Background: an optimization exercise with open tools, aiming at small area and a short achievable clock period. Do not read the settings as production practice.
RTL that was checked went through simulation tests only; none was proved equivalent to the original.
The series may have gaps, and a smaller design here may also do less where the tests do not look.
For runs 11 and 12, only the layout was checked, not whether the RTL still works.

[design/flow/flow/run.sh]
#!/bin/bash
# Own layout flow: the standard ORFS flow (standard.sh) with three changes:
#  - synthesis leaves adders to ABC (no full/half-adder cell extraction),
#  - port buffers use the smallest buffer cell,
#  - timing repair aims at a setup slack margin of 9.2 ns.
# Each tool's full output stays in orfs/logs/; make's output in run_flow.log.
set -euo pipefail
bash standard.sh ADDER_MAP_FILE= \
  "BUFFER_PORTS_ARGS=-buffer_cell sky130_fd_sc_hd__buf_1" \
  SETUP_SLACK_MARGIN=9.2 finish > run_flow.log 2>&1
[design/flow/config.mk]
export PLATFORM = sky130hd
export DESIGN_NAME = fmac_top
export DESIGN_NICKNAME = fmac_top
export VERILOG_FILES = /design/flow/design.v
export SDC_FILE = /design/flow/constraint.sdc
export NUM_CORES = 4
export LEC_CHECK = 0
export ABC_AREA = 1
export CAP_MARGIN = 20
export CORE_MARGIN = 2
export CORE_UTILIZATION = 40
export CTS_BUF_LIST = sky130_fd_sc_hd__clkbuf_8
export SLEW_MARGIN = 20
[design/flow/standard.sh]
#!/bin/bash
# synth_recipe.tcl (not shown) runs the flow's synth.tcl, then flattens the netlist and writes it again
# the make line also repeats each setting of config.mk as NAME=value (left out here)
make -C /OpenROAD-flow-scripts/flow DESIGN_CONFIG=/design/flow/config.mk WORK_HOME=/design/flow/orfs CLKGATE_MAP_FILE= SYNTH_SCRIPT=/design/flow/synth_recipe.tcl "${@:-finish}"
[design/flow/design.v]
`timescale 1ns / 1ps
module fmac (
    input  i_clk,
    input  i_reset_n,
    input  i_sel,
    input  [7:0] i_Act_E,
    input  [15:0][3:0] i_Act_M,
    input  [7:0] i_Weight_E,
    input  [15:0][3:0] i_Weight_M,
    input  [7:0]  i_ACC_E,
    input  [23:0] i_ACC_M,
    output logic [7:0] o_Weight_E,
    output logic [15:0][3:0] o_Weight_M,
    output logic [7:0] o_Act_E,
    output logic [15:0][7:0] o_Act_M,
    output logic [7:0]  o_ACC_E,
    output logic [23:0] o_ACC_M
    );
    wire sg0_1 = i_Act_M[0][3] ^ i_Weight_M[0][3];
    wire nsg0_2 = ~sg0_1;
    wire pp0_3 = i_Act_M[0][0] & i_Weight_M[0][0];
    wire pp0_4 = i_Act_M[0][0] & i_Weight_M[0][1];
    wire pp0_5 = i_Act_M[0][0] & i_Weight_M[0][2];
    wire pp0_6 = i_Act_M[0][1] & i_Weight_M[0][0];
    wire pp0_7 = i_Act_M[0][1] & i_Weight_M[0][1];
    wire pp0_8 = i_Act_M[0][1] & i_Weight_M[0][2];
    wire pp0_9 = i_Act_M[0][2] & i_Weight_M[0][0];
    wire pp0_10 = i_Act_M[0][2] & i_Weight_M[0][1];
    wire pp0_11 = i_Act_M[0][2] & i_Weight_M[0][2];
    wire h12 = pp0_4 ^ pp0_6;
    wire k13 = pp0_4 & pp0_6;
    wire s14 = pp0_5 ^ pp0_7 ^ pp0_9;
    wire c15 = (pp0_5 & pp0_7) | (pp0_9 & (pp0_5 ^ pp0_7));
    wire h16 = k13 ^ s14;
    wire k17 = k13 & s14;
    wire s18 = pp0_8 ^ pp0_10 ^ c15;
    wire c19 = (pp0_8 & pp0_10) | (c15 & (pp0_8 ^ pp0_10));
    wire h20 = k17 ^ s18;
    wire k21 = k17 & s18;
    wire s22 = pp0_11 ^ c19 ^ k21;
    wire c23 = (pp0_11 & c19) | (k21 & (pp0_11 ^ c19));
    wire x0_24 = h12 ^ sg0_1;
    wire x0_25 = h16 ^ sg0_1;
    wire x0_26 = h20 ^ sg0_1;
    wire x0_27 = s22 ^ sg0_1;
    wire x0_28 = c23 ^ sg0_1;
    wire sg1_29 = i_Act_M[1][3] ^ i_Weight_M[1][3];
    wire nsg1_30 = ~sg1_29;
    wire pp1_31 = i_Act_M[1][0] & i_Weight_M[1][0];
    wire pp1_32 = i_Act_M[1][0] & i_Weight_M[1][1];
    wire pp1_33 = i_Act_M[1][0] & i_Weight_M[1][2];
    wire pp1_34 = i_Act_M[1][1] & i_Weight_M[1][0];
    wire pp1_35 = i_Act_M[1][1] & i_Weight_M[1][1];
    wire pp1_36 = i_Act_M[1][1] & i_Weight_M[1][2];
    wire pp1_37 = i_Act_M[1][2] & i_Weight_M[1][0];
    wire pp1_38 = i_Act_M[1][2] & i_Weight_M[1][1];
    wire pp1_39 = i_Act_M[1][2] & i_Weight_M[1][2];
    wire h40 = pp1_32 ^ pp1_34;
    wire k41 = pp1_32 & pp1_34;
    wire s42 = pp1_33 ^ pp1_35 ^ pp1_37;
    wire c43 = (pp1_33 & pp1_35) | (pp1_37 & (pp1_33 ^ pp1_35));
    wire h44 = k41 ^ s42;
    wire k45 = k41 & s42;
    wire s46 = pp1_36 ^ pp1_38 ^ c43;
    wire c47 = (pp1_36 & pp1_38) | (c43 & (pp1_36 ^ pp1_38));
    wire h48 = k45 ^ s46;
    wire k49 = k45 & s46;
    wire s50 = pp1_39 ^ c47 ^ k49;
    wire c51 = (pp1_39 & c47) | (k49 & (pp1_39 ^ c47));
    wire x1_52 = h40 ^ sg1_29;
    wire x1_53 = h44 ^ sg1_29;
    wire x1_54 = h48 ^ sg1_29;
    wire x1_55 = s50 ^ sg1_29;
    wire x1_56 = c51 ^ sg1_29;
    wire sg2_57 = i_Act_M[2][3] ^ i_Weight_M[2][3];
    wire nsg2_58 = ~sg2_57;
    wire pp2_59 = i_Act_M[2][0] & i_Weight_M[2][0];
    wire pp2_60 = i_Act_M[2][0] & i_Weight_M[2][1];
    wire pp2_61 = i_Act_M[2][0] & i_Weight_M[2][2];
    wire pp2_62 = i_Act_M[2][1] & i_Weight_M[2][0];
    wire pp2_63 = i_Act_M[2][1] & i_Weight_M[2][1];
    wire pp2_64 = i_Act_M[2][1] & i_Weight_M[2][2];
    wire pp2_65 = i_Act_M[2][2] & i_Weight_M[2][0];
    wire pp2_66 = i_Act_M[2][2] & i_Weight_M[2][1];
    wire pp2_67 = i_Act_M[2][2] & i_Weight_M[2][2];
    wire h68 = pp2_60 ^ pp2_62;
    wire k69 = pp2_60 & pp2_62;
    wire s70 = pp2_61 ^ pp2_63 ^ pp2_65;
    wire c71 = (pp2_61 & pp2_63) | (pp2_65 & (pp2_61 ^ pp2_63));
    wire h72 = k69 ^ s70;
    wire k73 = k69 & s70;
    wire s74 = pp2_64 ^ pp2_66 ^ c71;
    wire c75 = (pp2_64 & pp2_66) | (c71 & (pp2_64 ^ pp2_66));
    wire h76 = k73 ^ s74;
    wire k77 = k73 & s74;
    wire s78 = pp2_67 ^ c75 ^ k77;
    wire c79 = (pp2_67 & c75) | (k77 & (pp2_67 ^ c75));
    wire x2_80 = h68 ^ sg2_57;
    wire x2_81 = h72 ^ sg2_57;
    wire x2_82 = h76 ^ sg2_57;
    wire x2_83 = s78 ^ sg2_57;
    wire x2_84 = c79 ^ sg2_57;
    wire sg3_85 = i_Act_M[3][3] ^ i_Weight_M[3][3];
    wire nsg3_86 = ~sg3_85;
    wire pp3_87 = i_Act_M[3][0] & i_Weight_M[3][0];
    wire pp3_88 = i_Act_M[3][0] & i_Weight_M[3][1];
    wire pp3_89 = i_Act_M[3][0] & i_Weight_M[3][2];
    wire pp3_90 = i_Act_M[3][1] & i_Weight_M[3][0];
    wire pp3_91 = i_Act_M[3][1] & i_Weight_M[3][1];
    wire pp3_92 = i_Act_M[3][1] & i_Weight_M[3][2];
    wire pp3_93 = i_Act_M[3][2] & i_Weight_M[3][0];
    wire pp3_94 = i_Act_M[3][2] & i_Weight_M[3][1];
    wire pp3_95 = i_Act_M[3][2] & i_Weight_M[3][2];
    wire h96 = pp3_88 ^ pp3_90;
    wire k97 = pp3_88 & pp3_90;
    wire s98 = pp3_89 ^ pp3_91 ^ pp3_93;
    wire c99 = (pp3_89 & pp3_91) | (pp3_93 & (pp3_89 ^ pp3_91));
    wire h100 = k97 ^ s98;
    wire k101 = k97 & s98;
    wire s102 = pp3_92 ^ pp3_94 ^ c99;
    wire c103 = (pp3_92 & pp3_94) | (c99 & (pp3_92 ^ pp3_94));
    wire h104 = k101 ^ s102;
    wire k105 = k101 & s102;
    wire s106 = pp3_95 ^ c103 ^ k105;
    wire c107 = (pp3_95 & c103) | (k105 & (pp3_95 ^ c103));
    wire x3_108 = h96 ^ sg3_85;
    wire x3_109 = h100 ^ sg3_85;
    wire x3_110 = h104 ^ sg3_85;
    wire x3_111 = s106 ^ sg3_85;
    wire x3_112 = c107 ^ sg3_85;
    wire sg4_113 = i_Act_M[4][3] ^ i_Weight_M[4][3];
    wire nsg4_114 = ~sg4_113;
    wire pp4_115 = i_Act_M[4][0] & i_Weight_M[4][0];
    wire pp4_116 = i_Act_M[4][0] & i_Weight_M[4][1];
    wire pp4_117 = i_Act_M[4][0] & i_Weight_M[4][2];
    wire pp4_118 = i_Act_M[4][1] & i_Weight_M[4][0];
    wire pp4_119 = i_Act_M[4][1] & i_Weight_M[4][1];
    wire pp4_120 = i_Act_M[4][1] & i_Weight_M[4][2];
    wire pp4_121 = i_Act_M[4][2] & i_Weight_M[4][0];
    wire pp4_122 = i_Act_M[4][2] & i_Weight_M[4][1];
    wire pp4_123 = i_Act_M[4][2] & i_Weight_M[4][2];
    wire h124 = pp4_116 ^ pp4_118;
    wire k125 = pp4_116 & pp4_118;
    wire s126 = pp4_117 ^ pp4_119 ^ pp4_121;
    wire c127 = (pp4_117 & pp4_119) | (pp4_121 & (pp4_117 ^ pp4_119));
    wire h128 = k125 ^ s126;
    wire k129 = k125 & s126;
    wire s130 = pp4_120 ^ pp4_122 ^ c127;
    wire c131 = (pp4_120 & pp4_122) | (c127 & (pp4_120 ^ pp4_122));
    wire h132 = k129 ^ s130;
    wire k133 = k129 & s130;
    wire s134 = pp4_123 ^ c131 ^ k133;
    wire c135 = (pp4_123 & c131) | (k133 & (pp4_123 ^ c131));
    wire x4_136 = h124 ^ sg4_113;
    wire x4_137 = h128 ^ sg4_113;
    wire x4_138 = h132 ^ sg4_113;
    wire x4_139 = s134 ^ sg4_113;
    wire x4_140 = c135 ^ sg4_113;
    wire sg5_141 = i_Act_M[5][3] ^ i_Weight_M[5][3];
    wire nsg5_142 = ~sg5_141;
    wire pp5_143 = i_Act_M[5][0] & i_Weight_M[5][0];
    wire pp5_144 = i_Act_M[5][0] & i_Weight_M[5][1];
    wire pp5_145 = i_Act_M[5][0] & i_Weight_M[5][2];
    wire pp5_146 = i_Act_M[5][1] & i_Weight_M[5][0];
    wire pp5_147 = i_Act_M[5][1] & i_Weight_M[5][1];
    wire pp5_148 = i_Act_M[5][1] & i_Weight_M[5][2];
    wire pp5_149 = i_Act_M[5][2] & i_Weight_M[5][0];
    wire pp5_150 = i_Act_M[5][2] & i_Weight_M[5][1];
    wire pp5_151 = i_Act_M[5][2] & i_Weight_M[5][2];
    wire h152 = pp5_144 ^ pp5_146;
    wire k153 = pp5_144 & pp5_146;
    wire s154 = pp5_145 ^ pp5_147 ^ pp5_149;
    wire c155 = (pp5_145 & pp5_147) | (pp5_149 & (pp5_145 ^ pp5_147));
    wire h156 = k153 ^ s154;
    wire k157 = k153 & s154;
    wire s158 = pp5_148 ^ pp5_150 ^ c155;
    wire c159 = (pp5_148 & pp5_150) | (c155 & (pp5_148 ^ pp5_150));
    wire h160 = k157 ^ s158;
    wire k161 = k157 & s158;
    wire s162 = pp5_151 ^ c159 ^ k161;
    wire c163 = (pp5_151 & c159) | (k161 & (pp5_151 ^ c159));
    wire x5_164 = h152 ^ sg5_141;
    wire x5_165 = h156 ^ sg5_141;
    wire x5_166 = h160 ^ sg5_141;
    wire x5_167 = s162 ^ sg5_141;
    wire x5_168 = c163 ^ sg5_141;
    wire sg6_169 = i_Act_M[6][3] ^ i_Weight_M[6][3];
    wire nsg6_170 = ~sg6_169;
    wire pp6_171 = i_Act_M[6][0] & i_Weight_M[6][0];
    wire pp6_172 = i_Act_M[6][0] & i_Weight_M[6][1];
    wire pp6_173 = i_Act_M[6][0] & i_Weight_M[6][2];
    wire pp6_174 = i_Act_M[6][1] & i_Weight_M[6][0];
    wire pp6_175 = i_Act_M[6][1] & i_Weight_M[6][1];
    wire pp6_176 = i_Act_M[6][1] & i_Weight_M[6][2];
    wire pp6_177 = i_Act_M[6][2] & i_Weight_M[6][0];
    wire pp6_178 = i_Act_M[6][2] & i_Weight_M[6][1];
    wire pp6_179 = i_Act_M[6][2] & i_Weight_M[6][2];
    wire h180 = pp6_172 ^ pp6_174;
    wire k181 = pp6_172 & pp6_174;
    wire s182 = pp6_173 ^ pp6_175 ^ pp6_177;
    wire c183 = (pp6_173 & pp6_175) | (pp6_177 & (pp6_173 ^ pp6_175));
    wire h184 = k181 ^ s182;
    wire k185 = k181 & s182;
    wire s186 = pp6_176 ^ pp6_178 ^ c183;
    wire c187 = (pp6_176 & pp6_178) | (c183 & (pp6_176 ^ pp6_178));
    wire h188 = k185 ^ s186;
    wire k189 = k185 & s186;
    wire s190 = pp6_179 ^ c187 ^ k189;
    wire c191 = (pp6_179 & c187) | (k189 & (pp6_179 ^ c187));
    wire x6_192 = h180 ^ sg6_169;
    wire x6_193 = h184 ^ sg6_169;
    wire x6_194 = h188 ^ sg6_169;
    wire x6_195 = s190 ^ sg6_169;
    wire x6_196 = c191 ^ sg6_169;
    wire sg7_197 = i_Act_M[7][3] ^ i_Weight_M[7][3];
    wire nsg7_198 = ~sg7_197;
    wire pp7_199 = i_Act_M[7][0] & i_Weight_M[7][0];
    wire pp7_200 = i_Act_M[7][0] & i_Weight_M[7][1];
    wire pp7_201 = i_Act_M[7][0] & i_Weight_M[7][2];
    wire pp7_202 = i_Act_M[7][1] & i_Weight_M[7][0];
    wire pp7_203 = i_Act_M[7][1] & i_Weight_M[7][1];
    wire pp7_204 = i_Act_M[7][1] & i_Weight_M[7][2];
    wire pp7_205 = i_Act_M[7][2] & i_Weight_M[7][0];
    wire pp7_206 = i_Act_M[7][2] & i_Weight_M[7][1];
    wire pp7_207 = i_Act_M[7][2] & i_Weight_M[7][2];
    wire h208 = pp7_200 ^ pp7_202;
    wire k209 = pp7_200 & pp7_202;
    wire s210 = pp7_201 ^ pp7_203 ^ pp7_205;
    wire c211 = (pp7_201 & pp7_203) | (pp7_205 & (pp7_201 ^ pp7_203));
    wire h212 = k209 ^ s210;
    wire k213 = k209 & s210;
    wire s214 = pp7_204 ^ pp7_206 ^ c211;
    wire c215 = (pp7_204 & pp7_206) | (c211 & (pp7_204 ^ pp7_206));
    wire h216 = k213 ^ s214;
    wire k217 = k213 & s214;
    wire s218 = pp7_207 ^ c215 ^ k217;
    wire c219 = (pp7_207 & c215) | (k217 & (pp7_207 ^ c215));
    wire x7_220 = h208 ^ sg7_197;
    wire x7_221 = h212 ^ sg7_197;
    wire x7_222 = h216 ^ sg7_197;
    wire x7_223 = s218 ^ sg7_197;
    wire x7_224 = c219 ^ sg7_197;
    wire sg8_225 = i_Act_M[8][3] ^ i_Weight_M[8][3];
    wire nsg8_226 = ~sg8_225;
    wire pp8_227 = i_Act_M[8][0] & i_Weight_M[8][0];
    wire pp8_228 = i_Act_M[8][0] & i_Weight_M[8][1];
    wire pp8_229 = i_Act_M[8][0] & i_Weight_M[8][2];
    wire pp8_230 = i_Act_M[8][1] & i_Weight_M[8][0];
    wire pp8_231 = i_Act_M[8][1] & i_Weight_M[8][1];
    wire pp8_232 = i_Act_M[8][1] & i_Weight_M[8][2];
    wire pp8_233 = i_Act_M[8][2] & i_Weight_M[8][0];
    wire pp8_234 = i_Act_M[8][2] & i_Weight_M[8][1];
    wire pp8_235 = i_Act_M[8][2] & i_Weight_M[8][2];
    wire h236 = pp8_228 ^ pp8_230;
    wire k237 = pp8_228 & pp8_230;
    wire s238 = pp8_229 ^ pp8_231 ^ pp8_233;
    wire c239 = (pp8_229 & pp8_231) | (pp8_233 & (pp8_229 ^ pp8_231));
    wire h240 = k237 ^ s238;
    wire k241 = k237 & s238;
    wire s242 = pp8_232 ^ pp8_234 ^ c239;
    wire c243 = (pp8_232 & pp8_234) | (c239 & (pp8_232 ^ pp8_234));
    wire h244 = k241 ^ s242;
    wire k245 = k241 & s242;
    wire s246 = pp8_235 ^ c243 ^ k245;
    wire c247 = (pp8_235 & c243) | (k245 & (pp8_235 ^ c243));
    wire x8_248 = h236 ^ sg8_225;
    wire x8_249 = h240 ^ sg8_225;
    wire x8_250 = h244 ^ sg8_225;
    wire x8_251 = s246 ^ sg8_225;
    wire x8_252 = c247 ^ sg8_225;
    wire sg9_253 = i_Act_M[9][3] ^ i_Weight_M[9][3];
    wire nsg9_254 = ~sg9_253;
    wire pp9_255 = i_Act_M[9][0] & i_Weight_M[9][0];
    wire pp9_256 = i_Act_M[9][0] & i_Weight_M[9][1];
    wire pp9_257 = i_Act_M[9][0] & i_Weight_M[9][2];
    wire pp9_258 = i_Act_M[9][1] & i_Weight_M[9][0];
    wire pp9_259 = i_Act_M[9][1] & i_Weight_M[9][1];
    wire pp9_260 = i_Act_M[9][1] & i_Weight_M[9][2];
    wire pp9_261 = i_Act_M[9][2] & i_Weight_M[9][0];
    wire pp9_262 = i_Act_M[9][2] & i_Weight_M[9][1];
    wire pp9_263 = i_Act_M[9][2] & i_Weight_M[9][2];
    wire h264 = pp9_256 ^ pp9_258;
    wire k265 = pp9_256 & pp9_258;
    wire s266 = pp9_257 ^ pp9_259 ^ pp9_261;
    wire c267 = (pp9_257 & pp9_259) | (pp9_261 & (pp9_257 ^ pp9_259));
    wire h268 = k265 ^ s266;
    wire k269 = k265 & s266;
    wire s270 = pp9_260 ^ pp9_262 ^ c267;
    wire c271 = (pp9_260 & pp9_262) | (c267 & (pp9_260 ^ pp9_262));
    wire h272 = k269 ^ s270;
    wire k273 = k269 & s270;
    wire s274 = pp9_263 ^ c271 ^ k273;
    wire c275 = (pp9_263 & c271) | (k273 & (pp9_263 ^ c271));
    wire x9_276 = h264 ^ sg9_253;
    wire x9_277 = h268 ^ sg9_253;
    wire x9_278 = h272 ^ sg9_253;
    wire x9_279 = s274 ^ sg9_253;
    wire x9_280 = c275 ^ sg9_253;
    wire sg10_281 = i_Act_M[10][3] ^ i_Weight_M[10][3];
    wire nsg10_282 = ~sg10_281;
    wire pp10_283 = i_Act_M[10][0] & i_Weight_M[10][0];
    wire pp10_284 = i_Act_M[10][0] & i_Weight_M[10][1];
    wire pp10_285 = i_Act_M[10][0] & i_Weight_M[10][2];
    wire pp10_286 = i_Act_M[10][1] & i_Weight_M[10][0];
    wire pp10_287 = i_Act_M[10][1] & i_Weight_M[10][1];
    wire pp10_288 = i_Act_M[10][1] & i_Weight_M[10][2];
    wire pp10_289 = i_Act_M[10][2] & i_Weight_M[10][0];
    wire pp10_290 = i_Act_M[10][2] & i_Weight_M[10][1];
    wire pp10_291 = i_Act_M[10][2] & i_Weight_M[10][2];
    wire h292 = pp10_284 ^ pp10_286;
    wire k293 = pp10_284 & pp10_286;
    wire s294 = pp10_285 ^ pp10_287 ^ pp10_289;
    wire c295 = (pp10_285 & pp10_287) | (pp10_289 & (pp10_285 ^ pp10_287));
    wire h296 = k293 ^ s294;
    wire k297 = k293 & s294;
    wire s298 = pp10_288 ^ pp10_290 ^ c295;
    wire c299 = (pp10_288 & pp10_290) | (c295 & (pp10_288 ^ pp10_290));
    wire h300 = k297 ^ s298;
    wire k301 = k297 & s298;
    wire s302 = pp10_291 ^ c299 ^ k301;
    wire c303 = (pp10_291 & c299) | (k301 & (pp10_291 ^ c299));
    wire x10_304 = h292 ^ sg10_281;
    wire x10_305 = h296 ^ sg10_281;
    wire x10_306 = h300 ^ sg10_281;
    wire x10_307 = s302 ^ sg10_281;
    wire x10_308 = c303 ^ sg10_281;
    wire sg11_309 = i_Act_M[11][3] ^ i_Weight_M[11][3];
    wire nsg11_310 = ~sg11_309;
    wire pp11_311 = i_Act_M[11][0] & i_Weight_M[11][0];
    wire pp11_312 = i_Act_M[11][0] & i_Weight_M[11][1];
    wire pp11_313 = i_Act_M[11][0] & i_Weight_M[11][2];
    wire pp11_314 = i_Act_M[11][1] & i_Weight_M[11][0];
    wire pp11_315 = i_Act_M[11][1] & i_Weight_M[11][1];
    wire pp11_316 = i_Act_M[11][1] & i_Weight_M[11][2];
    wire pp11_317 = i_Act_M[11][2] & i_Weight_M[11][0];
    wire pp11_318 = i_Act_M[11][2] & i_Weight_M[11][1];
    wire pp11_319 = i_Act_M[11][2] & i_Weight_M[11][2];
    wire h320 = pp11_312 ^ pp11_314;
    wire k321 = pp11_312 & pp11_314;
    wire s322 = pp11_313 ^ pp11_315 ^ pp11_317;
    wire c323 = (pp11_313 & pp11_315) | (pp11_317 & (pp11_313 ^ pp11_315));
    wire h324 = k321 ^ s322;
    wire k325 = k321 & s322;
    wire s326 = pp11_316 ^ pp11_318 ^ c323;
    wire c327 = (pp11_316 & pp11_318) | (c323 & (pp11_316 ^ pp11_318));
    wire h328 = k325 ^ s326;
    wire k329 = k325 & s326;
    wire s330 = pp11_319 ^ c327 ^ k329;
    wire c331 = (pp11_319 & c327) | (k329 & (pp11_319 ^ c327));
    wire x11_332 = h320 ^ sg11_309;
    wire x11_333 = h324 ^ sg11_309;
    wire x11_334 = h328 ^ sg11_309;
    wire x11_335 = s330 ^ sg11_309;
    wire x11_336 = c331 ^ sg11_309;
    wire sg12_337 = i_Act_M[12][3] ^ i_Weight_M[12][3];
    wire nsg12_338 = ~sg12_337;
    wire pp12_339 = i_Act_M[12][0] & i_Weight_M[12][0];
    wire pp12_340 = i_Act_M[12][0] & i_Weight_M[12][1];
    wire pp12_341 = i_Act_M[12][0] & i_Weight_M[12][2];
    wire pp12_342 = i_Act_M[12][1] & i_Weight_M[12][0];
    wire pp12_343 = i_Act_M[12][1] & i_Weight_M[12][1];
    wire pp12_344 = i_Act_M[12][1] & i_Weight_M[12][2];
    wire pp12_345 = i_Act_M[12][2] & i_Weight_M[12][0];
    wire pp12_346 = i_Act_M[12][2] & i_Weight_M[12][1];
    wire pp12_347 = i_Act_M[12][2] & i_Weight_M[12][2];
    wire h348 = pp12_340 ^ pp12_342;
    wire k349 = pp12_340 & pp12_342;
    wire s350 = pp12_341 ^ pp12_343 ^ pp12_345;
    wire c351 = (pp12_341 & pp12_343) | (pp12_345 & (pp12_341 ^ pp12_343));
    wire h352 = k349 ^ s350;
    wire k353 = k349 & s350;
    wire s354 = pp12_344 ^ pp12_346 ^ c351;
    wire c355 = (pp12_344 & pp12_346) | (c351 & (pp12_344 ^ pp12_346));
    wire h356 = k353 ^ s354;
    wire k357 = k353 & s354;
    wire s358 = pp12_347 ^ c355 ^ k357;
    wire c359 = (pp12_347 & c355) | (k357 & (pp12_347 ^ c355));
    wire x12_360 = h348 ^ sg12_337;
    wire x12_361 = h352 ^ sg12_337;
    wire x12_362 = h356 ^ sg12_337;
    wire x12_363 = s358 ^ sg12_337;
    wire x12_364 = c359 ^ sg12_337;
    wire sg13_365 = i_Act_M[13][3] ^ i_Weight_M[13][3];
    wire nsg13_366 = ~sg13_365;
    wire pp13_367 = i_Act_M[13][0] & i_Weight_M[13][0];
    wire pp13_368 = i_Act_M[13][0] & i_Weight_M[13][1];
    wire pp13_369 = i_Act_M[13][0] & i_Weight_M[13][2];
    wire pp13_370 = i_Act_M[13][1] & i_Weight_M[13][0];
    wire pp13_371 = i_Act_M[13][1] & i_Weight_M[13][1];
    wire pp13_372 = i_Act_M[13][1] & i_Weight_M[13][2];
    wire pp13_373 = i_Act_M[13][2] & i_Weight_M[13][0];
    wire pp13_374 = i_Act_M[13][2] & i_Weight_M[13][1];
    wire pp13_375 = i_Act_M[13][2] & i_Weight_M[13][2];
    wire h376 = pp13_368 ^ pp13_370;
    wire k377 = pp13_368 & pp13_370;
    wire s378 = pp13_369 ^ pp13_371 ^ pp13_373;
    wire c379 = (pp13_369 & pp13_371) | (pp13_373 & (pp13_369 ^ pp13_371));
    wire h380 = k377 ^ s378;
    wire k381 = k377 & s378;
    wire s382 = pp13_372 ^ pp13_374 ^ c379;
    wire c383 = (pp13_372 & pp13_374) | (c379 & (pp13_372 ^ pp13_374));
    wire h384 = k381 ^ s382;
    wire k385 = k381 & s382;
    wire s386 = pp13_375 ^ c383 ^ k385;
    wire c387 = (pp13_375 & c383) | (k385 & (pp13_375 ^ c383));
    wire x13_388 = h376 ^ sg13_365;
    wire x13_389 = h380 ^ sg13_365;
    wire x13_390 = h384 ^ sg13_365;
    wire x13_391 = s386 ^ sg13_365;
    wire x13_392 = c387 ^ sg13_365;
    wire sg14_393 = i_Act_M[14][3] ^ i_Weight_M[14][3];
    wire nsg14_394 = ~sg14_393;
    wire pp14_395 = i_Act_M[14][0] & i_Weight_M[14][0];
    wire pp14_396 = i_Act_M[14][0] & i_Weight_M[14][1];
    wire pp14_397 = i_Act_M[14][0] & i_Weight_M[14][2];
    wire pp14_398 = i_Act_M[14][1] & i_Weight_M[14][0];
    wire pp14_399 = i_Act_M[14][1] & i_Weight_M[14][1];
    wire pp14_400 = i_Act_M[14][1] & i_Weight_M[14][2];
    wire pp14_401 = i_Act_M[14][2] & i_Weight_M[14][0];
    wire pp14_402 = i_Act_M[14][2] & i_Weight_M[14][1];
    wire pp14_403 = i_Act_M[14][2] & i_Weight_M[14][2];
    wire h404 = pp14_396 ^ pp14_398;
    wire k405 = pp14_396 & pp14_398;
    wire s406 = pp14_397 ^ pp14_399 ^ pp14_401;
    wire c407 = (pp14_397 & pp14_399) | (pp14_401 & (pp14_397 ^ pp14_399));
    wire h408 = k405 ^ s406;
    wire k409 = k405 & s406;
    wire s410 = pp14_400 ^ pp14_402 ^ c407;
    wire c411 = (pp14_400 & pp14_402) | (c407 & (pp14_400 ^ pp14_402));
    wire h412 = k409 ^ s410;
    wire k413 = k409 & s410;
    wire s414 = pp14_403 ^ c411 ^ k413;
    wire c415 = (pp14_403 & c411) | (k413 & (pp14_403 ^ c411));
    wire x14_416 = h404 ^ sg14_393;
    wire x14_417 = h408 ^ sg14_393;
    wire x14_418 = h412 ^ sg14_393;
    wire x14_419 = s414 ^ sg14_393;
    wire x14_420 = c415 ^ sg14_393;
    wire sg15_421 = i_Act_M[15][3] ^ i_Weight_M[15][3];
    wire nsg15_422 = ~sg15_421;
    wire pp15_423 = i_Act_M[15][0] & i_Weight_M[15][0];
    wire pp15_424 = i_Act_M[15][0] & i_Weight_M[15][1];
    wire pp15_425 = i_Act_M[15][0] & i_Weight_M[15][2];
    wire pp15_426 = i_Act_M[15][1] & i_Weight_M[15][0];
    wire pp15_427 = i_Act_M[15][1] & i_Weight_M[15][1];
    wire pp15_428 = i_Act_M[15][1] & i_Weight_M[15][2];
    wire pp15_429 = i_Act_M[15][2] & i_Weight_M[15][0];
    wire pp15_430 = i_Act_M[15][2] & i_Weight_M[15][1];
    wire pp15_431 = i_Act_M[15][2] & i_Weight_M[15][2];
    wire h432 = pp15_424 ^ pp15_426;
    wire k433 = pp15_424 & pp15_426;
    wire s434 = pp15_425 ^ pp15_427 ^ pp15_429;
    wire c435 = (pp15_425 & pp15_427) | (pp15_429 & (pp15_425 ^ pp15_427));
    wire h436 = k433 ^ s434;
    wire k437 = k433 & s434;
    wire s438 = pp15_428 ^ pp15_430 ^ c435;
    wire c439 = (pp15_428 & pp15_430) | (c435 & (pp15_428 ^ pp15_430));
    wire h440 = k437 ^ s438;
    wire k441 = k437 & s438;
    wire s442 = pp15_431 ^ c439 ^ k441;
    wire c443 = (pp15_431 & c439) | (k441 & (pp15_431 ^ c439));
    wire x15_444 = h432 ^ sg15_421;
    wire x15_445 = h436 ^ sg15_421;
    wire x15_446 = h440 ^ sg15_421;
    wire x15_447 = s442 ^ sg15_421;
    wire x15_448 = c443 ^ sg15_421;
    wire q449 = ~(pp0_3 ^ pp1_31);
    wire o450 = pp0_3 | pp1_31;
    wire s451 = pp2_59 ^ pp3_87 ^ pp4_115;
    wire c452 = (pp2_59 & pp3_87) | (pp4_115 & (pp2_59 ^ pp3_87));
    wire s453 = pp5_143 ^ pp6_171 ^ pp7_199;
    wire c454 = (pp5_143 & pp6_171) | (pp7_199 & (pp5_143 ^ pp6_171));
    wire s455 = pp8_227 ^ pp9_255 ^ pp10_283;
    wire c456 = (pp8_227 & pp9_255) | (pp10_283 & (pp8_227 ^ pp9_255));
    wire s457 = pp11_311 ^ pp12_339 ^ pp13_367;
    wire c458 = (pp11_311 & pp12_339) | (pp13_367 & (pp11_311 ^ pp12_339));
    wire s459 = pp14_395 ^ pp15_423 ^ q449;
    wire c460 = (pp14_395 & pp15_423) | (q449 & (pp14_395 ^ pp15_423));
    wire s461 = s451 ^ s453 ^ s455;
    wire c462 = (s451 & s453) | (s455 & (s451 ^ s453));
    wire s463 = s457 ^ s459 ^ s461;
    wire c464 = (s457 & s459) | (s461 & (s457 ^ s459));
    wire q465 = ~((sg0_1 & ~pp0_3) ^ (sg1_29 & ~pp1_31));
    wire o466 = (sg0_1 & ~pp0_3) | (sg1_29 & ~pp1_31);
    wire s467 = (sg2_57 & ~pp2_59) ^ (sg3_85 & ~pp3_87) ^ (sg4_113 & ~pp4_115);
    wire c468 = ((sg2_57 & ~pp2_59) & (sg3_85 & ~pp3_87)) | ((sg4_113 & ~pp4_115) & ((sg2_57 & ~pp2_59) ^ (sg3_85 & ~pp3_87)));
    wire s469 = (sg5_141 & ~pp5_143) ^ (sg6_169 & ~pp6_171) ^ (sg7_197 & ~pp7_199);
    wire c470 = ((sg5_141 & ~pp5_143) & (sg6_169 & ~pp6_171)) | ((sg7_197 & ~pp7_199) & ((sg5_141 & ~pp5_143) ^ (sg6_169 & ~pp6_171)));
    wire s471 = (sg8_225 & ~pp8_227) ^ (sg9_253 & ~pp9_255) ^ (sg10_281 & ~pp10_283);
    wire c472 = ((sg8_225 & ~pp8_227) & (sg9_253 & ~pp9_255)) | ((sg10_281 & ~pp10_283) & ((sg8_225 & ~pp8_227) ^ (sg9_253 & ~pp9_255)));
    wire s473 = (sg11_309 & ~pp11_311) ^ (sg12_337 & ~pp12_339) ^ (sg13_365 & ~pp13_367);
    wire c474 = ((sg11_309 & ~pp11_311) & (sg12_337 & ~pp12_339)) | ((sg13_365 & ~pp13_367) & ((sg11_309 & ~pp11_311) ^ (sg12_337 & ~pp12_339)));
    wire s475 = (sg14_393 & ~pp14_395) ^ (sg15_421 & ~pp15_423) ^ o450;
    wire c476 = ((sg14_393 & ~pp14_395) & (sg15_421 & ~pp15_423)) | (o450 & ((sg14_393 & ~pp14_395) ^ (sg15_421 & ~pp15_423)));
    wire s477 = c452 ^ c454 ^ c456;
    wire c478 = (c452 & c454) | (c456 & (c452 ^ c454));
    wire s479 = c458 ^ q465 ^ x0_24;
    wire c480 = (c458 & q465) | (x0_24 & (c458 ^ q465));
    wire s481 = x1_52 ^ x2_80 ^ x3_108;
    wire c482 = (x1_52 & x2_80) | (x3_108 & (x1_52 ^ x2_80));
    wire s483 = x4_136 ^ x5_164 ^ x6_192;
    wire c484 = (x4_136 & x5_164) | (x6_192 & (x4_136 ^ x5_164));
    wire s485 = x7_220 ^ x8_248 ^ x9_276;
    wire c486 = (x7_220 & x8_248) | (x9_276 & (x7_220 ^ x8_248));
    wire s487 = x10_304 ^ x11_332 ^ x12_360;
    wire c488 = (x10_304 & x11_332) | (x12_360 & (x10_304 ^ x11_332));
    wire s489 = x13_388 ^ x14_416 ^ x15_444;
    wire c490 = (x13_388 & x14_416) | (x15_444 & (x13_388 ^ x14_416));
    wire s491 = s467 ^ s469 ^ s471;
    wire c492 = (s467 & s469) | (s471 & (s467 ^ s469));
    wire s493 = s473 ^ c460 ^ s475;
    wire c494 = (s473 & c460) | (s475 & (s473 ^ c460));
    wire s495 = c462 ^ s477 ^ s479;
    wire c496 = (c462 & s477) | (s479 & (c462 ^ s477));
    wire s497 = s481 ^ s483 ^ s485;
    wire c498 = (s481 & s483) | (s485 & (s481 ^ s483));
    wire s499 = s487 ^ s489 ^ s491;
    wire c500 = (s487 & s489) | (s491 & (s487 ^ s489));
    wire s501 = s493 ^ c464 ^ s495;
    wire c502 = (s493 & c464) | (s495 & (s493 ^ c464));
    wire s503 = s497 ^ s499 ^ s501;
    wire c504 = (s497 & s499) | (s501 & (s497 ^ s499));
    wire q505 = ~(o466 ^ c468);
    wire o506 = o466 | c468;
    wire s507 = c470 ^ c472 ^ c474;
    wire c508 = (c470 & c472) | (c474 & (c470 ^ c472));
    wire s509 = c476 ^ q505 ^ c478;
    wire c510 = (c476 & q505) | (c478 & (c476 ^ q505));
    wire s511 = c480 ^ c482 ^ c484;
    wire c512 = (c480 & c482) | (c484 & (c480 ^ c482));
    wire s513 = c486 ^ c488 ^ c490;
    wire c514 = (c486 & c488) | (c490 & (c486 ^ c488));
    wire s515 = x0_25 ^ x1_53 ^ x2_81;
    wire c516 = (x0_25 & x1_53) | (x2_81 & (x0_25 ^ x1_53));
    wire s517 = x3_109 ^ x4_137 ^ x5_165;
    wire c518 = (x3_109 & x4_137) | (x5_165 & (x3_109 ^ x4_137));
    wire s519 = x6_193 ^ x7_221 ^ x8_249;
    wire c520 = (x6_193 & x7_221) | (x8_249 & (x6_193 ^ x7_221));
    wire s521 = x9_277 ^ x10_305 ^ x11_333;
    wire c522 = (x9_277 & x10_305) | (x11_333 & (x9_277 ^ x10_305));
    wire s523 = x12_361 ^ x13_389 ^ x14_417;
    wire c524 = (x12_361 & x13_389) | (x14_417 & (x12_361 ^ x13_389));
    wire s525 = x15_445 ^ c492 ^ s507;
    wire c526 = (x15_445 & c492) | (s507 & (x15_445 ^ c492));
    wire s527 = c494 ^ s509 ^ s511;
    wire c528 = (c494 & s509) | (s511 & (c494 ^ s509));
    wire s529 = s513 ^ c496 ^ c498;
    wire c530 = (s513 & c496) | (c498 & (s513 ^ c496));
    wire s531 = s515 ^ s517 ^ s519;
    wire c532 = (s515 & s517) | (s519 & (s515 ^ s517));
    wire s533 = s521 ^ s523 ^ s525;
    wire c534 = (s521 & s523) | (s525 & (s521 ^ s523));
    wire s535 = c500 ^ c502 ^ s527;
    wire c536 = (c500 & c502) | (s527 & (c500 ^ c502));
    wire s537 = s529 ^ s531 ^ s533;
    wire c538 = (s529 & s531) | (s533 & (s529 ^ s531));
    wire s539 = c504 ^ s535 ^ s537;
    wire c540 = (c504 & s535) | (s537 & (c504 ^ s535));
    wire q541 = ~(o506 ^ c508);
    wire o542 = o506 | c508;
    wire s543 = c510 ^ q541 ^ c512;
    wire c544 = (c510 & q541) | (c512 & (c510 ^ q541));
    wire s545 = c514 ^ x0_26 ^ x1_54;
    wire c546 = (c514 & x0_26) | (x1_54 & (c514 ^ x0_26));
    wire s547 = x2_82 ^ x3_110 ^ x4_138;
    wire c548 = (x2_82 & x3_110) | (x4_138 & (x2_82 ^ x3_110));
    wire s549 = x5_166 ^ x6_194 ^ x7_222;
    wire c550 = (x5_166 & x6_194) | (x7_222 & (x5_166 ^ x6_194));
    wire s551 = x8_250 ^ x9_278 ^ x10_306;
    wire c552 = (x8_250 & x9_278) | (x10_306 & (x8_250 ^ x9_278));
    wire s553 = x11_334 ^ x12_362 ^ x13_390;
    wire c554 = (x11_334 & x12_362) | (x13_390 & (x11_334 ^ x12_362));
    wire s555 = x14_418 ^ x15_446 ^ c516;
    wire c556 = (x14_418 & x15_446) | (c516 & (x14_418 ^ x15_446));
    wire s557 = c518 ^ c520 ^ c522;
    wire c558 = (c518 & c520) | (c522 & (c518 ^ c520));
    wire s559 = c524 ^ c526 ^ s543;
    wire c560 = (c524 & c526) | (s543 & (c524 ^ c526));
    wire s561 = c528 ^ c530 ^ c532;
    wire c562 = (c528 & c530) | (c532 & (c528 ^ c530));
    wire s563 = s545 ^ s547 ^ s549;
    wire c564 = (s545 & s547) | (s549 & (s545 ^ s547));
    wire s565 = s551 ^ s553 ^ s555;
    wire c566 = (s551 & s553) | (s555 & (s551 ^ s553));
    wire s567 = s557 ^ c534 ^ c536;
    wire c568 = (s557 & c534) | (c536 & (s557 ^ c534));
    wire s569 = s559 ^ s561 ^ s563;
    wire c570 = (s559 & s561) | (s563 & (s559 ^ s561));
    wire s571 = s565 ^ c538 ^ s567;
    wire c572 = (s565 & c538) | (s567 & (s565 ^ c538));
    wire s573 = s569 ^ c540 ^ s571;
    wire c574 = (s569 & c540) | (s571 & (s569 ^ c540));
    wire q575 = ~(o542 ^ c544);
    wire o576 = o542 | c544;
    wire s577 = x0_27 ^ x1_55 ^ x2_83;
    wire c578 = (x0_27 & x1_55) | (x2_83 & (x0_27 ^ x1_55));
    wire s579 = x3_111 ^ x4_139 ^ x5_167;
    wire c580 = (x3_111 & x4_139) | (x5_167 & (x3_111 ^ x4_139));
    wire s581 = x6_195 ^ x7_223 ^ x8_251;
    wire c582 = (x6_195 & x7_223) | (x8_251 & (x6_195 ^ x7_223));
    wire s583 = x9_279 ^ x10_307 ^ x11_335;
    wire c584 = (x9_279 & x10_307) | (x11_335 & (x9_279 ^ x10_307));
    wire s585 = x12_363 ^ x13_391 ^ x14_419;
    wire c586 = (x12_363 & x13_391) | (x14_419 & (x12_363 ^ x13_391));
    wire s587 = x15_447 ^ c546 ^ c548;
    wire c588 = (x15_447 & c546) | (c548 & (x15_447 ^ c546));
    wire s589 = c550 ^ c552 ^ c554;
    wire c590 = (c550 & c552) | (c554 & (c550 ^ c552));
    wire s591 = c556 ^ c558 ^ q575;
    wire c592 = (c556 & c558) | (q575 & (c556 ^ c558));
    wire s593 = c560 ^ s577 ^ s579;
    wire c594 = (c560 & s577) | (s579 & (c560 ^ s577));
    wire s595 = s581 ^ s583 ^ s585;
    wire c596 = (s581 & s583) | (s585 & (s581 ^ s583));
    wire s597 = c562 ^ c564 ^ c566;
    wire c598 = (c562 & c564) | (c566 & (c562 ^ c564));
    wire s599 = s587 ^ s589 ^ s591;
    wire c600 = (s587 & s589) | (s591 & (s587 ^ s589));
    wire s601 = c568 ^ s593 ^ s595;
    wire c602 = (c568 & s593) | (s595 & (c568 ^ s593));
    wire s603 = c570 ^ s597 ^ s599;
    wire c604 = (c570 & s597) | (s599 & (c570 ^ s597));
    wire s605 = c572 ^ s601 ^ s603;
    wire c606 = (c572 & s601) | (s603 & (c572 ^ s601));
    wire q607 = ~(x0_28 ^ x1_56);
    wire o608 = x0_28 | x1_56;
    wire s609 = x2_84 ^ x3_112 ^ x4_140;
    wire c610 = (x2_84 & x3_112) | (x4_140 & (x2_84 ^ x3_112));
    wire s611 = x5_168 ^ x6_196 ^ x7_224;
    wire c612 = (x5_168 & x6_196) | (x7_224 & (x5_168 ^ x6_196));
    wire s613 = x8_252 ^ x9_280 ^ x10_308;
    wire c614 = (x8_252 & x9_280) | (x10_308 & (x8_252 ^ x9_280));
    wire s615 = x11_336 ^ x12_364 ^ x13_392;
    wire c616 = (x11_336 & x12_364) | (x13_392 & (x11_336 ^ x12_364));
    wire s617 = x14_420 ^ x15_448 ^ o576;
    wire c618 = (x14_420 & x15_448) | (o576 & (x14_420 ^ x15_448));
    wire s619 = q607 ^ c578 ^ c580;
    wire c620 = (q607 & c578) | (c580 & (q607 ^ c578));
    wire s621 = c582 ^ c584 ^ c586;
    wire c622 = (c582 & c584) | (c586 & (c582 ^ c584));
    wire s623 = s609 ^ s611 ^ s613;
    wire c624 = (s609 & s611) | (s613 & (s609 ^ s611));
    wire s625 = s615 ^ c588 ^ c590;
    wire c626 = (s615 & c588) | (c590 & (s615 ^ c588));
    wire s627 = c592 ^ s617 ^ c594;
    wire c628 = (c592 & s617) | (c594 & (c592 ^ s617));
    wire s629 = c596 ^ s619 ^ s621;
    wire c630 = (c596 & s619) | (s621 & (c596 ^ s619));
    wire s631 = s623 ^ c598 ^ s625;
    wire c632 = (s623 & c598) | (s625 & (s623 ^ c598));
    wire s633 = c600 ^ c602 ^ s627;
    wire c634 = (c600 & c602) | (s627 & (c600 ^ c602));
    wire s635 = s629 ^ s631 ^ c604;
    wire c636 = (s629 & s631) | (c604 & (s629 ^ s631));
    wire s637 = s633 ^ c606 ^ s635;
    wire c638 = (s633 & c606) | (s635 & (s633 ^ c606));
    wire q639 = ~(nsg0_2 ^ nsg1_30);
    wire o640 = nsg0_2 | nsg1_30;
    wire s641 = nsg2_58 ^ nsg3_86 ^ nsg4_114;
    wire c642 = (nsg2_58 & nsg3_86) | (nsg4_114 & (nsg2_58 ^ nsg3_86));
    wire s643 = nsg5_142 ^ nsg6_170 ^ nsg7_198;
    wire c644 = (nsg5_142 & nsg6_170) | (nsg7_198 & (nsg5_142 ^ nsg6_170));
    wire s645 = nsg8_226 ^ nsg9_254 ^ nsg10_282;
    wire c646 = (nsg8_226 & nsg9_254) | (nsg10_282 & (nsg8_226 ^ nsg9_254));
    wire s647 = nsg11_310 ^ nsg12_338 ^ nsg13_366;
    wire c648 = (nsg11_310 & nsg12_338) | (nsg13_366 & (nsg11_310 ^ nsg12_338));
    wire s649 = nsg14_394 ^ nsg15_422 ^ q639;
    wire c650 = (nsg14_394 & nsg15_422) | (q639 & (nsg14_394 ^ nsg15_422));
    wire s651 = s641 ^ s643 ^ s645;
    wire c652 = (s641 & s643) | (s645 & (s641 ^ s643));
    wire s653 = s647 ^ s649 ^ s651;
    wire c654 = (s647 & s649) | (s651 & (s647 ^ s649));
    wire s655 = s653 ^ o608 ^ c610;
    wire c656 = (s653 & o608) | (c610 & (s653 ^ o608));
    wire s657 = c612 ^ c614 ^ c616;
    wire c658 = (c612 & c614) | (c616 & (c612 ^ c614));
    wire s659 = c618 ^ c620 ^ c622;
    wire c660 = (c618 & c620) | (c622 & (c618 ^ c620));
    wire s661 = c624 ^ s655 ^ s657;
    wire c662 = (c624 & s655) | (s657 & (c624 ^ s655));
    wire s663 = c626 ^ c628 ^ c630;
    wire c664 = (c626 & c628) | (c630 & (c626 ^ c628));
    wire s665 = s659 ^ s661 ^ c632;
    wire c666 = (s659 & s661) | (c632 & (s659 ^ s661));
    wire s667 = c634 ^ s663 ^ s665;
    wire c668 = (c634 & s663) | (s665 & (c634 ^ s663));
    wire s669 = c636 ^ s667 ^ c638;
    wire c670 = (c636 & s667) | (c638 & (c636 ^ s667));
    wire q671 = ~(o640 ^ c642);
    wire o672 = o640 | c642;
    wire s673 = c644 ^ c646 ^ c648;
    wire c674 = (c644 & c646) | (c648 & (c644 ^ c646));
    wire s675 = c650 ^ q671 ^ c652;
    wire c676 = (c650 & q671) | (c652 & (c650 ^ q671));
    wire s677 = s673 ^ s675 ^ c654;
    wire c678 = (s673 & s675) | (c654 & (s673 ^ s675));
    wire s679 = s677 ^ c656 ^ c658;
    wire c680 = (s677 & c656) | (c658 & (s677 ^ c656));
    wire s681 = c660 ^ c662 ^ s679;
    wire c682 = (c660 & c662) | (s679 & (c660 ^ c662));
    wire s683 = c664 ^ s681 ^ c666;
    wire c684 = (c664 & s681) | (c666 & (c664 ^ s681));
    wire s685 = c668 ^ s683 ^ c670;
    wire c686 = (c668 & s683) | (c670 & (c668 ^ s683));
    wire q687 = ~(o672 ^ c674);
    wire o688 = o672 | c674;
    wire s689 = q687 ^ c676 ^ c678;
    wire c690 = (q687 & c676) | (c678 & (q687 ^ c676));
    wire s691 = s689 ^ c680 ^ c682;
    wire c692 = (s689 & c680) | (c682 & (s689 ^ c680));
    wire s693 = s691 ^ c684 ^ c686;
    wire c694 = (s691 & c684) | (c686 & (s691 ^ c684));
    wire q695 = ~(o688 ^ c690);
    wire o696 = o688 | c690;
    wire s697 = q695 ^ c692 ^ c694;
    wire c698 = (q695 & c692) | (c694 & (q695 ^ c692));
    wire [10:0] X = {o696, s697, s693, s685, s669, s637, c574, s573, s539, s503, s463};
    wire [10:0] Y = {c698, 1'b0, 1'b0, 1'b0, 1'b0, 1'b0, s605, 1'b0, 1'b0, 1'b0, 1'b0};
    wire [10:0] cg = X & Y;
    wire [10:0] cp = X ^ Y;
    wire gg699 = cg[1] | (cp[1] & cg[0]);
    wire gp700 = cp[1] & cp[0];
    wire gg701 = cg[2] | (cp[2] & cg[1]);
    wire gp702 = cp[2] & cp[1];
    wire gg703 = cg[3] | (cp[3] & cg[2]);
    wire gp704 = cp[3] & cp[2];
    wire gg705 = cg[4] | (cp[4] & cg[3]);
    wire gp706 = cp[4] & cp[3];
    wire gg707 = cg[5] | (cp[5] & cg[4]);
    wire gp708 = cp[5] & cp[4];
    wire gg709 = cg[6] | (cp[6] & cg[5]);
    wire gp710 = cp[6] & cp[5];
    wire gg711 = cg[7] | (cp[7] & cg[6]);
    wire gp712 = cp[7] & cp[6];
    wire gg713 = cg[8] | (cp[8] & cg[7]);
    wire gp714 = cp[8] & cp[7];
    wire gg715 = cg[9] | (cp[9] & cg[8]);
    wire gp716 = cp[9] & cp[8];
    wire gg717 = cg[10] | (cp[10] & cg[9]);
    wire gp718 = cp[10] & cp[9];
    wire gg719 = gg701 | (gp702 & cg[0]);
    wire gp720 = gp702 & cp[0];
    wire gg721 = gg703 | (gp704 & gg699);
    wire gp722 = gp704 & gp700;
    wire gg723 = gg705 | (gp706 & gg701);
    wire gp724 = gp706 & gp702;
    wire gg725 = gg707 | (gp708 & gg703);
    wire gp726 = gp708 & gp704;
    wire gg727 = gg709 | (gp710 & gg705);
    wire gp728 = gp710 & gp706;
    wire gg729 = gg711 | (gp712 & gg707);
    wire gp730 = gp712 & gp708;
    wire gg731 = gg713 | (gp714 & gg709);
    wire gp732 = gp714 & gp710;
    wire gg733 = gg715 | (gp716 & gg711);
    wire gp734 = gp716 & gp712;
    wire gg735 = gg717 | (gp718 & gg713);
    wire gp736 = gp718 & gp714;
    wire gg737 = gg723 | (gp724 & cg[0]);
    wire gp738 = gp724 & cp[0];
    wire gg739 = gg725 | (gp726 & gg699);
    wire gp740 = gp726 & gp700;
    wire gg741 = gg727 | (gp728 & gg719);
    wire gp742 = gp728 & gp720;
    wire gg743 = gg729 | (gp730 & gg721);
    wire gp744 = gp730 & gp722;
    wire gg745 = gg731 | (gp732 & gg723);
    wire gp746 = gp732 & gp724;
    wire gg747 = gg733 | (gp734 & gg725);
    wire gp748 = gp734 & gp726;
    wire gg749 = gg735 | (gp736 & gg727);
    wire gp750 = gp736 & gp728;
    wire gg751 = gg745 | (gp746 & cg[0]);
    wire gp752 = gp746 & cp[0];
    wire gg753 = gg747 | (gp748 & gg699);
    wire gp754 = gp748 & gp700;
    wire gg755 = gg749 | (gp750 & gg719);
    wire gp756 = gp750 & gp720;
    wire [10:0] T = {(cp[10] ^ gg753), (cp[9] ^ gg751), (cp[8] ^ gg743), (cp[7] ^ gg741), (cp[6] ^ gg739), (cp[5] ^ gg737), (cp[4] ^ gg721), (cp[3] ^ gg719), (cp[2] ^ gg699), (cp[1] ^ cg[0]), (cp[0])};
    wire [10:0] U = {(cp[10] ^ (gg753 | gp754)), (cp[9] ^ (gg751 | gp752)), (cp[8] ^ (gg743 | gp744)), (cp[7] ^ (gg741 | gp742)), (cp[6] ^ (gg739 | gp740)), (cp[5] ^ (gg737 | gp738)), (cp[4] ^ (gg721 | gp722)), (cp[3] ^ (gg719 | gp720)), (cp[2] ^ (gg699 | gp700)), (cp[1] ^ (cg[0] | cp[0])), (~cp[0])};
    wire       sgn  = U[10];
    wire [9:0] mag  = sgn ? ~T[9:0] : U[9:0];
    wire       zero = &(X ^ Y);                 
    function automatic [3:0] lzc10(input [9:0] v);
        lzc10 = 4'd9;
        for (int k = 0; k < 10; k = k + 1)
            if (v[k]) lzc10 = 4'(9 - k);
    endfunction
    wire [3:0] lz_p = lzc10(U[9:0]);
    wire [3:0] lz_n = lzc10(~T[9:0]);
    wire [3:0] lz   = sgn ? lz_n : lz_p;
    wire [9:0] m4 = mag << lz;
    wire [8:0] e   = {1'b0, i_Act_E} + {1'b0, i_Weight_E};
    wire [9:0] e3  = {1'b0, e} + 10'd3;
    wire [5:0] eh  = e3[9:4];
    wire [5:0] ehm = e3[9:4] - 6'd1;
    wire [4:0] xl  = {1'b0, e3[3:0]} - {1'b0, lz};
    wire       bw  = xl[4];
    wire [7:0] xe  = {bw ? ehm[3:0] : eh[3:0], xl[3:0]};
    wire       lo15 = &xl[3:0];
    wire       ovf0 = (eh  >= 6'd16) | ((eh  == 6'd15) & lo15);
    wire       ovf1 = (ehm >= 6'd16) & (eh != 6'd0) | ((ehm == 6'd15) & lo15);
    wire       ovf = bw ? ovf1 : ovf0;                
    wire       unf = bw & (eh == 6'd0);               
    wire [9:0] fu  = mag << e[2:0];                   
    logic [7:0]  fp_exp;
    logic [23:0] fp_man;
    always_comb begin
        if (zero) begin
            fp_exp = e[7:0];
            fp_man = 24'd0;
        end else if (ovf) begin
            fp_exp = 8'hFF;
            fp_man = 24'd0;
        end else if (unf) begin
            fp_exp = 8'd0;
            fp_man = {sgn, fu, 13'd0};
        end else begin
            fp_exp = xe;
            fp_man = {sgn, m4[8:0], 1'b0, 13'd0};
        end
    end
    always_ff @ (posedge i_clk or negedge i_reset_n) begin
        if (~i_reset_n) begin
            o_Act_E    <= 0;
            o_Weight_E <= 0;
            o_ACC_E    <= 0;
            o_ACC_M    <= 0;
            o_Act_M    <= 0;
            o_Weight_M <= 0;
        end else begin
            o_Act_E    <= i_Act_E;
            o_Weight_E <= i_Weight_E;
            o_ACC_E    <= fp_exp;
            o_ACC_M    <= fp_man;
            for (int j = 0; j < 16; j = j + 1) begin
                o_Act_M[j]    <= {4'd0, i_Act_M[j]};
                o_Weight_M[j] <= i_Weight_M[j];
            end
        end
    end
endmodule
module fmac_top (
    input          i_clk,
    input          i_reset_n,
    input          i_sel,
    input  [7:0]   i_Act_E,
    input  [63:0]  i_Act_M,
    input  [7:0]   i_Weight_E,
    input  [63:0]  i_Weight_M,
    input  [7:0]   i_ACC_E,
    input  [23:0]  i_ACC_M,
    output [7:0]   o_Weight_E,
    output [63:0]  o_Weight_M,
    output [7:0]   o_Act_E,
    output [127:0] o_Act_M,
    output [7:0]   o_ACC_E,
    output [23:0]  o_ACC_M
);
    fmac u_fmac (
        .i_clk      (i_clk),
        .i_reset_n  (i_reset_n),
        .i_sel      (i_sel),
        .i_Act_E    (i_Act_E),
        .i_Act_M    (i_Act_M),
        .i_Weight_E (i_Weight_E),
        .i_Weight_M (i_Weight_M),
        .i_ACC_E    (i_ACC_E),
        .i_ACC_M    (i_ACC_M),
        .o_Weight_E (o_Weight_E),
        .o_Weight_M (o_Weight_M),
        .o_Act_E    (o_Act_E),
        .o_Act_M    (o_Act_M),
        .o_ACC_E    (o_ACC_E),
        .o_ACC_M    (o_ACC_M)
    );
endmodule
[design/flow/constraint.sdc]
create_clock -name core_clock -period 18.0 [get_ports {i_clk}]
set_input_delay 3.6000 -clock core_clock [delete_from_list [all_inputs] [get_ports {i_clk}]]
set_output_delay 3.6000 -clock core_clock [all_outputs]
set_load 0.01 [all_outputs]
### Routed clock nets over the placement, run 1

Scale bar: 50 um.
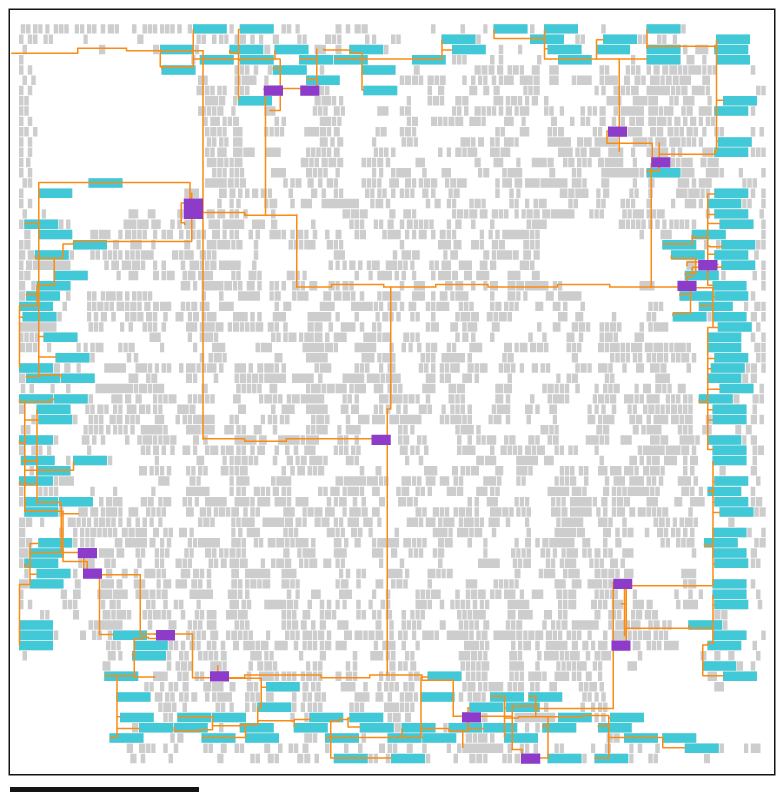
clock drivers -> purple  # count 17
clock wires -> orange  # length 2310 um
flip-flops -> cyan  # count 163
flops lie = widely spread

### Routing congestion map, run 1

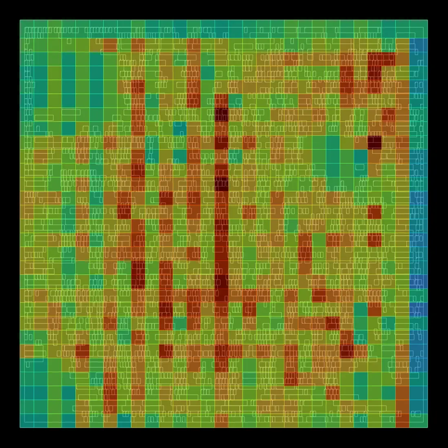
GR peak layer: met2
met1 Use GR: 27.5%

### Close-up of the layout, run 1

Window x 142 to 162, y 142 to 162 um. Cells in grey, sequential cells in the stronger grey; small squares are vias.
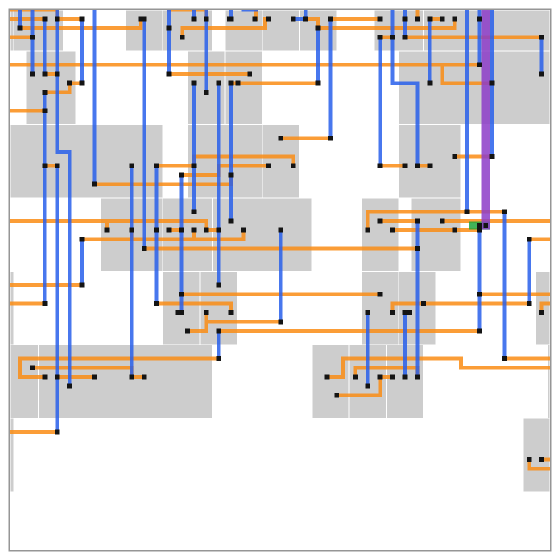
metal 3 -> green
metal 2 -> blue
metal 4 -> purple
metal 1 -> orange
cells with their middle in the window = 30
most frequent = nand2_1 (7), inv_1 (5), nand3_1 (4)
sequential cells in the window = 0

==> flow_summary.json, run 1 <==
{
  "wl_met3_um": 2510,
  "cts.path.max_buffers": 2,
  "wl_per_cell_um": 12.5,
  "yosys.area_share.simple_pct": 49.2,
  "path_max_fanout": 8,
  "nets": 3243,
  "wl_met2_um": 20800,
  "cap_violations": 0,
  "setup_tns_ps": 0,
  "ioPinCount": 419,
  "synthMuxAreaShare_pct": 0,
  "endpoint": "u_fmac.o_ACC_M[18]",
  "first_iter_violations": 737,
  "multi_input_area_share_pct": 58.7,
  "path_depth": 45,
  "yosys-top-cells-area": "nand2_1, dfrtp_1, nand3_1",
  "setup_violations": 0,
  "syn_to_final_growth_pct": 25.7,
  "multi_input_area_sq_um": 11600,
  "yosysUniqueCellTypes": 53,
  "status": "complete, no violations",
  "vias": 17234,
  "final_cell_mix": "nand2_1, inv_1, nand3_1",
  "slowest_delay_ps": 410,
  "synthArstFlopShare_pct": 100,
  "worst_slack_ps": 9570,
  "dieHeight_um": 202,
  "remaining_drc_errors": 0,
  "netlist_area_sq_um": 15700,
  "synth_top_family_by_area": "simple AND/OR/NAND/NOR gates"
}
==> run 1 -> run 2 <==
==> design/flow/flow/run.sh (replaced) <==
#!/bin/bash
# Own layout flow: the standard ORFS flow (standard.sh) with three changes:
#  - synthesis leaves adders to ABC (no full/half-adder cell extraction),
#  - port buffers use the smallest buffer cell,
#  - timing repair aims at a setup slack margin of 8.7 ns.
# Each tool's full output stays in orfs/logs/; make's output in run_flow.log.
set -euo pipefail
bash standard.sh ADDER_MAP_FILE= \
  "BUFFER_PORTS_ARGS=-buffer_cell sky130_fd_sc_hd__buf_1" \
  SETUP_SLACK_MARGIN=8.7 finish > run_flow.log 2>&1
### Routing congestion map, run 2

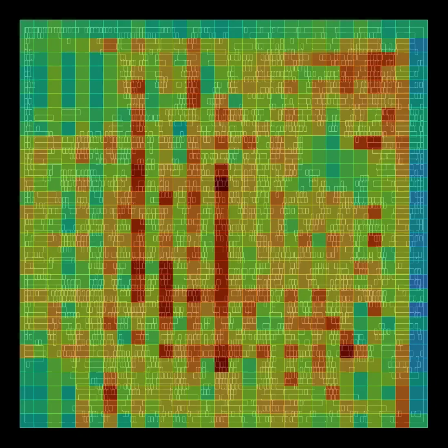
met3 Use GR: 4.31%
met1 Use GR: 27.3%

### Close-up of the layout, run 2

Window x 142 to 162, y 142 to 162 um. Cells in grey, sequential cells in the stronger grey; small squares are vias.
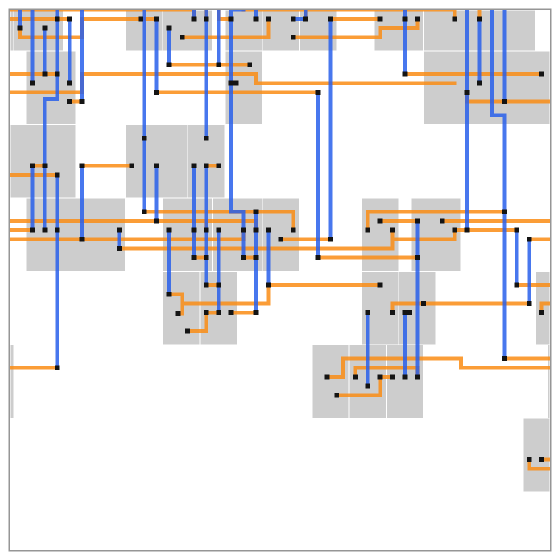
metal 2 -> blue
metal 1 -> orange
cells with their middle in the window = 28
sequential cells in the window = 0
most frequent = nand2_1 (7), inv_1 (5), nand3_1 (5)

==> flow_summary.json, run 2 <==
{
  "status": "complete, no violations",
  "worstMarginPinSlew_ps": 954,
  "netlist_area_sq_um": 15700,
  "worstSetupEndpointType": "register",
  "path_depth": 40,
  "path_max_fanout": 15,
  "arrival_ps": 9180,
  "cts.path.max_buffers": 2,
  "synth_top_family_by_area": "simple AND/OR/NAND/NOR gates",
  "slowest_delay_ps": 420,
  "synthMuxAreaShare_pct": 0,
  "wl_met2_um": 19400,
  "nets": 3188,
  "dieHeight_um": 202,
  "setup_tns_ps": 0,
  "final_cell_mix": "nand2_1, inv_1, buf_1",
  "worst_slack_ps": 9240,
  "seq_cells": 163,
  "multi_input_area_share_pct": 57.4,
  "synthArstFlopShare_pct": 100,
  "first_iter_violations": 894,
  "vias": 16927,
  "ioPinCount": 419,
  "wl_per_cell_um": 12.2,
  "cap_violations": 0,
  "yosys-top-cells-area": "nand2_1, dfrtp_1, nand3_1",
  "syn_to_final_growth_pct": 13.7,
  "endpoint": "u_fmac.o_ACC_M[23]",
  "yosys.area_share.simple_pct": 49.2,
  "wl_met3_um": 2690
}
==> run 2 -> run 3 <==
==> design/flow/flow/run.sh (replaced) <==
#!/bin/bash
# Own layout flow: the standard ORFS flow (standard.sh) with three changes:
#  - synthesis leaves adders to ABC (no full/half-adder cell extraction),
#  - port buffers use the smallest buffer cell,
#  - timing repair aims at a setup slack margin of 8.9 ns.
# Each tool's full output stays in orfs/logs/; make's output in run_flow.log.
set -euo pipefail
bash standard.sh ADDER_MAP_FILE= \
  "BUFFER_PORTS_ARGS=-buffer_cell sky130_fd_sc_hd__buf_1" \
  SETUP_SLACK_MARGIN=8.9 finish > run_flow.log 2>&1
### Routing congestion map, run 3

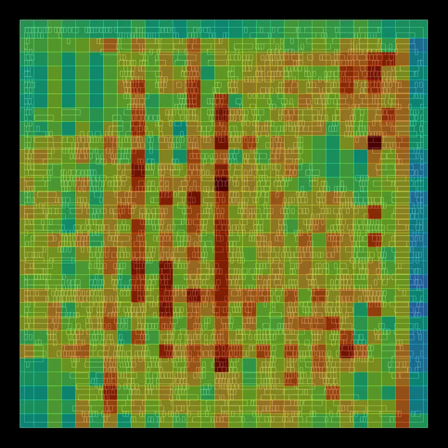
met1 Use GR: 27.5%
GR Util met2: 34.7%

### Close-up of the layout, run 3

Window x 142 to 162, y 142 to 162 um. Cells in grey, sequential cells in the stronger grey; small squares are vias.
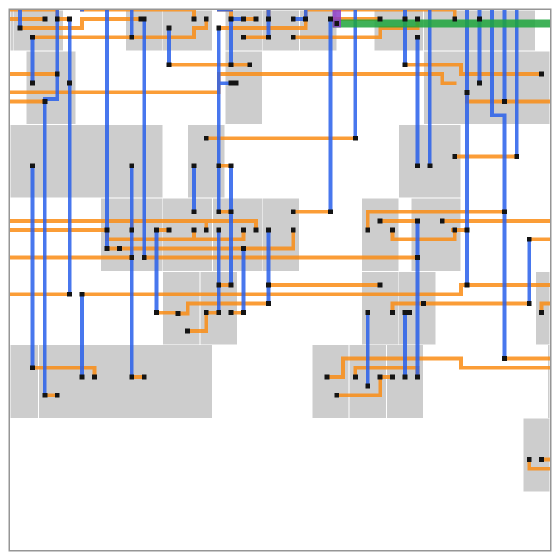
metal 1 -> orange
metal 4 -> purple
metal 3 -> green
metal 2 -> blue
most frequent = nand2_1 (7), inv_1 (5), nand3_1 (5)
sequential cells in the window = 0
cells with their middle in the window = 29

==> flow_summary.json, run 3 <==
{
  "status": "complete, no violations",
  "ys.flop_type": "dfrtp_1",
  "buffer_area_share_pct": 7.30,
  "setup_tns_ps": 0,
  "io_buffers": 308,
  "multi_input_area_sq_um": 10500,
  "multi_input_area_share_pct": 57.7,
  "yosys-top-cells-count": "nand2_1, inv_1, nand3_1, dfrtp_1, nor2_1",
  "yosys-top-cells-area": "nand2_1, dfrtp_1, nand3_1",
  "cts.path.max_buffers": 2,
  "vias": 16945,
  "ioPinCount": 419,
  "critPathLaunchType": "primary input",
  "arrival_ps": 9080,
  "synthArstFlopShare_pct": 100,
  "syn_to_final_growth_pct": 16.3,
  "top_usage_layer": "met2",
  "worst_slack_ps": 9340,
  "endpoint": "u_fmac.o_ACC_E[0]",
  "yosysUniqueCellTypes": 53,
  "remaining_drc_errors": 0,
  "synthMuxAreaShare_pct": 0,
  "netlist_area_sq_um": 15700,
  "seq_cells": 163,
  "wl_met3_um": 2880,
  "worstSetupEndpointType": "register",
  "slowest_delay_ps": 300,
  "synth_top_family_by_area": "simple AND/OR/NAND/NOR gates",
  "final_cell_mix": "nand2_1, inv_1, buf_1",
  "seq_area_share_pct": 22.3,
  "met3_usage_pct": 4.16,
  "path_common_cell": "nand2_1",
  "synth_edf_count": 0,
  "path_depth": 42,
  "crit_type": "primary input to register",
  "clock_area_share_pct": 2.27,
  "setup_violations": 0,
  "path_max_fanout": 9,
  "yosys.area_share.simple_pct": 49.2,
  "clk_pin_slew_ps": 90,
  "gp_congestion": 0.880,
  "tritoncts": "built",
  "fin_cells": 3552,
  "crit_buf_inv": 5,
  "wl_per_cell_um": 12.3,
  "dieHeight_um": 202,
  "nets": 3200,
  "cap_violations": 0,
  "first_iter_violations": 814
}
==> run 3 -> run 4 <==
--- a/design/flow/flow/run.sh
+++ b/design/flow/flow/run.sh
@@ -8,3 +8,4 @@
 bash standard.sh ADDER_MAP_FILE= \
   "BUFFER_PORTS_ARGS=-buffer_cell sky130_fd_sc_hd__buf_1" \
+  "CTS_ARGS=-sink_clustering_enable -repair_clock_nets -buf_list sky130_fd_sc_hd__clkbuf_8 -dont_use_dummy_load" \
   SETUP_SLACK_MARGIN=8.9 finish > run_flow.log 2>&1
### Close-up of the layout, run 4

Window x 142 to 162, y 142 to 162 um. Cells in grey, sequential cells in the stronger grey; small squares are vias.
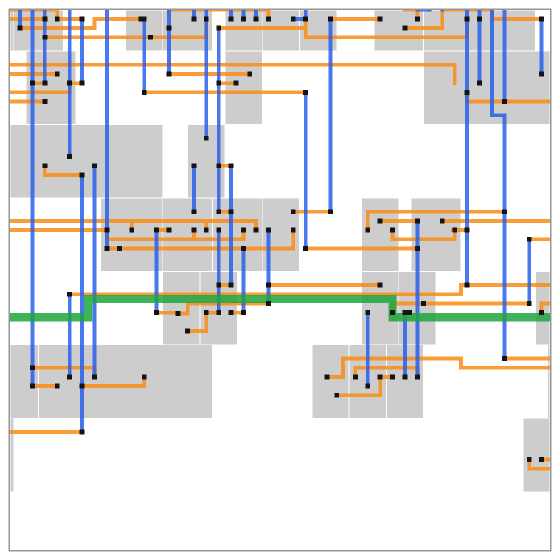
metal 3 -> green
metal 2 -> blue
metal 1 -> orange
sequential cells in the window = 0
most frequent = nand2_1 (7), inv_1 (5), nand3_1 (5)
cells with their middle in the window = 28

### Routed clock nets over the placement, run 4

Scale bar: 50 um.
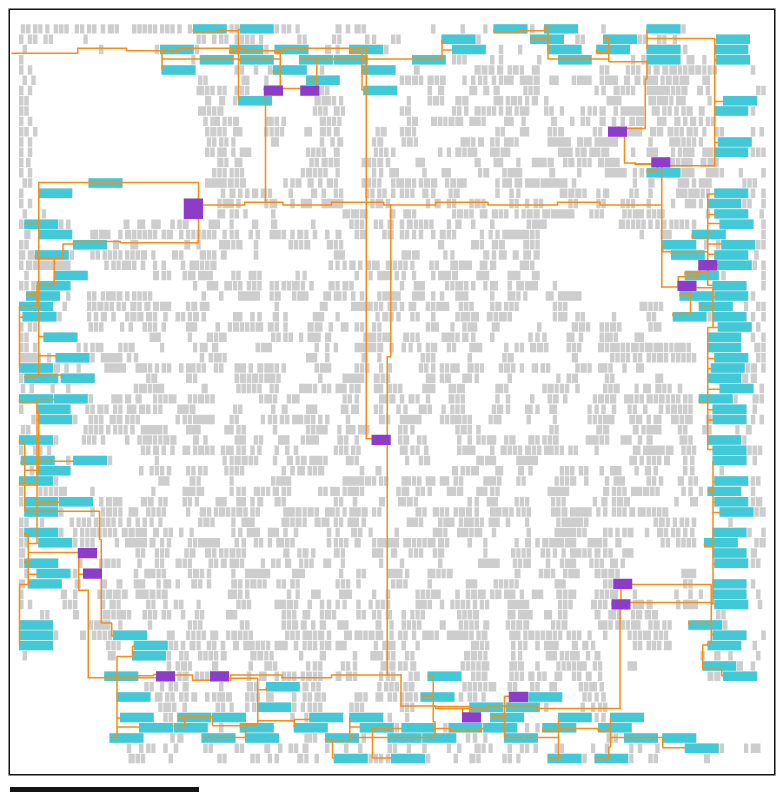
clock wires -> orange  # length 2240 um
flip-flops -> cyan  # count 163
clock drivers -> purple  # count 17
routed clock nets = 18
flops lie = widely spread

==> flow_summary.json, run 4 <==
{
  "clock_area_share_pct": 1.29,
  "ys.flop_type": "dfrtp_1",
  "yosys.area_share.simple_pct": 49.2,
  "worstMarginPinSlew_ps": 940,
  "io_buffers": 308,
  "buffer_area_share_pct": 7.46,
  "status": "complete, no violations",
  "top_usage_layer": "met2",
  "netlist_area_sq_um": 15700,
  "remaining_drc_errors": 0,
  "worst_slack_ps": 9320,
  "tritoncts": "built",
  "synthMuxAreaShare_pct": 0,
  "seq_area_share_pct": 22.4,
  "wl_per_cell_um": 12.3,
  "use_met1_pct": 27.4,
  "final_cell_mix": "nand2_1, inv_1, buf_1",
  "nets": 3204,
  "worstSetupEndpointType": "register",
  "multi_input_area_share_pct": 58.4,
  "critPathLaunchType": "primary input",
  "endpoint": "u_fmac.o_ACC_E[0]",
  "fin_cells": 3541,
  "crit_buf_inv": 5,
  "synth_edf_count": 0,
  "synth_top_family_by_area": "simple AND/OR/NAND/NOR gates",
  "setup_tns_ps": 0,
  "clk_pin_slew_ps": 90,
  "vias": 16964,
  "yosys-top-cells-area": "nand2_1, dfrtp_1, nand3_1",
  "synthArstFlopShare_pct": 100,
  "wl_met3_um": 2880,
  "use_met2_pct": 34.6,
  "crit_type": "primary input to register",
  "wl_met2_um": 19500,
  "seq_cells": 163
}
==> run 4 -> run 5 <==
==> design/flow/flow/run.sh (replaced) <==
#!/bin/bash
# Own layout flow: the standard ORFS flow (standard.sh) with these changes:
#  - synthesis leaves adders to ABC (no full/half-adder cell extraction),
#  - port buffers use the smallest buffer cell,
#  - timing repair aims at a setup slack margin of 8.7 ns.
# Each tool's full output stays in orfs/logs/; make's output in run_flow.log.
set -euo pipefail
bash standard.sh ADDER_MAP_FILE= \
  "BUFFER_PORTS_ARGS=-buffer_cell sky130_fd_sc_hd__buf_1" \
  "CTS_ARGS=-sink_clustering_enable -repair_clock_nets -buf_list sky130_fd_sc_hd__clkbuf_8 -dont_use_dummy_load" \
  SETUP_SLACK_MARGIN=8.7 finish > run_flow.log 2>&1
--- a/design/flow/config.mk
+++ b/design/flow/config.mk
@@ -11,3 +11,4 @@
 export CORE_UTILIZATION = 40
 export CTS_BUF_LIST = sky130_fd_sc_hd__clkbuf_8
+export PLACE_DENSITY = 0.9
 export SLEW_MARGIN = 20
### Signal wires on met4, run 5

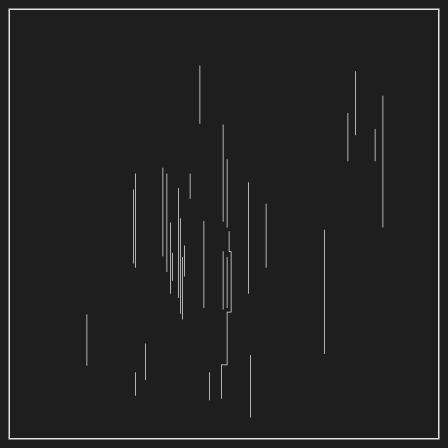
wire length on this layer = 1010 um
main direction = vertical
share of all routed wire = 2.5%

### Close-up of the layout, run 5

Window x 142 to 162, y 142 to 162 um. Cells in grey, sequential cells in the stronger grey; small squares are vias.
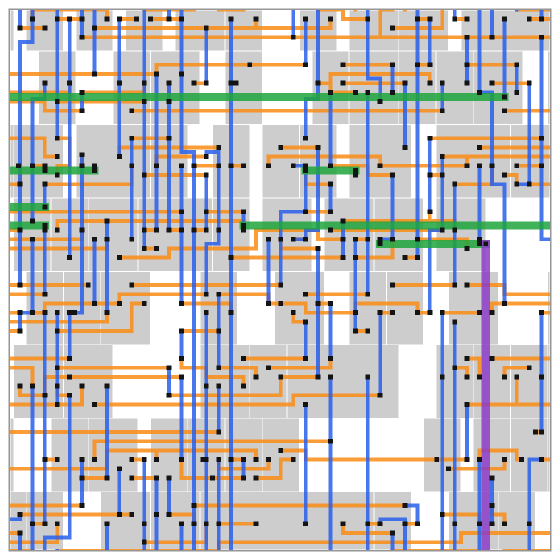
metal 2 -> blue
metal 3 -> green
metal 1 -> orange
metal 4 -> purple
most frequent = nand2_1 (23), o21ai_0 (16), nor2_1 (9)
cells with their middle in the window = 68
sequential cells in the window = 0

==> flow_summary.json, run 5 <==
{
  "status": "complete, no violations",
  "netlist_area_sq_um": 15700,
  "yosys.area_share.simple_pct": 49.2,
  "path_max_fanout": 15,
  "endpoint": "u_fmac.o_ACC_E[1]",
  "worstMarginPinSlew_ps": 877,
  "multi_input_area_sq_um": 10200,
  "seq_area_share_pct": 23.1,
  "arrival_ps": 9090,
  "remaining_drc_errors": 0,
  "ys.flop_type": "dfrtp_1",
  "use_met1_pct": 24.5,
  "clk_pin_slew_ps": 70,
  "synth_edf_count": 0,
  "ioPinCount": 419,
  "synthArstFlopShare_pct": 100,
  "cap_violations": 0,
  "yosysUniqueCellTypes": 53,
  "critPathLaunchType": "primary input",
  "yosys-top-cells-area": "nand2_1, dfrtp_1, nand3_1",
  "crit_type": "primary input to register",
  "crit_buf_inv": 2,
  "tritoncts": "built",
  "dieHeight_um": 202,
  "wl_met3_um": 2190,
  "slowest_delay_ps": 320,
  "fin_cells": 3525,
  "final_cell_mix": "nand2_1, inv_1, buf_1"
}
==> run 5 -> run 6 <==
--- a/design/flow/config.mk
+++ b/design/flow/config.mk
@@ -11,4 +11,3 @@
 export CORE_UTILIZATION = 40
 export CTS_BUF_LIST = sky130_fd_sc_hd__clkbuf_8
-export PLACE_DENSITY = 0.9
 export SLEW_MARGIN = 20
### Close-up of the layout, run 6

Window x 142 to 162, y 142 to 162 um. Cells in grey, sequential cells in the stronger grey; small squares are vias.
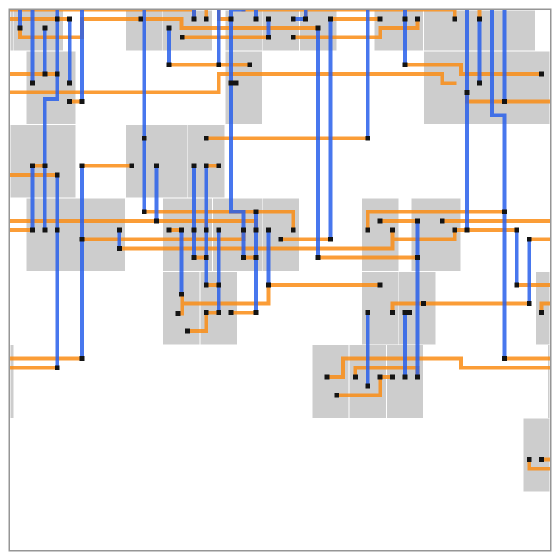
metal 2 -> blue
metal 1 -> orange
cells with their middle in the window = 28
sequential cells in the window = 0
most frequent = nand2_1 (7), inv_1 (5), nand3_1 (5)

### Nets reached from selected ports, run 6

Scale bar: 50 um.
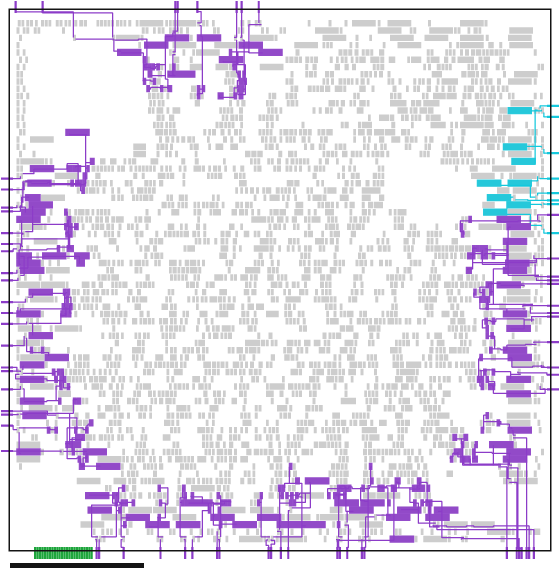
o_Act_E -> cyan  # bits 8, direction output, edge right, end cells 8, buffers 8, wire 114 um
i_ACC_M -> green  # bits 24, direction input, edge bottom, end cells 0, buffers 0
i_Weight_M -> purple  # bits 64, direction input, edge 24 bottom, 20 left, 12 right, 8 top, end cells 264, buffers 64, wire 2740 um

==> flow_summary.json, run 6 <==
{
  "multi_input_area_share_pct": 58.0,
  "synthArstFlopShare_pct": 100,
  "ioPinCount": 419,
  "yosys-top-cells-count": "nand2_1, inv_1, nand3_1, dfrtp_1, nor2_1",
  "ys.flop_type": "dfrtp_1",
  "critPathLaunchType": "primary input",
  "gp_congestion": 0.880,
  "met3_usage_pct": 4.21,
  "synthMuxAreaShare_pct": 0,
  "top_usage_layer": "met2",
  "use_met1_pct": 27.3,
  "synth_edf_count": 0,
  "dieHeight_um": 202,
  "wl_met3_um": 2700,
  "path_depth": 40,
  "nets": 3188,
  "fin_cells": 3526,
  "vias": 16813,
  "slowest_delay_ps": 420,
  "arrival_ps": 9190,
  "worstMarginPinSlew_ps": 942,
  "path_max_fanout": 15,
  "cts.path.max_buffers": 2,
  "synth_top_family_by_area": "simple AND/OR/NAND/NOR gates",
  "status": "complete, no violations"
}
==> run 6 -> run 7 <==
--- a/design/flow/config.mk
+++ b/design/flow/config.mk
@@ -11,3 +11,4 @@
 export CORE_UTILIZATION = 40
 export CTS_BUF_LIST = sky130_fd_sc_hd__clkbuf_8
+export PLACE_DENSITY = 0.75
 export SLEW_MARGIN = 20
### Nets reached from selected ports, run 7

Scale bar: 50 um.
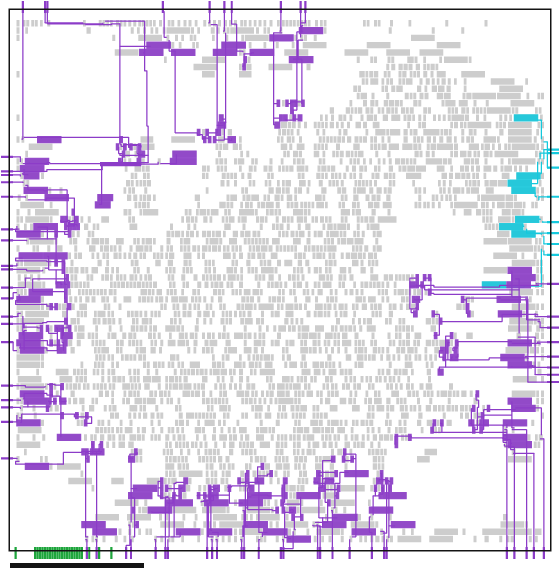
i_Weight_M -> purple  # bits 64, direction input, edge 27 bottom, 19 left, 10 top, 8 right, end cells 264, buffers 64, wire 3210 um
o_Act_E -> cyan  # bits 8, direction output, edge right, end cells 8, buffers 8, wire 108 um
i_ACC_M -> green  # bits 24, direction input, edge bottom, end cells 0, buffers 0

### Routed clock nets over the placement, run 7

Scale bar: 50 um.
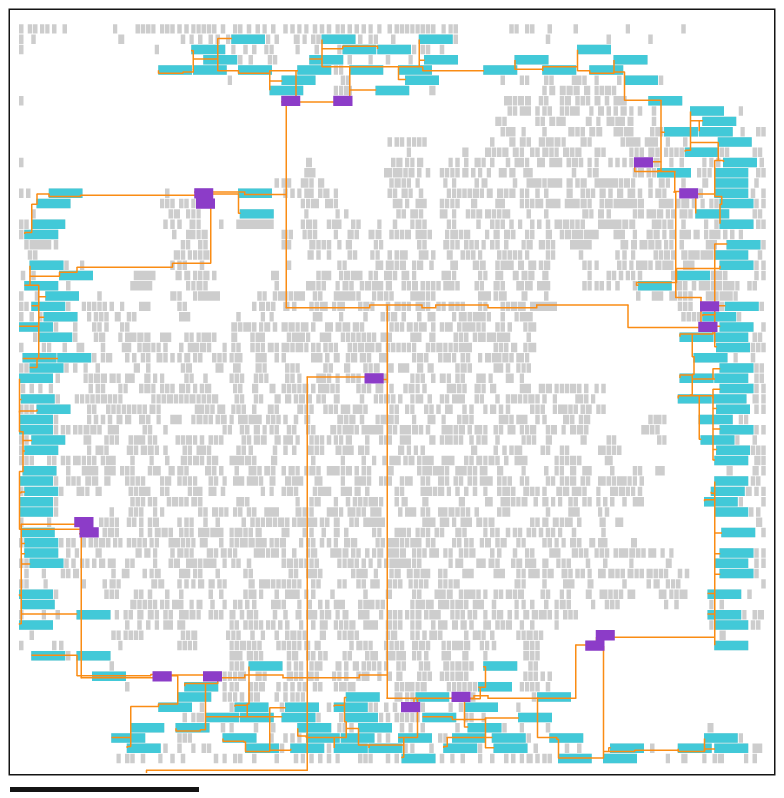
flip-flops -> cyan  # count 163
clock drivers -> purple  # count 17
clock wires -> orange  # length 2080 um
routed clock nets = 18
flops lie = widely spread

==> flow_summary.json, run 7 <==
{
  "status": "complete, no violations",
  "worstSetupEndpointType": "register",
  "synthArstFlopShare_pct": 100,
  "wl_per_cell_um": 11.7,
  "cts.path.max_buffers": 2,
  "path_max_fanout": 15,
  "first_iter_violations": 887,
  "synth_edf_count": 0,
  "cap_violations": 0,
  "use_met2_pct": 34.9,
  "arrival_ps": 9090,
  "io_buffers": 308,
  "synth_most_common_cell": "nand2_1",
  "multi_input_area_sq_um": 10200,
  "seq_area_share_pct": 23.1,
  "setup_violations": 0,
  "use_met1_pct": 25.7,
  "max_freq_mhz": 116,
  "gp_congestion": 0.937,
  "synthMuxAreaShare_pct": 0,
  "n_all_inverters": 330,
  "synth_top_family_by_area": "simple AND/OR/NAND/NOR gates",
  "critPathLaunchType": "primary input",
  "fin_cells": 3529,
  "wl_met3_um": 2100,
  "synth_xor_area_share_pct": 4.53,
  "final_common_cell": "nand2_1",
  "seq_cells": 163,
  "yosysWarnings": 1,
  "slowest_delay_ps": 330,
  "remaining_drc_errors": 0,
  "synth-seq-cells": 163,
  "worst_slack_ps": 9350,
  "tritoncts": "built",
  "ioPinCount": 419,
  "final_cell_mix": "nand2_1, inv_1, buf_1",
  "setup_tns_ps": 0,
  "path_depth": 47,
  "yosys-top-cells-count": "nand2_1, inv_1, nand3_1, dfrtp_1, nor2_1",
  "area_dominant_class": "multi-input gates",
  "dieHeight_um": 202,
  "yosys.area_share.simple_pct": 49.2,
  "yosys-top-cells-area": "nand2_1, dfrtp_1, nand3_1",
  "crit_buf_inv": 7,
  "wirelength_met1_um": 19200,
  "worstMarginPinSlew_ps": 818,
  "clk_pin_slew_ps": 70,
  "yosysUniqueCellTypes": 53,
  "grt_antenna_before_repair": 1,
  "path_common_cell": "nand2_1",
  "buffer_area_share_pct": 7.10,
  "vias": 16372,
  "syn_to_final_growth_pct": 12.3,
  "top_usage_layer": "met2",
  "multi_input_area_share_pct": 57.7,
  "crit_type": "primary input to register"
}
==> run 7 -> run 8 <==
--- a/design/flow/flow/run.sh
+++ b/design/flow/flow/run.sh
@@ -9,3 +9,3 @@
   "BUFFER_PORTS_ARGS=-buffer_cell sky130_fd_sc_hd__buf_1" \
   "CTS_ARGS=-sink_clustering_enable -repair_clock_nets -buf_list sky130_fd_sc_hd__clkbuf_8 -dont_use_dummy_load" \
-  SETUP_SLACK_MARGIN=8.7 finish > run_flow.log 2>&1
+  SETUP_MOVE_SEQUENCE=sizeup,swap SETUP_SLACK_MARGIN=8.7 finish > run_flow.log 2>&1
### Routed clock nets over the placement, run 8

Scale bar: 50 um.
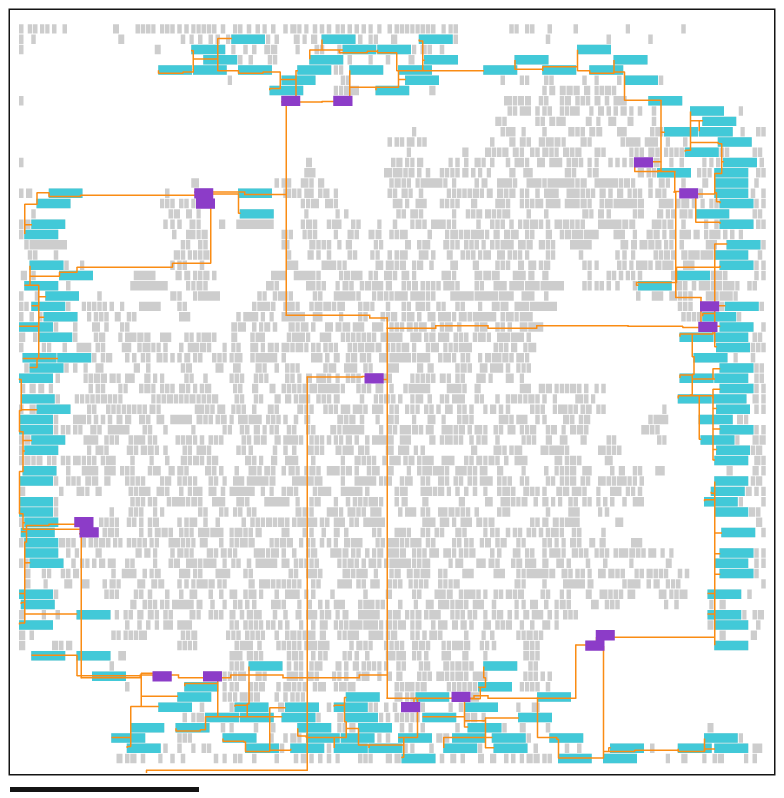
flip-flops -> cyan  # count 163
clock drivers -> purple  # count 17
clock wires -> orange  # length 2080 um
routed clock nets = 18

### Close-up of the layout, run 8

Window x 142 to 162, y 142 to 162 um. Cells in grey, sequential cells in the stronger grey; small squares are vias.
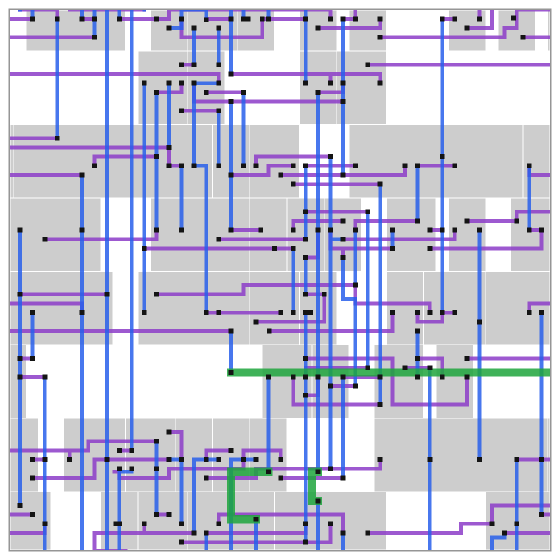
metal 3 -> green
metal 2 -> blue
metal 1 -> purple
sequential cells in the window = 0
most frequent = nand2_1 (14), nand3_1 (10), inv_1 (5)
cells with their middle in the window = 48

==> flow_summary.json, run 8 <==
{
  "status": "complete, no violations",
  "yosys-top-cells-count": "nand2_1, inv_1, nand3_1, dfrtp_1, nor2_1",
  "tritoncts": "built",
  "wl_per_cell_um": 11.9,
  "max_freq_mhz": 113,
  "multi_input_area_share_pct": 59.2,
  "syn_to_final_growth_pct": 16.8,
  "setup_violations": 0,
  "seq_area_share_pct": 22.2,
  "fin_cells": 3520,
  "first_iter_violations": 931,
  "setup_tns_ps": 0,
  "vias": 16476,
  "worstMarginPinSlew_ps": 835,
  "crit_buf_inv": 5,
  "use_met2_pct": 34.9,
  "use_met1_pct": 25.7,
  "wl_met3_um": 2330,
  "dieHeight_um": 202,
  "synthMuxAreaShare_pct": 0,
  "nets": 3183,
  "remaining_drc_errors": 0,
  "arrival_ps": 9270,
  "top_usage_layer": "met2",
  "n_all_inverters": 330,
  "gp_congestion": 0.937,
  "ys.flop_type": "dfrtp_1",
  "io_buffers": 308,
  "seq_cells": 163,
  "synth_xor_area_share_pct": 4.53,
  "synth-seq-cells": 163,
  "final_cell_mix": "nand2_1, inv_1, nand3_1",
  "clock_area_share_pct": 1.27,
  "worstSetupEndpointType": "register",
  "yosysWarnings": 1,
  "multi_input_area_sq_um": 10900,
  "synthArstFlopShare_pct": 100,
  "final_common_cell": "nand2_1",
  "yosysUniqueCellTypes": 53,
  "synth_most_common_cell": "nand2_1",
  "worst_slack_ps": 9120,
  "yosys-top-cells-area": "nand2_1, dfrtp_1, nand3_1",
  "cap_violations": 0,
  "endpoint": "u_fmac.o_ACC_M[14]",
  "crit_type": "primary input to register",
  "yosys.area_share.simple_pct": 49.2,
  "critPathLaunchType": "primary input"
}
==> run 8 -> run 9 <==
--- a/design/flow/flow/run.sh
+++ b/design/flow/flow/run.sh
@@ -9,3 +9,3 @@
   "BUFFER_PORTS_ARGS=-buffer_cell sky130_fd_sc_hd__buf_1" \
   "CTS_ARGS=-sink_clustering_enable -repair_clock_nets -buf_list sky130_fd_sc_hd__clkbuf_8 -dont_use_dummy_load" \
-  SETUP_MOVE_SEQUENCE=sizeup,swap SETUP_SLACK_MARGIN=8.7 finish > run_flow.log 2>&1
+  SETUP_SLACK_MARGIN=8.9 finish > run_flow.log 2>&1
### Routing congestion map, run 9

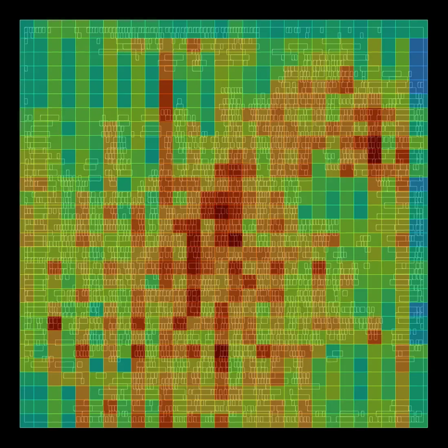
met3 Use GR: 3.66%
WL/cell: 11.7 um
GR Util met2: 34.9%

### Routed clock nets over the placement, run 9

Scale bar: 50 um.
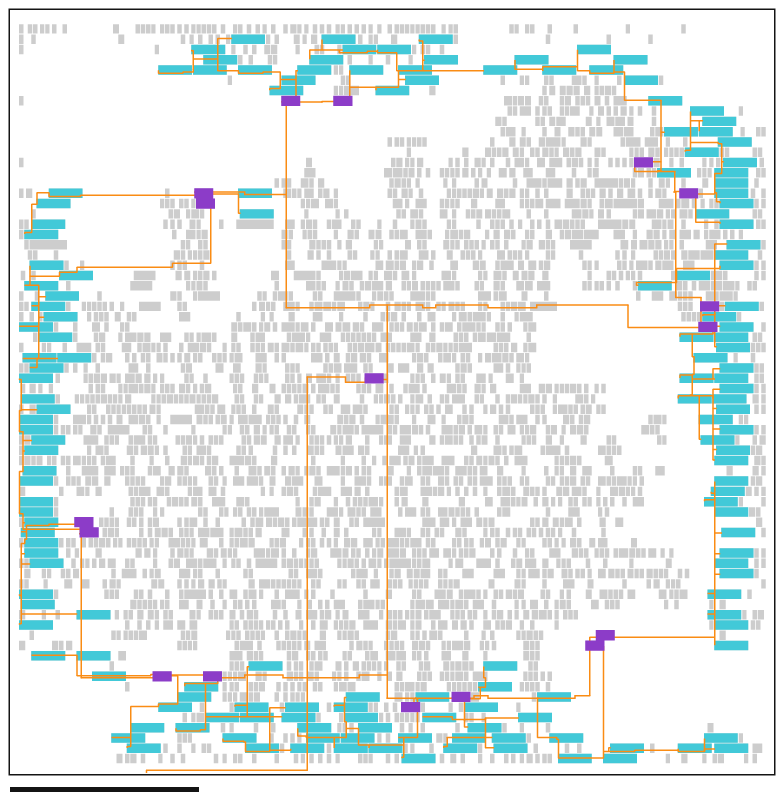
clock wires -> orange  # length 2080 um
flip-flops -> cyan  # count 163
clock drivers -> purple  # count 17
routed clock nets = 18

==> flow_summary.json, run 9 <==
{
  "path_common_cell": "nand2_1",
  "clock_area_share_pct": 1.30,
  "syn_to_final_growth_pct": 14.3,
  "synth_most_common_cell": "nand2_1",
  "synthMuxAreaShare_pct": 0,
  "yosys-top-cells-area": "nand2_1, dfrtp_1, nand3_1",
  "grt_antenna_before_repair": 1,
  "io_buffers": 308,
  "dieHeight_um": 202,
  "yosysUniqueCellTypes": 53,
  "use_met1_pct": 25.7,
  "worst_slack_ps": 9430,
  "clk_pin_slew_ps": 70,
  "synth-seq-cells": 163,
  "yosys.area_share.simple_pct": 49.2,
  "worstMarginPinSlew_ps": 824,
  "netlist_area_sq_um": 15700,
  "vias": 16464,
  "wirelength_met1_um": 19200,
  "multi_input_area_share_pct": 57.9,
  "gp_congestion": 0.937,
  "tritoncts": "built",
  "final_cell_mix": "nand2_1, inv_1, buf_1",
  "arrival_ps": 8960,
  "first_iter_violations": 1003,
  "yosysWarnings": 1,
  "seq_cells": 163,
  "cts.path.max_buffers": 2,
  "synthArstFlopShare_pct": 100,
  "multi_input_area_sq_um": 10400,
  "nets": 3200,
  "final_common_cell": "nand2_1",
  "ys.flop_type": "dfrtp_1",
  "n_all_inverters": 330,
  "setup_violations": 0,
  "crit_type": "primary input to register",
  "area_dominant_class": "multi-input gates",
  "worstSetupEndpointType": "register",
  "buffer_area_share_pct": 7.50,
  "slowest_delay_ps": 290,
  "path_max_fanout": 15,
  "crit_buf_inv": 3,
  "fin_cells": 3537,
  "status": "complete, no violations",
  "critPathLaunchType": "primary input",
  "cap_violations": 0,
  "synth_top_family_by_area": "simple AND/OR/NAND/NOR gates"
}
==> run 9 -> run 10 <==
--- a/design/flow/flow/run.sh
+++ b/design/flow/flow/run.sh
@@ -9,3 +9,3 @@
   "BUFFER_PORTS_ARGS=-buffer_cell sky130_fd_sc_hd__buf_1" \
   "CTS_ARGS=-sink_clustering_enable -repair_clock_nets -buf_list sky130_fd_sc_hd__clkbuf_8 -dont_use_dummy_load" \
-  SETUP_SLACK_MARGIN=8.9 finish > run_flow.log 2>&1
+  SETUP_SLACK_MARGIN=8.5 finish > run_flow.log 2>&1
### Routing congestion map, run 10

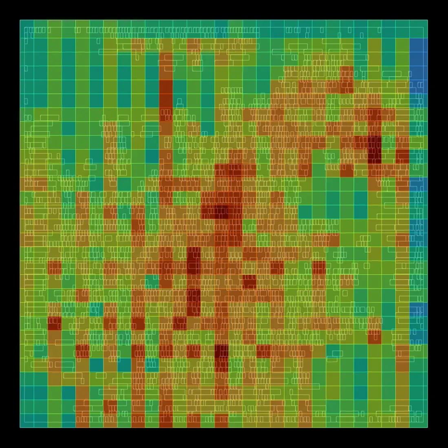
met1 Use GR: 25.7%
WL/cell: 11.6 um
GRT Overall Usage: 20.2%
Util after Layout: 45.1%

### Close-up of the layout, run 10

Window x 142 to 162, y 142 to 162 um. Cells in grey, sequential cells in the stronger grey; small squares are vias.
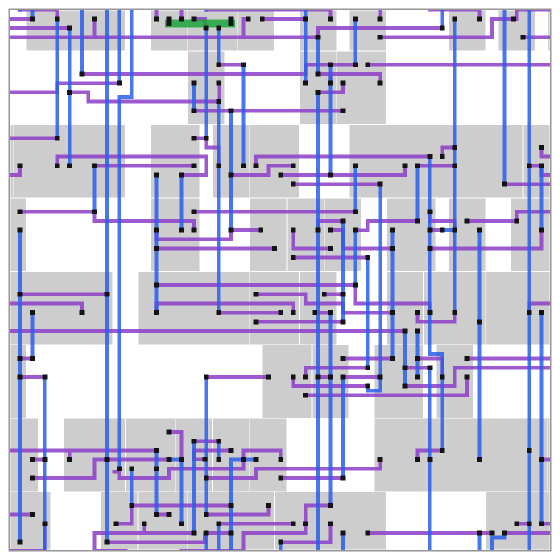
metal 3 -> green
metal 1 -> purple
metal 2 -> blue
cells with their middle in the window = 47
most frequent = nand2_1 (14), nand3_1 (11), inv_1 (5)
sequential cells in the window = 0

==> flow_summary.json, run 10 <==
{
  "status": "complete, no violations",
  "seq_cells": 163,
  "io_buffers": 308,
  "final_cell_mix": "nand2_1, inv_1, buf_1",
  "worst_slack_ps": 9170,
  "seq_area_share_pct": 23.3,
  "yosys-top-cells-area": "nand2_1, dfrtp_1, nand3_1",
  "multi_input_area_sq_um": 10100,
  "crit_type": "primary input to register",
  "synth_top_family_by_area": "simple AND/OR/NAND/NOR gates",
  "tritoncts": "built",
  "ys.flop_type": "dfrtp_1",
  "wl_met2_um": 19000,
  "yosys-top-cells-count": "nand2_1, inv_1, nand3_1, dfrtp_1, nor2_1",
  "synthArstFlopShare_pct": 100,
  "grt_antenna_before_repair": 1,
  "vias": 16349,
  "synth_edf_count": 0,
  "syn_to_final_growth_pct": 11.3,
  "endpoint": "u_fmac.o_ACC_E[3]",
  "yosysUniqueCellTypes": 53,
  "use_met2_pct": 34.9,
  "clock_area_share_pct": 1.34,
  "worstSetupEndpointType": "register"
}
==> run 10 -> run 11 <==
--- a/design/flow/design.v
+++ b/design/flow/design.v
@@ -721,62 +721,38 @@
     wire gg699 = cg[1] | (cp[1] & cg[0]);
     wire gp700 = cp[1] & cp[0];
-    wire gg701 = cg[2] | (cp[2] & cg[1]);
-    wire gp702 = cp[2] & cp[1];
-    wire gg703 = cg[3] | (cp[3] & cg[2]);
-    wire gp704 = cp[3] & cp[2];
-    wire gg705 = cg[4] | (cp[4] & cg[3]);
-    wire gp706 = cp[4] & cp[3];
-    wire gg707 = cg[5] | (cp[5] & cg[4]);
-    wire gp708 = cp[5] & cp[4];
-    wire gg709 = cg[6] | (cp[6] & cg[5]);
-    wire gp710 = cp[6] & cp[5];
-    wire gg711 = cg[7] | (cp[7] & cg[6]);
-    wire gp712 = cp[7] & cp[6];
-    wire gg713 = cg[8] | (cp[8] & cg[7]);
-    wire gp714 = cp[8] & cp[7];
-    wire gg715 = cg[9] | (cp[9] & cg[8]);
-    wire gp716 = cp[9] & cp[8];
-    wire gg717 = cg[10] | (cp[10] & cg[9]);
-    wire gp718 = cp[10] & cp[9];
-    wire gg719 = gg701 | (gp702 & cg[0]);
-    wire gp720 = gp702 & cp[0];
-    wire gg721 = gg703 | (gp704 & gg699);
-    wire gp722 = gp704 & gp700;
-    wire gg723 = gg705 | (gp706 & gg701);
-    wire gp724 = gp706 & gp702;
-    wire gg725 = gg707 | (gp708 & gg703);
-    wire gp726 = gp708 & gp704;
-    wire gg727 = gg709 | (gp710 & gg705);
-    wire gp728 = gp710 & gp706;
-    wire gg729 = gg711 | (gp712 & gg707);
-    wire gp730 = gp712 & gp708;
-    wire gg731 = gg713 | (gp714 & gg709);
-    wire gp732 = gp714 & gp710;
-    wire gg733 = gg715 | (gp716 & gg711);
-    wire gp734 = gp716 & gp712;
-    wire gg735 = gg717 | (gp718 & gg713);
-    wire gp736 = gp718 & gp714;
-    wire gg737 = gg723 | (gp724 & cg[0]);
-    wire gp738 = gp724 & cp[0];
-    wire gg739 = gg725 | (gp726 & gg699);
-    wire gp740 = gp726 & gp700;
-    wire gg741 = gg727 | (gp728 & gg719);
-    wire gp742 = gp728 & gp720;
-    wire gg743 = gg729 | (gp730 & gg721);
-    wire gp744 = gp730 & gp722;
-    wire gg745 = gg731 | (gp732 & gg723);
-    wire gp746 = gp732 & gp724;
-    wire gg747 = gg733 | (gp734 & gg725);
-    wire gp748 = gp734 & gp726;
-    wire gg749 = gg735 | (gp736 & gg727);
-    wire gp750 = gp736 & gp728;
-    wire gg751 = gg745 | (gp746 & cg[0]);
-    wire gp752 = gp746 & cp[0];
-    wire gg753 = gg747 | (gp748 & gg699);
-    wire gp754 = gp748 & gp700;
-    wire gg755 = gg749 | (gp750 & gg719);
-    wire gp756 = gp750 & gp720;
-    wire [10:0] T = {(cp[10] ^ gg753), (cp[9] ^ gg751), (cp[8] ^ gg743), (cp[7] ^ gg741), (cp[6] ^ gg739), (cp[5] ^ gg737), (cp[4] ^ gg721), (cp[3] ^ gg719), (cp[2] ^ gg699), (cp[1] ^ cg[0]), (cp[0])};
-    wire [10:0] U = {(cp[10] ^ (gg753 | gp754)), (cp[9] ^ (gg751 | gp752)), (cp[8] ^ (gg743 | gp744)), (cp[7] ^ (gg741 | gp742)), (cp[6] ^ (gg739 | gp740)), (cp[5] ^ (gg737 | gp738)), (cp[4] ^ (gg721 | gp722)), (cp[3] ^ (gg719 | gp720)), (cp[2] ^ (gg699 | gp700)), (cp[1] ^ (cg[0] | cp[0])), (~cp[0])};
+    wire gg701 = cg[3] | (cp[3] & cg[2]);
+    wire gp702 = cp[3] & cp[2];
+    wire gg703 = cg[5] | (cp[5] & cg[4]);
+    wire gp704 = cp[5] & cp[4];
+    wire gg705 = cg[7] | (cp[7] & cg[6]);
+    wire gp706 = cp[7] & cp[6];
+    wire gg707 = cg[9] | (cp[9] & cg[8]);
+    wire gp708 = cp[9] & cp[8];
+    wire gg709 = cg[2] | (cp[2] & gg699);
+    wire gp710 = cp[2] & gp700;
+    wire gg711 = gg701 | (gp702 & gg699);
+    wire gp712 = gp702 & gp700;
+    wire gg713 = cg[6] | (cp[6] & gg703);
+    wire gp714 = cp[6] & gp704;
+    wire gg715 = gg705 | (gp706 & gg703);
+    wire gp716 = gp706 & gp704;
+    wire gg717 = cg[10] | (cp[10] & gg707);
+    wire gp718 = cp[10] & gp708;
+    wire gg719 = cg[4] | (cp[4] & gg711);
+    wire gp720 = cp[4] & gp712;
+    wire gg721 = gg703 | (gp704 & gg711);
+    wire gp722 = gp704 & gp712;
+    wire gg723 = gg713 | (gp714 & gg711);
+    wire gp724 = gp714 & gp712;
+    wire gg725 = gg715 | (gp716 & gg711);
+    wire gp726 = gp716 & gp712;
+    wire gg727 = cg[8] | (cp[8] & gg725);
+    wire gp728 = cp[8] & gp726;
+    wire gg729 = gg707 | (gp708 & gg725);
+    wire gp730 = gp708 & gp726;
+    wire gg731 = gg717 | (gp718 & gg725);
+    wire gp732 = gp718 & gp726;
+    wire [10:0] T = {(cp[10] ^ gg729), (cp[9] ^ gg727), (cp[8] ^ gg725), (cp[7] ^ gg723), (cp[6] ^ gg721), (cp[5] ^ gg719), (cp[4] ^ gg711), (cp[3] ^ gg709), (cp[2] ^ gg699), (cp[1] ^ cg[0]), (cp[0])};
+    wire [10:0] U = {(cp[10] ^ (gg729 | gp730)), (cp[9] ^ (gg727 | gp728)), (cp[8] ^ (gg725 | gp726)), (cp[7] ^ (gg723 | gp724)), (cp[6] ^ (gg721 | gp722)), (cp[5] ^ (gg719 | gp720)), (cp[4] ^ (gg711 | gp712)), (cp[3] ^ (gg709 | gp710)), (cp[2] ^ (gg699 | gp700)), (cp[1] ^ (cg[0] | cp[0])), (~cp[0])};
     wire       sgn  = U[10];
     wire [9:0] mag  = sgn ? ~T[9:0] : U[9:0];
--- a/design/flow/flow/run.sh
+++ b/design/flow/flow/run.sh
@@ -9,3 +9,3 @@
   "BUFFER_PORTS_ARGS=-buffer_cell sky130_fd_sc_hd__buf_1" \
   "CTS_ARGS=-sink_clustering_enable -repair_clock_nets -buf_list sky130_fd_sc_hd__clkbuf_8 -dont_use_dummy_load" \
-  SETUP_SLACK_MARGIN=8.5 finish > run_flow.log 2>&1
+  SETUP_SLACK_MARGIN=8.7 finish > run_flow.log 2>&1
### Routing congestion map, run 11

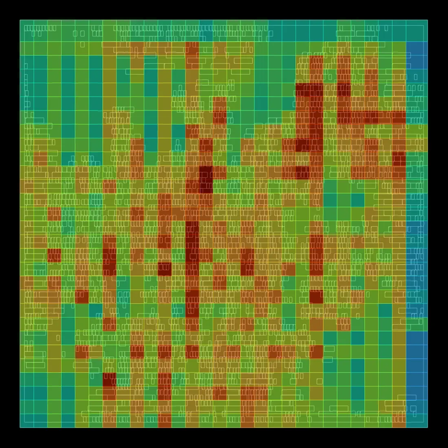
met1 Use GR: 26.1%
Util after Layout: 45.7%
GR Util met2: 33.6%
WL/cell: 11.5 um
GRT Overall Usage: 19.9%

### Signal wires on met4, run 11

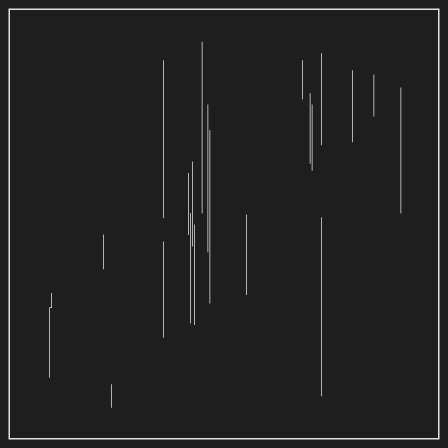
share of all routed wire = 2.3%
main direction = vertical

==> flow_summary.json, run 11 <==
{
  "seq_area_share_pct": 22.5,
  "path_common_cell": "nand2_1",
  "vias": 16727,
  "status": "complete, no violations",
  "endpoint": "u_fmac.o_ACC_M[22]",
  "cap_violations": 0,
  "synth_xor_area_share_pct": 4.18,
  "yosysWarnings": 1,
  "area_dominant_class": "multi-input gates",
  "nets": 3258,
  "netlist_area_sq_um": 16000,
  "clk_pin_slew_ps": 80,
  "wirelength_met1_um": 19700,
  "slowest_delay_ps": 450,
  "multi_input_area_sq_um": 10400,
  "buffer_area_share_pct": 7.24,
  "io_buffers": 308,
  "yosys-top-cells-area": "nand2_1, dfrtp_1, nand3_1",
  "synthMuxAreaShare_pct": 0.0626,
  "worstMarginPinSlew_ps": 913,
  "ioPinCount": 419,
  "synthArstFlopShare_pct": 100,
  "setup_violations": 0,
  "ys.flop_type": "dfrtp_1",
  "remaining_drc_errors": 0,
  "cts.path.max_buffers": 2,
  "worstSetupEndpointType": "register",
  "dieHeight_um": 204,
  "synth-seq-cells": 163,
  "wl_met3_um": 2100,
  "n_all_inverters": 368,
  "crit_buf_inv": 3
}
==> run 11 -> run 12 <==
--- a/design/flow/design.v
+++ b/design/flow/design.v
@@ -507,8 +507,8 @@
     wire s489 = x13_388 ^ x14_416 ^ x15_444;
     wire c490 = (x13_388 & x14_416) | (x15_444 & (x13_388 ^ x14_416));
-    wire s491 = s467 ^ s469 ^ s471;
-    wire c492 = (s467 & s469) | (s471 & (s467 ^ s469));
-    wire s493 = s473 ^ c460 ^ s475;
-    wire c494 = (s473 & c460) | (s475 & (s473 ^ c460));
+    wire s491 = c460 ^ s467 ^ s469;
+    wire c492 = (c460 & s467) | (s469 & (c460 ^ s467));
+    wire s493 = s471 ^ s473 ^ s475;
+    wire c494 = (s471 & s473) | (s475 & (s471 ^ s473));
     wire s495 = c462 ^ s477 ^ s479;
     wire c496 = (c462 & s477) | (s479 & (c462 ^ s477));
@@ -543,14 +543,14 @@
     wire s525 = x15_445 ^ c492 ^ s507;
     wire c526 = (x15_445 & c492) | (s507 & (x15_445 ^ c492));
-    wire s527 = c494 ^ s509 ^ s511;
-    wire c528 = (c494 & s509) | (s511 & (c494 ^ s509));
-    wire s529 = s513 ^ c496 ^ c498;
-    wire c530 = (s513 & c496) | (c498 & (s513 ^ c496));
+    wire s527 = c494 ^ s509 ^ c496;
+    wire c528 = (c494 & s509) | (c496 & (c494 ^ s509));
+    wire s529 = c498 ^ s511 ^ s513;
+    wire c530 = (c498 & s511) | (s513 & (c498 ^ s511));
     wire s531 = s515 ^ s517 ^ s519;
     wire c532 = (s515 & s517) | (s519 & (s515 ^ s517));
-    wire s533 = s521 ^ s523 ^ s525;
-    wire c534 = (s521 & s523) | (s525 & (s521 ^ s523));
-    wire s535 = c500 ^ c502 ^ s527;
-    wire c536 = (c500 & c502) | (s527 & (c500 ^ c502));
+    wire s533 = s521 ^ s523 ^ c500;
+    wire c534 = (s521 & s523) | (c500 & (s521 ^ s523));
+    wire s535 = s525 ^ c502 ^ s527;
+    wire c536 = (s525 & c502) | (s527 & (s525 ^ c502));
     wire s537 = s529 ^ s531 ^ s533;
     wire c538 = (s529 & s531) | (s533 & (s529 ^ s531));
@@ -575,8 +575,8 @@
     wire s557 = c518 ^ c520 ^ c522;
     wire c558 = (c518 & c520) | (c522 & (c518 ^ c520));
-    wire s559 = c524 ^ c526 ^ s543;
-    wire c560 = (c524 & c526) | (s543 & (c524 ^ c526));
-    wire s561 = c528 ^ c530 ^ c532;
-    wire c562 = (c528 & c530) | (c532 & (c528 ^ c530));
+    wire s559 = c524 ^ c526 ^ c528;
+    wire c560 = (c524 & c526) | (c528 & (c524 ^ c526));
+    wire s561 = c530 ^ s543 ^ c532;
+    wire c562 = (c530 & s543) | (c532 & (c530 ^ s543));
     wire s563 = s545 ^ s547 ^ s549;
     wire c564 = (s545 & s547) | (s549 & (s545 ^ s547));
@@ -593,32 +593,32 @@
     wire q575 = ~(o542 ^ c544);
     wire o576 = o542 | c544;
-    wire s577 = x0_27 ^ x1_55 ^ x2_83;
-    wire c578 = (x0_27 & x1_55) | (x2_83 & (x0_27 ^ x1_55));
-    wire s579 = x3_111 ^ x4_139 ^ x5_167;
-    wire c580 = (x3_111 & x4_139) | (x5_167 & (x3_111 ^ x4_139));
-    wire s581 = x6_195 ^ x7_223 ^ x8_251;
-    wire c582 = (x6_195 & x7_223) | (x8_251 & (x6_195 ^ x7_223));
-    wire s583 = x9_279 ^ x10_307 ^ x11_335;
-    wire c584 = (x9_279 & x10_307) | (x11_335 & (x9_279 ^ x10_307));
-    wire s585 = x12_363 ^ x13_391 ^ x14_419;
-    wire c586 = (x12_363 & x13_391) | (x14_419 & (x12_363 ^ x13_391));
-    wire s587 = x15_447 ^ c546 ^ c548;
-    wire c588 = (x15_447 & c546) | (c548 & (x15_447 ^ c546));
-    wire s589 = c550 ^ c552 ^ c554;
-    wire c590 = (c550 & c552) | (c554 & (c550 ^ c552));
-    wire s591 = c556 ^ c558 ^ q575;
-    wire c592 = (c556 & c558) | (q575 & (c556 ^ c558));
-    wire s593 = c560 ^ s577 ^ s579;
-    wire c594 = (c560 & s577) | (s579 & (c560 ^ s577));
-    wire s595 = s581 ^ s583 ^ s585;
-    wire c596 = (s581 & s583) | (s585 & (s581 ^ s583));
-    wire s597 = c562 ^ c564 ^ c566;
-    wire c598 = (c562 & c564) | (c566 & (c562 ^ c564));
+    wire s577 = c546 ^ c548 ^ c550;
+    wire c578 = (c546 & c548) | (c550 & (c546 ^ c548));
+    wire s579 = c552 ^ c554 ^ c556;
+    wire c580 = (c552 & c554) | (c556 & (c552 ^ c554));
+    wire s581 = c558 ^ q575 ^ x0_27;
+    wire c582 = (c558 & q575) | (x0_27 & (c558 ^ q575));
+    wire s583 = x1_55 ^ x2_83 ^ x3_111;
+    wire c584 = (x1_55 & x2_83) | (x3_111 & (x1_55 ^ x2_83));
+    wire s585 = x4_139 ^ x5_167 ^ x6_195;
+    wire c586 = (x4_139 & x5_167) | (x6_195 & (x4_139 ^ x5_167));
+    wire s587 = x7_223 ^ x8_251 ^ x9_279;
+    wire c588 = (x7_223 & x8_251) | (x9_279 & (x7_223 ^ x8_251));
+    wire s589 = x10_307 ^ x11_335 ^ x12_363;
+    wire c590 = (x10_307 & x11_335) | (x12_363 & (x10_307 ^ x11_335));
+    wire s591 = x13_391 ^ x14_419 ^ x15_447;
+    wire c592 = (x13_391 & x14_419) | (x15_447 & (x13_391 ^ x14_419));
+    wire s593 = c560 ^ c562 ^ c564;
+    wire c594 = (c560 & c562) | (c564 & (c560 ^ c562));
+    wire s595 = c566 ^ s577 ^ s579;
+    wire c596 = (c566 & s577) | (s579 & (c566 ^ s577));
+    wire s597 = s581 ^ s583 ^ s585;
+    wire c598 = (s581 & s583) | (s585 & (s581 ^ s583));
     wire s599 = s587 ^ s589 ^ s591;
     wire c600 = (s587 & s589) | (s591 & (s587 ^ s589));
-    wire s601 = c568 ^ s593 ^ s595;
-    wire c602 = (c568 & s593) | (s595 & (c568 ^ s593));
-    wire s603 = c570 ^ s597 ^ s599;
-    wire c604 = (c570 & s597) | (s599 & (c570 ^ s597));
+    wire s601 = c568 ^ c570 ^ s593;
+    wire c602 = (c568 & c570) | (s593 & (c568 ^ c570));
+    wire s603 = s595 ^ s597 ^ s599;
+    wire c604 = (s595 & s597) | (s599 & (s595 ^ s597));
     wire s605 = c572 ^ s601 ^ s603;
     wire c606 = (c572 & s601) | (s603 & (c572 ^ s601));
@@ -639,20 +639,20 @@
     wire s621 = c582 ^ c584 ^ c586;
     wire c622 = (c582 & c584) | (c586 & (c582 ^ c584));
-    wire s623 = s609 ^ s611 ^ s613;
-    wire c624 = (s609 & s611) | (s613 & (s609 ^ s611));
-    wire s625 = s615 ^ c588 ^ c590;
-    wire c626 = (s615 & c588) | (c590 & (s615 ^ c588));
-    wire s627 = c592 ^ s617 ^ c594;
-    wire c628 = (c592 & s617) | (c594 & (c592 ^ s617));
-    wire s629 = c596 ^ s619 ^ s621;
-    wire c630 = (c596 & s619) | (s621 & (c596 ^ s619));
-    wire s631 = s623 ^ c598 ^ s625;
-    wire c632 = (s623 & c598) | (s625 & (s623 ^ c598));
-    wire s633 = c600 ^ c602 ^ s627;
-    wire c634 = (c600 & c602) | (s627 & (c600 ^ c602));
-    wire s635 = s629 ^ s631 ^ c604;
-    wire c636 = (s629 & s631) | (c604 & (s629 ^ s631));
-    wire s637 = s633 ^ c606 ^ s635;
-    wire c638 = (s633 & c606) | (s635 & (s633 ^ c606));
+    wire s623 = c588 ^ c590 ^ c592;
+    wire c624 = (c588 & c590) | (c592 & (c588 ^ c590));
+    wire s625 = s609 ^ s611 ^ s613;
+    wire c626 = (s609 & s611) | (s613 & (s609 ^ s611));
+    wire s627 = s615 ^ s617 ^ c594;
+    wire c628 = (s615 & s617) | (c594 & (s615 ^ s617));
+    wire s629 = c596 ^ s619 ^ c598;
+    wire c630 = (c596 & s619) | (c598 & (c596 ^ s619));
+    wire s631 = c600 ^ s621 ^ s623;
+    wire c632 = (c600 & s621) | (s623 & (c600 ^ s621));
+    wire s633 = s625 ^ c602 ^ s627;
+    wire c634 = (s625 & c602) | (s627 & (s625 ^ c602));
+    wire s635 = c604 ^ s629 ^ s631;
+    wire c636 = (c604 & s629) | (s631 & (c604 ^ s629));
+    wire s637 = s633 ^ s635 ^ c606;
+    wire c638 = (s633 & s635) | (c606 & (s633 ^ s635));
     wire q639 = ~(nsg0_2 ^ nsg1_30);
     wire o640 = nsg0_2 | nsg1_30;
@@ -677,14 +677,14 @@
     wire s659 = c618 ^ c620 ^ c622;
     wire c660 = (c618 & c620) | (c622 & (c618 ^ c620));
-    wire s661 = c624 ^ s655 ^ s657;
-    wire c662 = (c624 & s655) | (s657 & (c624 ^ s655));
-    wire s663 = c626 ^ c628 ^ c630;
-    wire c664 = (c626 & c628) | (c630 & (c626 ^ c628));
-    wire s665 = s659 ^ s661 ^ c632;
-    wire c666 = (s659 & s661) | (c632 & (s659 ^ s661));
-    wire s667 = c634 ^ s663 ^ s665;
-    wire c668 = (c634 & s663) | (s665 & (c634 ^ s663));
-    wire s669 = c636 ^ s667 ^ c638;
-    wire c670 = (c636 & s667) | (c638 & (c636 ^ s667));
+    wire s661 = c624 ^ c626 ^ s655;
+    wire c662 = (c624 & c626) | (s655 & (c624 ^ c626));
+    wire s663 = s657 ^ c628 ^ c630;
+    wire c664 = (s657 & c628) | (c630 & (s657 ^ c628));
+    wire s665 = c632 ^ s659 ^ s661;
+    wire c666 = (c632 & s659) | (s661 & (c632 ^ s659));
+    wire s667 = c634 ^ s663 ^ c636;
+    wire c668 = (c634 & s663) | (c636 & (c634 ^ s663));
+    wire s669 = s665 ^ s667 ^ c638;
+    wire c670 = (s665 & s667) | (c638 & (s665 ^ s667));
     wire q671 = ~(o640 ^ c642);
     wire o672 = o640 | c642;
@@ -693,14 +693,14 @@
     wire s675 = c650 ^ q671 ^ c652;
     wire c676 = (c650 & q671) | (c652 & (c650 ^ q671));
-    wire s677 = s673 ^ s675 ^ c654;
-    wire c678 = (s673 & s675) | (c654 & (s673 ^ s675));
+    wire s677 = s673 ^ c654 ^ s675;
+    wire c678 = (s673 & c654) | (s675 & (s673 ^ c654));
     wire s679 = s677 ^ c656 ^ c658;
     wire c680 = (s677 & c656) | (c658 & (s677 ^ c656));
     wire s681 = c660 ^ c662 ^ s679;
     wire c682 = (c660 & c662) | (s679 & (c660 ^ c662));
-    wire s683 = c664 ^ s681 ^ c666;
-    wire c684 = (c664 & s681) | (c666 & (c664 ^ s681));
-    wire s685 = c668 ^ s683 ^ c670;
-    wire c686 = (c668 & s683) | (c670 & (c668 ^ s683));
+    wire s683 = c664 ^ c666 ^ s681;
+    wire c684 = (c664 & c666) | (s681 & (c664 ^ c666));
+    wire s685 = s683 ^ c668 ^ c670;
+    wire c686 = (s683 & c668) | (c670 & (s683 ^ c668));
     wire q687 = ~(o672 ^ c674);
     wire o688 = o672 | c674;
@@ -721,38 +721,62 @@
     wire gg699 = cg[1] | (cp[1] & cg[0]);
     wire gp700 = cp[1] & cp[0];
-    wire gg701 = cg[3] | (cp[3] & cg[2]);
-    wire gp702 = cp[3] & cp[2];
-    wire gg703 = cg[5] | (cp[5] & cg[4]);
-    wire gp704 = cp[5] & cp[4];
-    wire gg705 = cg[7] | (cp[7] & cg[6]);
-    wire gp706 = cp[7] & cp[6];
-    wire gg707 = cg[9] | (cp[9] & cg[8]);
-    wire gp708 = cp[9] & cp[8];
-    wire gg709 = cg[2] | (cp[2] & gg699);
-    wire gp710 = cp[2] & gp700;
-    wire gg711 = gg701 | (gp702 & gg699);
-    wire gp712 = gp702 & gp700;
-    wire gg713 = cg[6] | (cp[6] & gg703);
-    wire gp714 = cp[6] & gp704;
-    wire gg715 = gg705 | (gp706 & gg703);
-    wire gp716 = gp706 & gp704;
-    wire gg717 = cg[10] | (cp[10] & gg707);
-    wire gp718 = cp[10] & gp708;
-    wire gg719 = cg[4] | (cp[4] & gg711);
-    wire gp720 = cp[4] & gp712;
-    wire gg721 = gg703 | (gp704 & gg711);
-    wire gp722 = gp704 & gp712;
-    wire gg723 = gg713 | (gp714 & gg711);
-    wire gp724 = gp714 & gp712;
-    wire gg725 = gg715 | (gp716 & gg711);
-    wire gp726 = gp716 & gp712;
-    wire gg727 = cg[8] | (cp[8] & gg725);
-    wire gp728 = cp[8] & gp726;
-    wire gg729 = gg707 | (gp708 & gg725);
-    wire gp730 = gp708 & gp726;
-    wire gg731 = gg717 | (gp718 & gg725);
-    wire gp732 = gp718 & gp726;
-    wire [10:0] T = {(cp[10] ^ gg729), (cp[9] ^ gg727), (cp[8] ^ gg725), (cp[7] ^ gg723), (cp[6] ^ gg721), (cp[5] ^ gg719), (cp[4] ^ gg711), (cp[3] ^ gg709), (cp[2] ^ gg699), (cp[1] ^ cg[0]), (cp[0])};
-    wire [10:0] U = {(cp[10] ^ (gg729 | gp730)), (cp[9] ^ (gg727 | gp728)), (cp[8] ^ (gg725 | gp726)), (cp[7] ^ (gg723 | gp724)), (cp[6] ^ (gg721 | gp722)), (cp[5] ^ (gg719 | gp720)), (cp[4] ^ (gg711 | gp712)), (cp[3] ^ (gg709 | gp710)), (cp[2] ^ (gg699 | gp700)), (cp[1] ^ (cg[0] | cp[0])), (~cp[0])};
+    wire gg701 = cg[2] | (cp[2] & cg[1]);
+    wire gp702 = cp[2] & cp[1];
+    wire gg703 = cg[3] | (cp[3] & cg[2]);
+    wire gp704 = cp[3] & cp[2];
+    wire gg705 = cg[4] | (cp[4] & cg[3]);
+    wire gp706 = cp[4] & cp[3];
+    wire gg707 = cg[5] | (cp[5] & cg[4]);
+    wire gp708 = cp[5] & cp[4];
+    wire gg709 = cg[6] | (cp[6] & cg[5]);
+    wire gp710 = cp[6] & cp[5];
+    wire gg711 = cg[7] | (cp[7] & cg[6]);
+    wire gp712 = cp[7] & cp[6];
+    wire gg713 = cg[8] | (cp[8] & cg[7]);
+    wire gp714 = cp[8] & cp[7];
+    wire gg715 = cg[9] | (cp[9] & cg[8]);
+    wire gp716 = cp[9] & cp[8];
+    wire gg717 = cg[10] | (cp[10] & cg[9]);
+    wire gp718 = cp[10] & cp[9];
+    wire gg719 = gg701 | (gp702 & cg[0]);
+    wire gp720 = gp702 & cp[0];
+    wire gg721 = gg703 | (gp704 & gg699);
+    wire gp722 = gp704 & gp700;
+    wire gg723 = gg705 | (gp706 & gg701);
+    wire gp724 = gp706 & gp702;
+    wire gg725 = gg707 | (gp708 & gg703);
+    wire gp726 = gp708 & gp704;
+    wire gg727 = gg709 | (gp710 & gg705);
+    wire gp728 = gp710 & gp706;
+    wire gg729 = gg711 | (gp712 & gg707);
+    wire gp730 = gp712 & gp708;
+    wire gg731 = gg713 | (gp714 & gg709);
+    wire gp732 = gp714 & gp710;
+    wire gg733 = gg715 | (gp716 & gg711);
+    wire gp734 = gp716 & gp712;
+    wire gg735 = gg717 | (gp718 & gg713);
+    wire gp736 = gp718 & gp714;
+    wire gg737 = gg723 | (gp724 & cg[0]);
+    wire gp738 = gp724 & cp[0];
+    wire gg739 = gg725 | (gp726 & gg699);
+    wire gp740 = gp726 & gp700;
+    wire gg741 = gg727 | (gp728 & gg719);
+    wire gp742 = gp728 & gp720;
+    wire gg743 = gg729 | (gp730 & gg721);
+    wire gp744 = gp730 & gp722;
+    wire gg745 = gg731 | (gp732 & gg723);
+    wire gp746 = gp732 & gp724;
+    wire gg747 = gg733 | (gp734 & gg725);
+    wire gp748 = gp734 & gp726;
+    wire gg749 = gg735 | (gp736 & gg727);
+    wire gp750 = gp736 & gp728;
+    wire gg751 = gg745 | (gp746 & cg[0]);
+    wire gp752 = gp746 & cp[0];
+    wire gg753 = gg747 | (gp748 & gg699);
+    wire gp754 = gp748 & gp700;
+    wire gg755 = gg749 | (gp750 & gg719);
+    wire gp756 = gp750 & gp720;
+    wire [10:0] T = {(cp[10] ^ gg753), (cp[9] ^ gg751), (cp[8] ^ gg743), (cp[7] ^ gg741), (cp[6] ^ gg739), (cp[5] ^ gg737), (cp[4] ^ gg721), (cp[3] ^ gg719), (cp[2] ^ gg699), (cp[1] ^ cg[0]), (cp[0])};
+    wire [10:0] U = {(cp[10] ^ (gg753 | gp754)), (cp[9] ^ (gg751 | gp752)), (cp[8] ^ (gg743 | gp744)), (cp[7] ^ (gg741 | gp742)), (cp[6] ^ (gg739 | gp740)), (cp[5] ^ (gg737 | gp738)), (cp[4] ^ (gg721 | gp722)), (cp[3] ^ (gg719 | gp720)), (cp[2] ^ (gg699 | gp700)), (cp[1] ^ (cg[0] | cp[0])), (~cp[0])};
     wire       sgn  = U[10];
     wire [9:0] mag  = sgn ? ~T[9:0] : U[9:0];
### Signal wires on met4, run 12

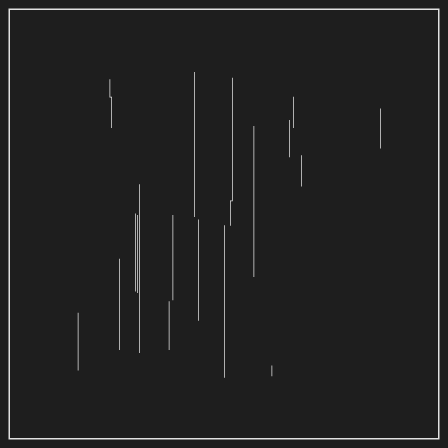
longest straight run = 78.2 um
main direction = vertical
nets with wire on the layer = 13
wire length on this layer = 698 um
share of all routed wire = 1.8%

### Close-up of the layout, run 12

Window x 139 to 159, y 139 to 159 um. Cells in grey, sequential cells in the stronger grey; small squares are vias.
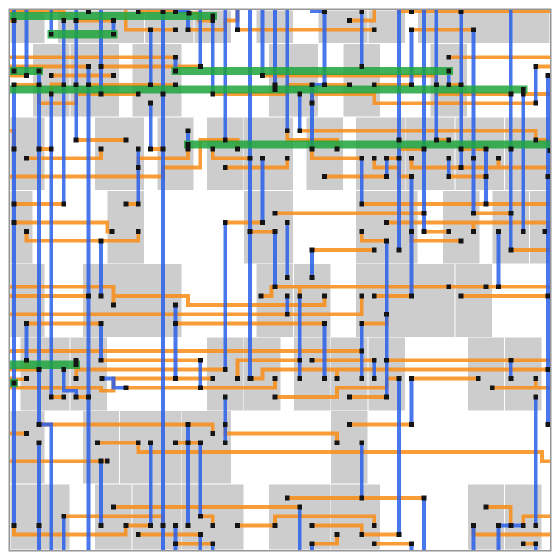
metal 2 -> blue
metal 3 -> green
metal 1 -> orange
sequential cells in the window = 0
cells with their middle in the window = 51
most frequent = nand2_1 (21), nand3_1 (8), o21ai_0 (7)

==> flow_summary.json, run 12 <==
{
  "status": "complete, no violations",
  "setup_violations": 0,
  "synth_most_common_cell": "nand2_1",
  "tritoncts": "built",
  "area_dominant_class": "multi-input gates",
  "nets": 3059,
  "multi_input_area_sq_um": 10000,
  "vias": 15509,
  "wl_met3_um": 1840,
  "endpoint": "u_fmac.o_ACC_E[7]",
  "crit_buf_inv": 6,
  "slowest_delay_ps": 270,
  "setup_tns_ps": 0,
  "yosys.area_share.simple_pct": 44.9,
  "worst_slack_ps": 9260,
  "ioPinCount": 419,
  "synth-seq-cells": 163,
  "path_common_cell": "nand2_1",
  "yosysWarnings": 1,
  "final_cell_mix": "nand2_1, inv_1, buf_1",
  "use_met2_pct": 33.7,
  "seq_area_share_pct": 23.2,
  "io_buffers": 308,
  "n_all_inverters": 327,
  "grt_antenna_before_repair": 0,
  "max_freq_mhz": 114,
  "ys.flop_type": "dfrtp_1",
  "wl_per_cell_um": 11.6,
  "netlist_area_sq_um": 15300,
  "use_met1_pct": 25.3,
  "synthMuxAreaShare_pct": 0.262,
  "path_depth": 48,
  "wirelength_met1_um": 18100,
  "arrival_ps": 9130,
  "syn_to_final_growth_pct": 15.2,
  "final_util_pct": 46.8,
  "clock_area_share_pct": 1.33,
  "path_max_fanout": 11,
  "worstSetupEndpointType": "register",
  "met3_usage_pct": 3.38
}

## Gallery

Close-up of the layout.
panel A
Window x 143 to 163, y 143 to 163 um. Cells in grey, sequential cells in the stronger grey; small squares are vias.
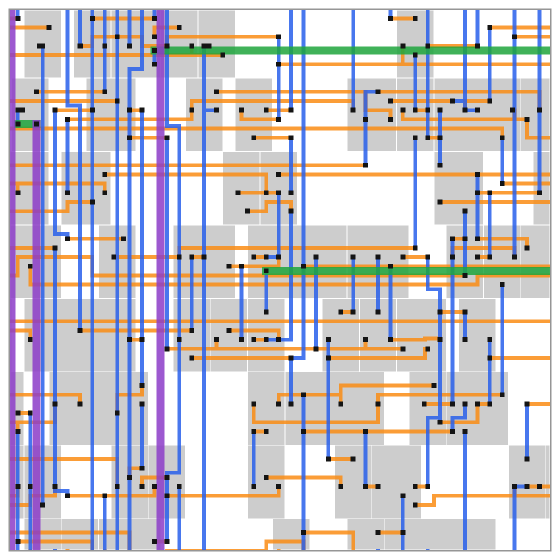
panel B
Window x 142 to 162, y 142 to 162 um. Cells in grey, sequential cells in the stronger grey; small squares are vias.
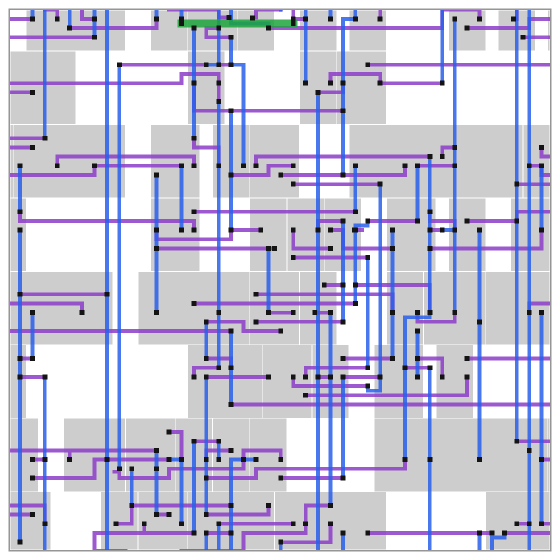
panel B: run 9
panel A: run 11

Key to panel B:
metal 1 -> purple
metal 3 -> green
metal 2 -> blue
cells with their middle in the window = 49
most frequent = nand2_1 (14), nand3_1 (11), inv_1 (5)
sequential cells in the window = 0

## re-timing with driven ports
In the flow no input, the clock included, has a driving cell. The finished layouts below were timed again as built, in two steps. Step 1 assumes that a clkbuf_16 drives the clock port and a buf_2 every other input. Step 2, shift: input delay + t, output delay - t, t = (earliest + latest rising clock arrival at the registers) / 2. This alone moves slack from input paths to output paths. a / b / c = no drivers / after step 1 / after step 2; a / b = the first two.
run	t (ns)	setup slack, ns	hold WS [ns]	clock arrival spread, ns	slew at the worst register clock pin (ns)
run 1	0.582	9.571 / 9.588 / 9.006	2.976 / 2.945 / 3.527	0.013 / 0.012	0.10 / 0.10
run 2	0.579	9.236 / 9.245 / 8.666	2.977 / 2.946 / 3.525	0.012 / 0.012	0.10 / 0.10
run 3	0.585	9.339 / 9.348 / 8.763	2.972 / 2.941 / 3.527	0.013 / 0.013	0.10 / 0.10
run 4	0.555	9.317 / 9.322 / 8.766	2.996 / 2.968 / 3.524	0.030 / 0.031	0.09 / 0.09
run 5	0.559	9.299 / 9.317 / 8.758	3.009 / 2.984 / 3.543	0.040 / 0.040	0.10 / 0.10
run 6	0.553	9.197 / 9.202 / 8.649	2.997 / 2.970 / 3.523	0.031 / 0.030	0.09 / 0.09
run 7	0.544	9.351 / 9.363 / 8.820	3.087 / 3.064 / 3.607	0.023 / 0.023	0.08 / 0.08
run 8	0.544	9.118 / 9.125 / 8.581	3.083 / 3.060 / 3.604	0.022 / 0.022	0.08 / 0.08
run 9	0.544	9.429 / 9.432 / 8.889	3.086 / 3.063 / 3.607	0.023 / 0.023	0.08 / 0.08
run 10	0.544	9.167 / 9.180 / 8.636	3.088 / 3.065 / 3.609	0.023 / 0.024	0.08 / 0.08
run 11	0.552	9.236 / 9.251 / 8.699	2.974 / 2.950 / 3.502	0.029 / 0.029	0.09 / 0.09
run 12	0.544	9.258 / 9.275 / 8.731	3.020 / 2.999 / 3.543	0.027 / 0.028	0.09 / 0.09
After both steps setup and hold are still met in every run listed. For run 3, which loses most, drivers alone change the setup slack by +0.009 ns; drivers and shift together by -0.576 ns.
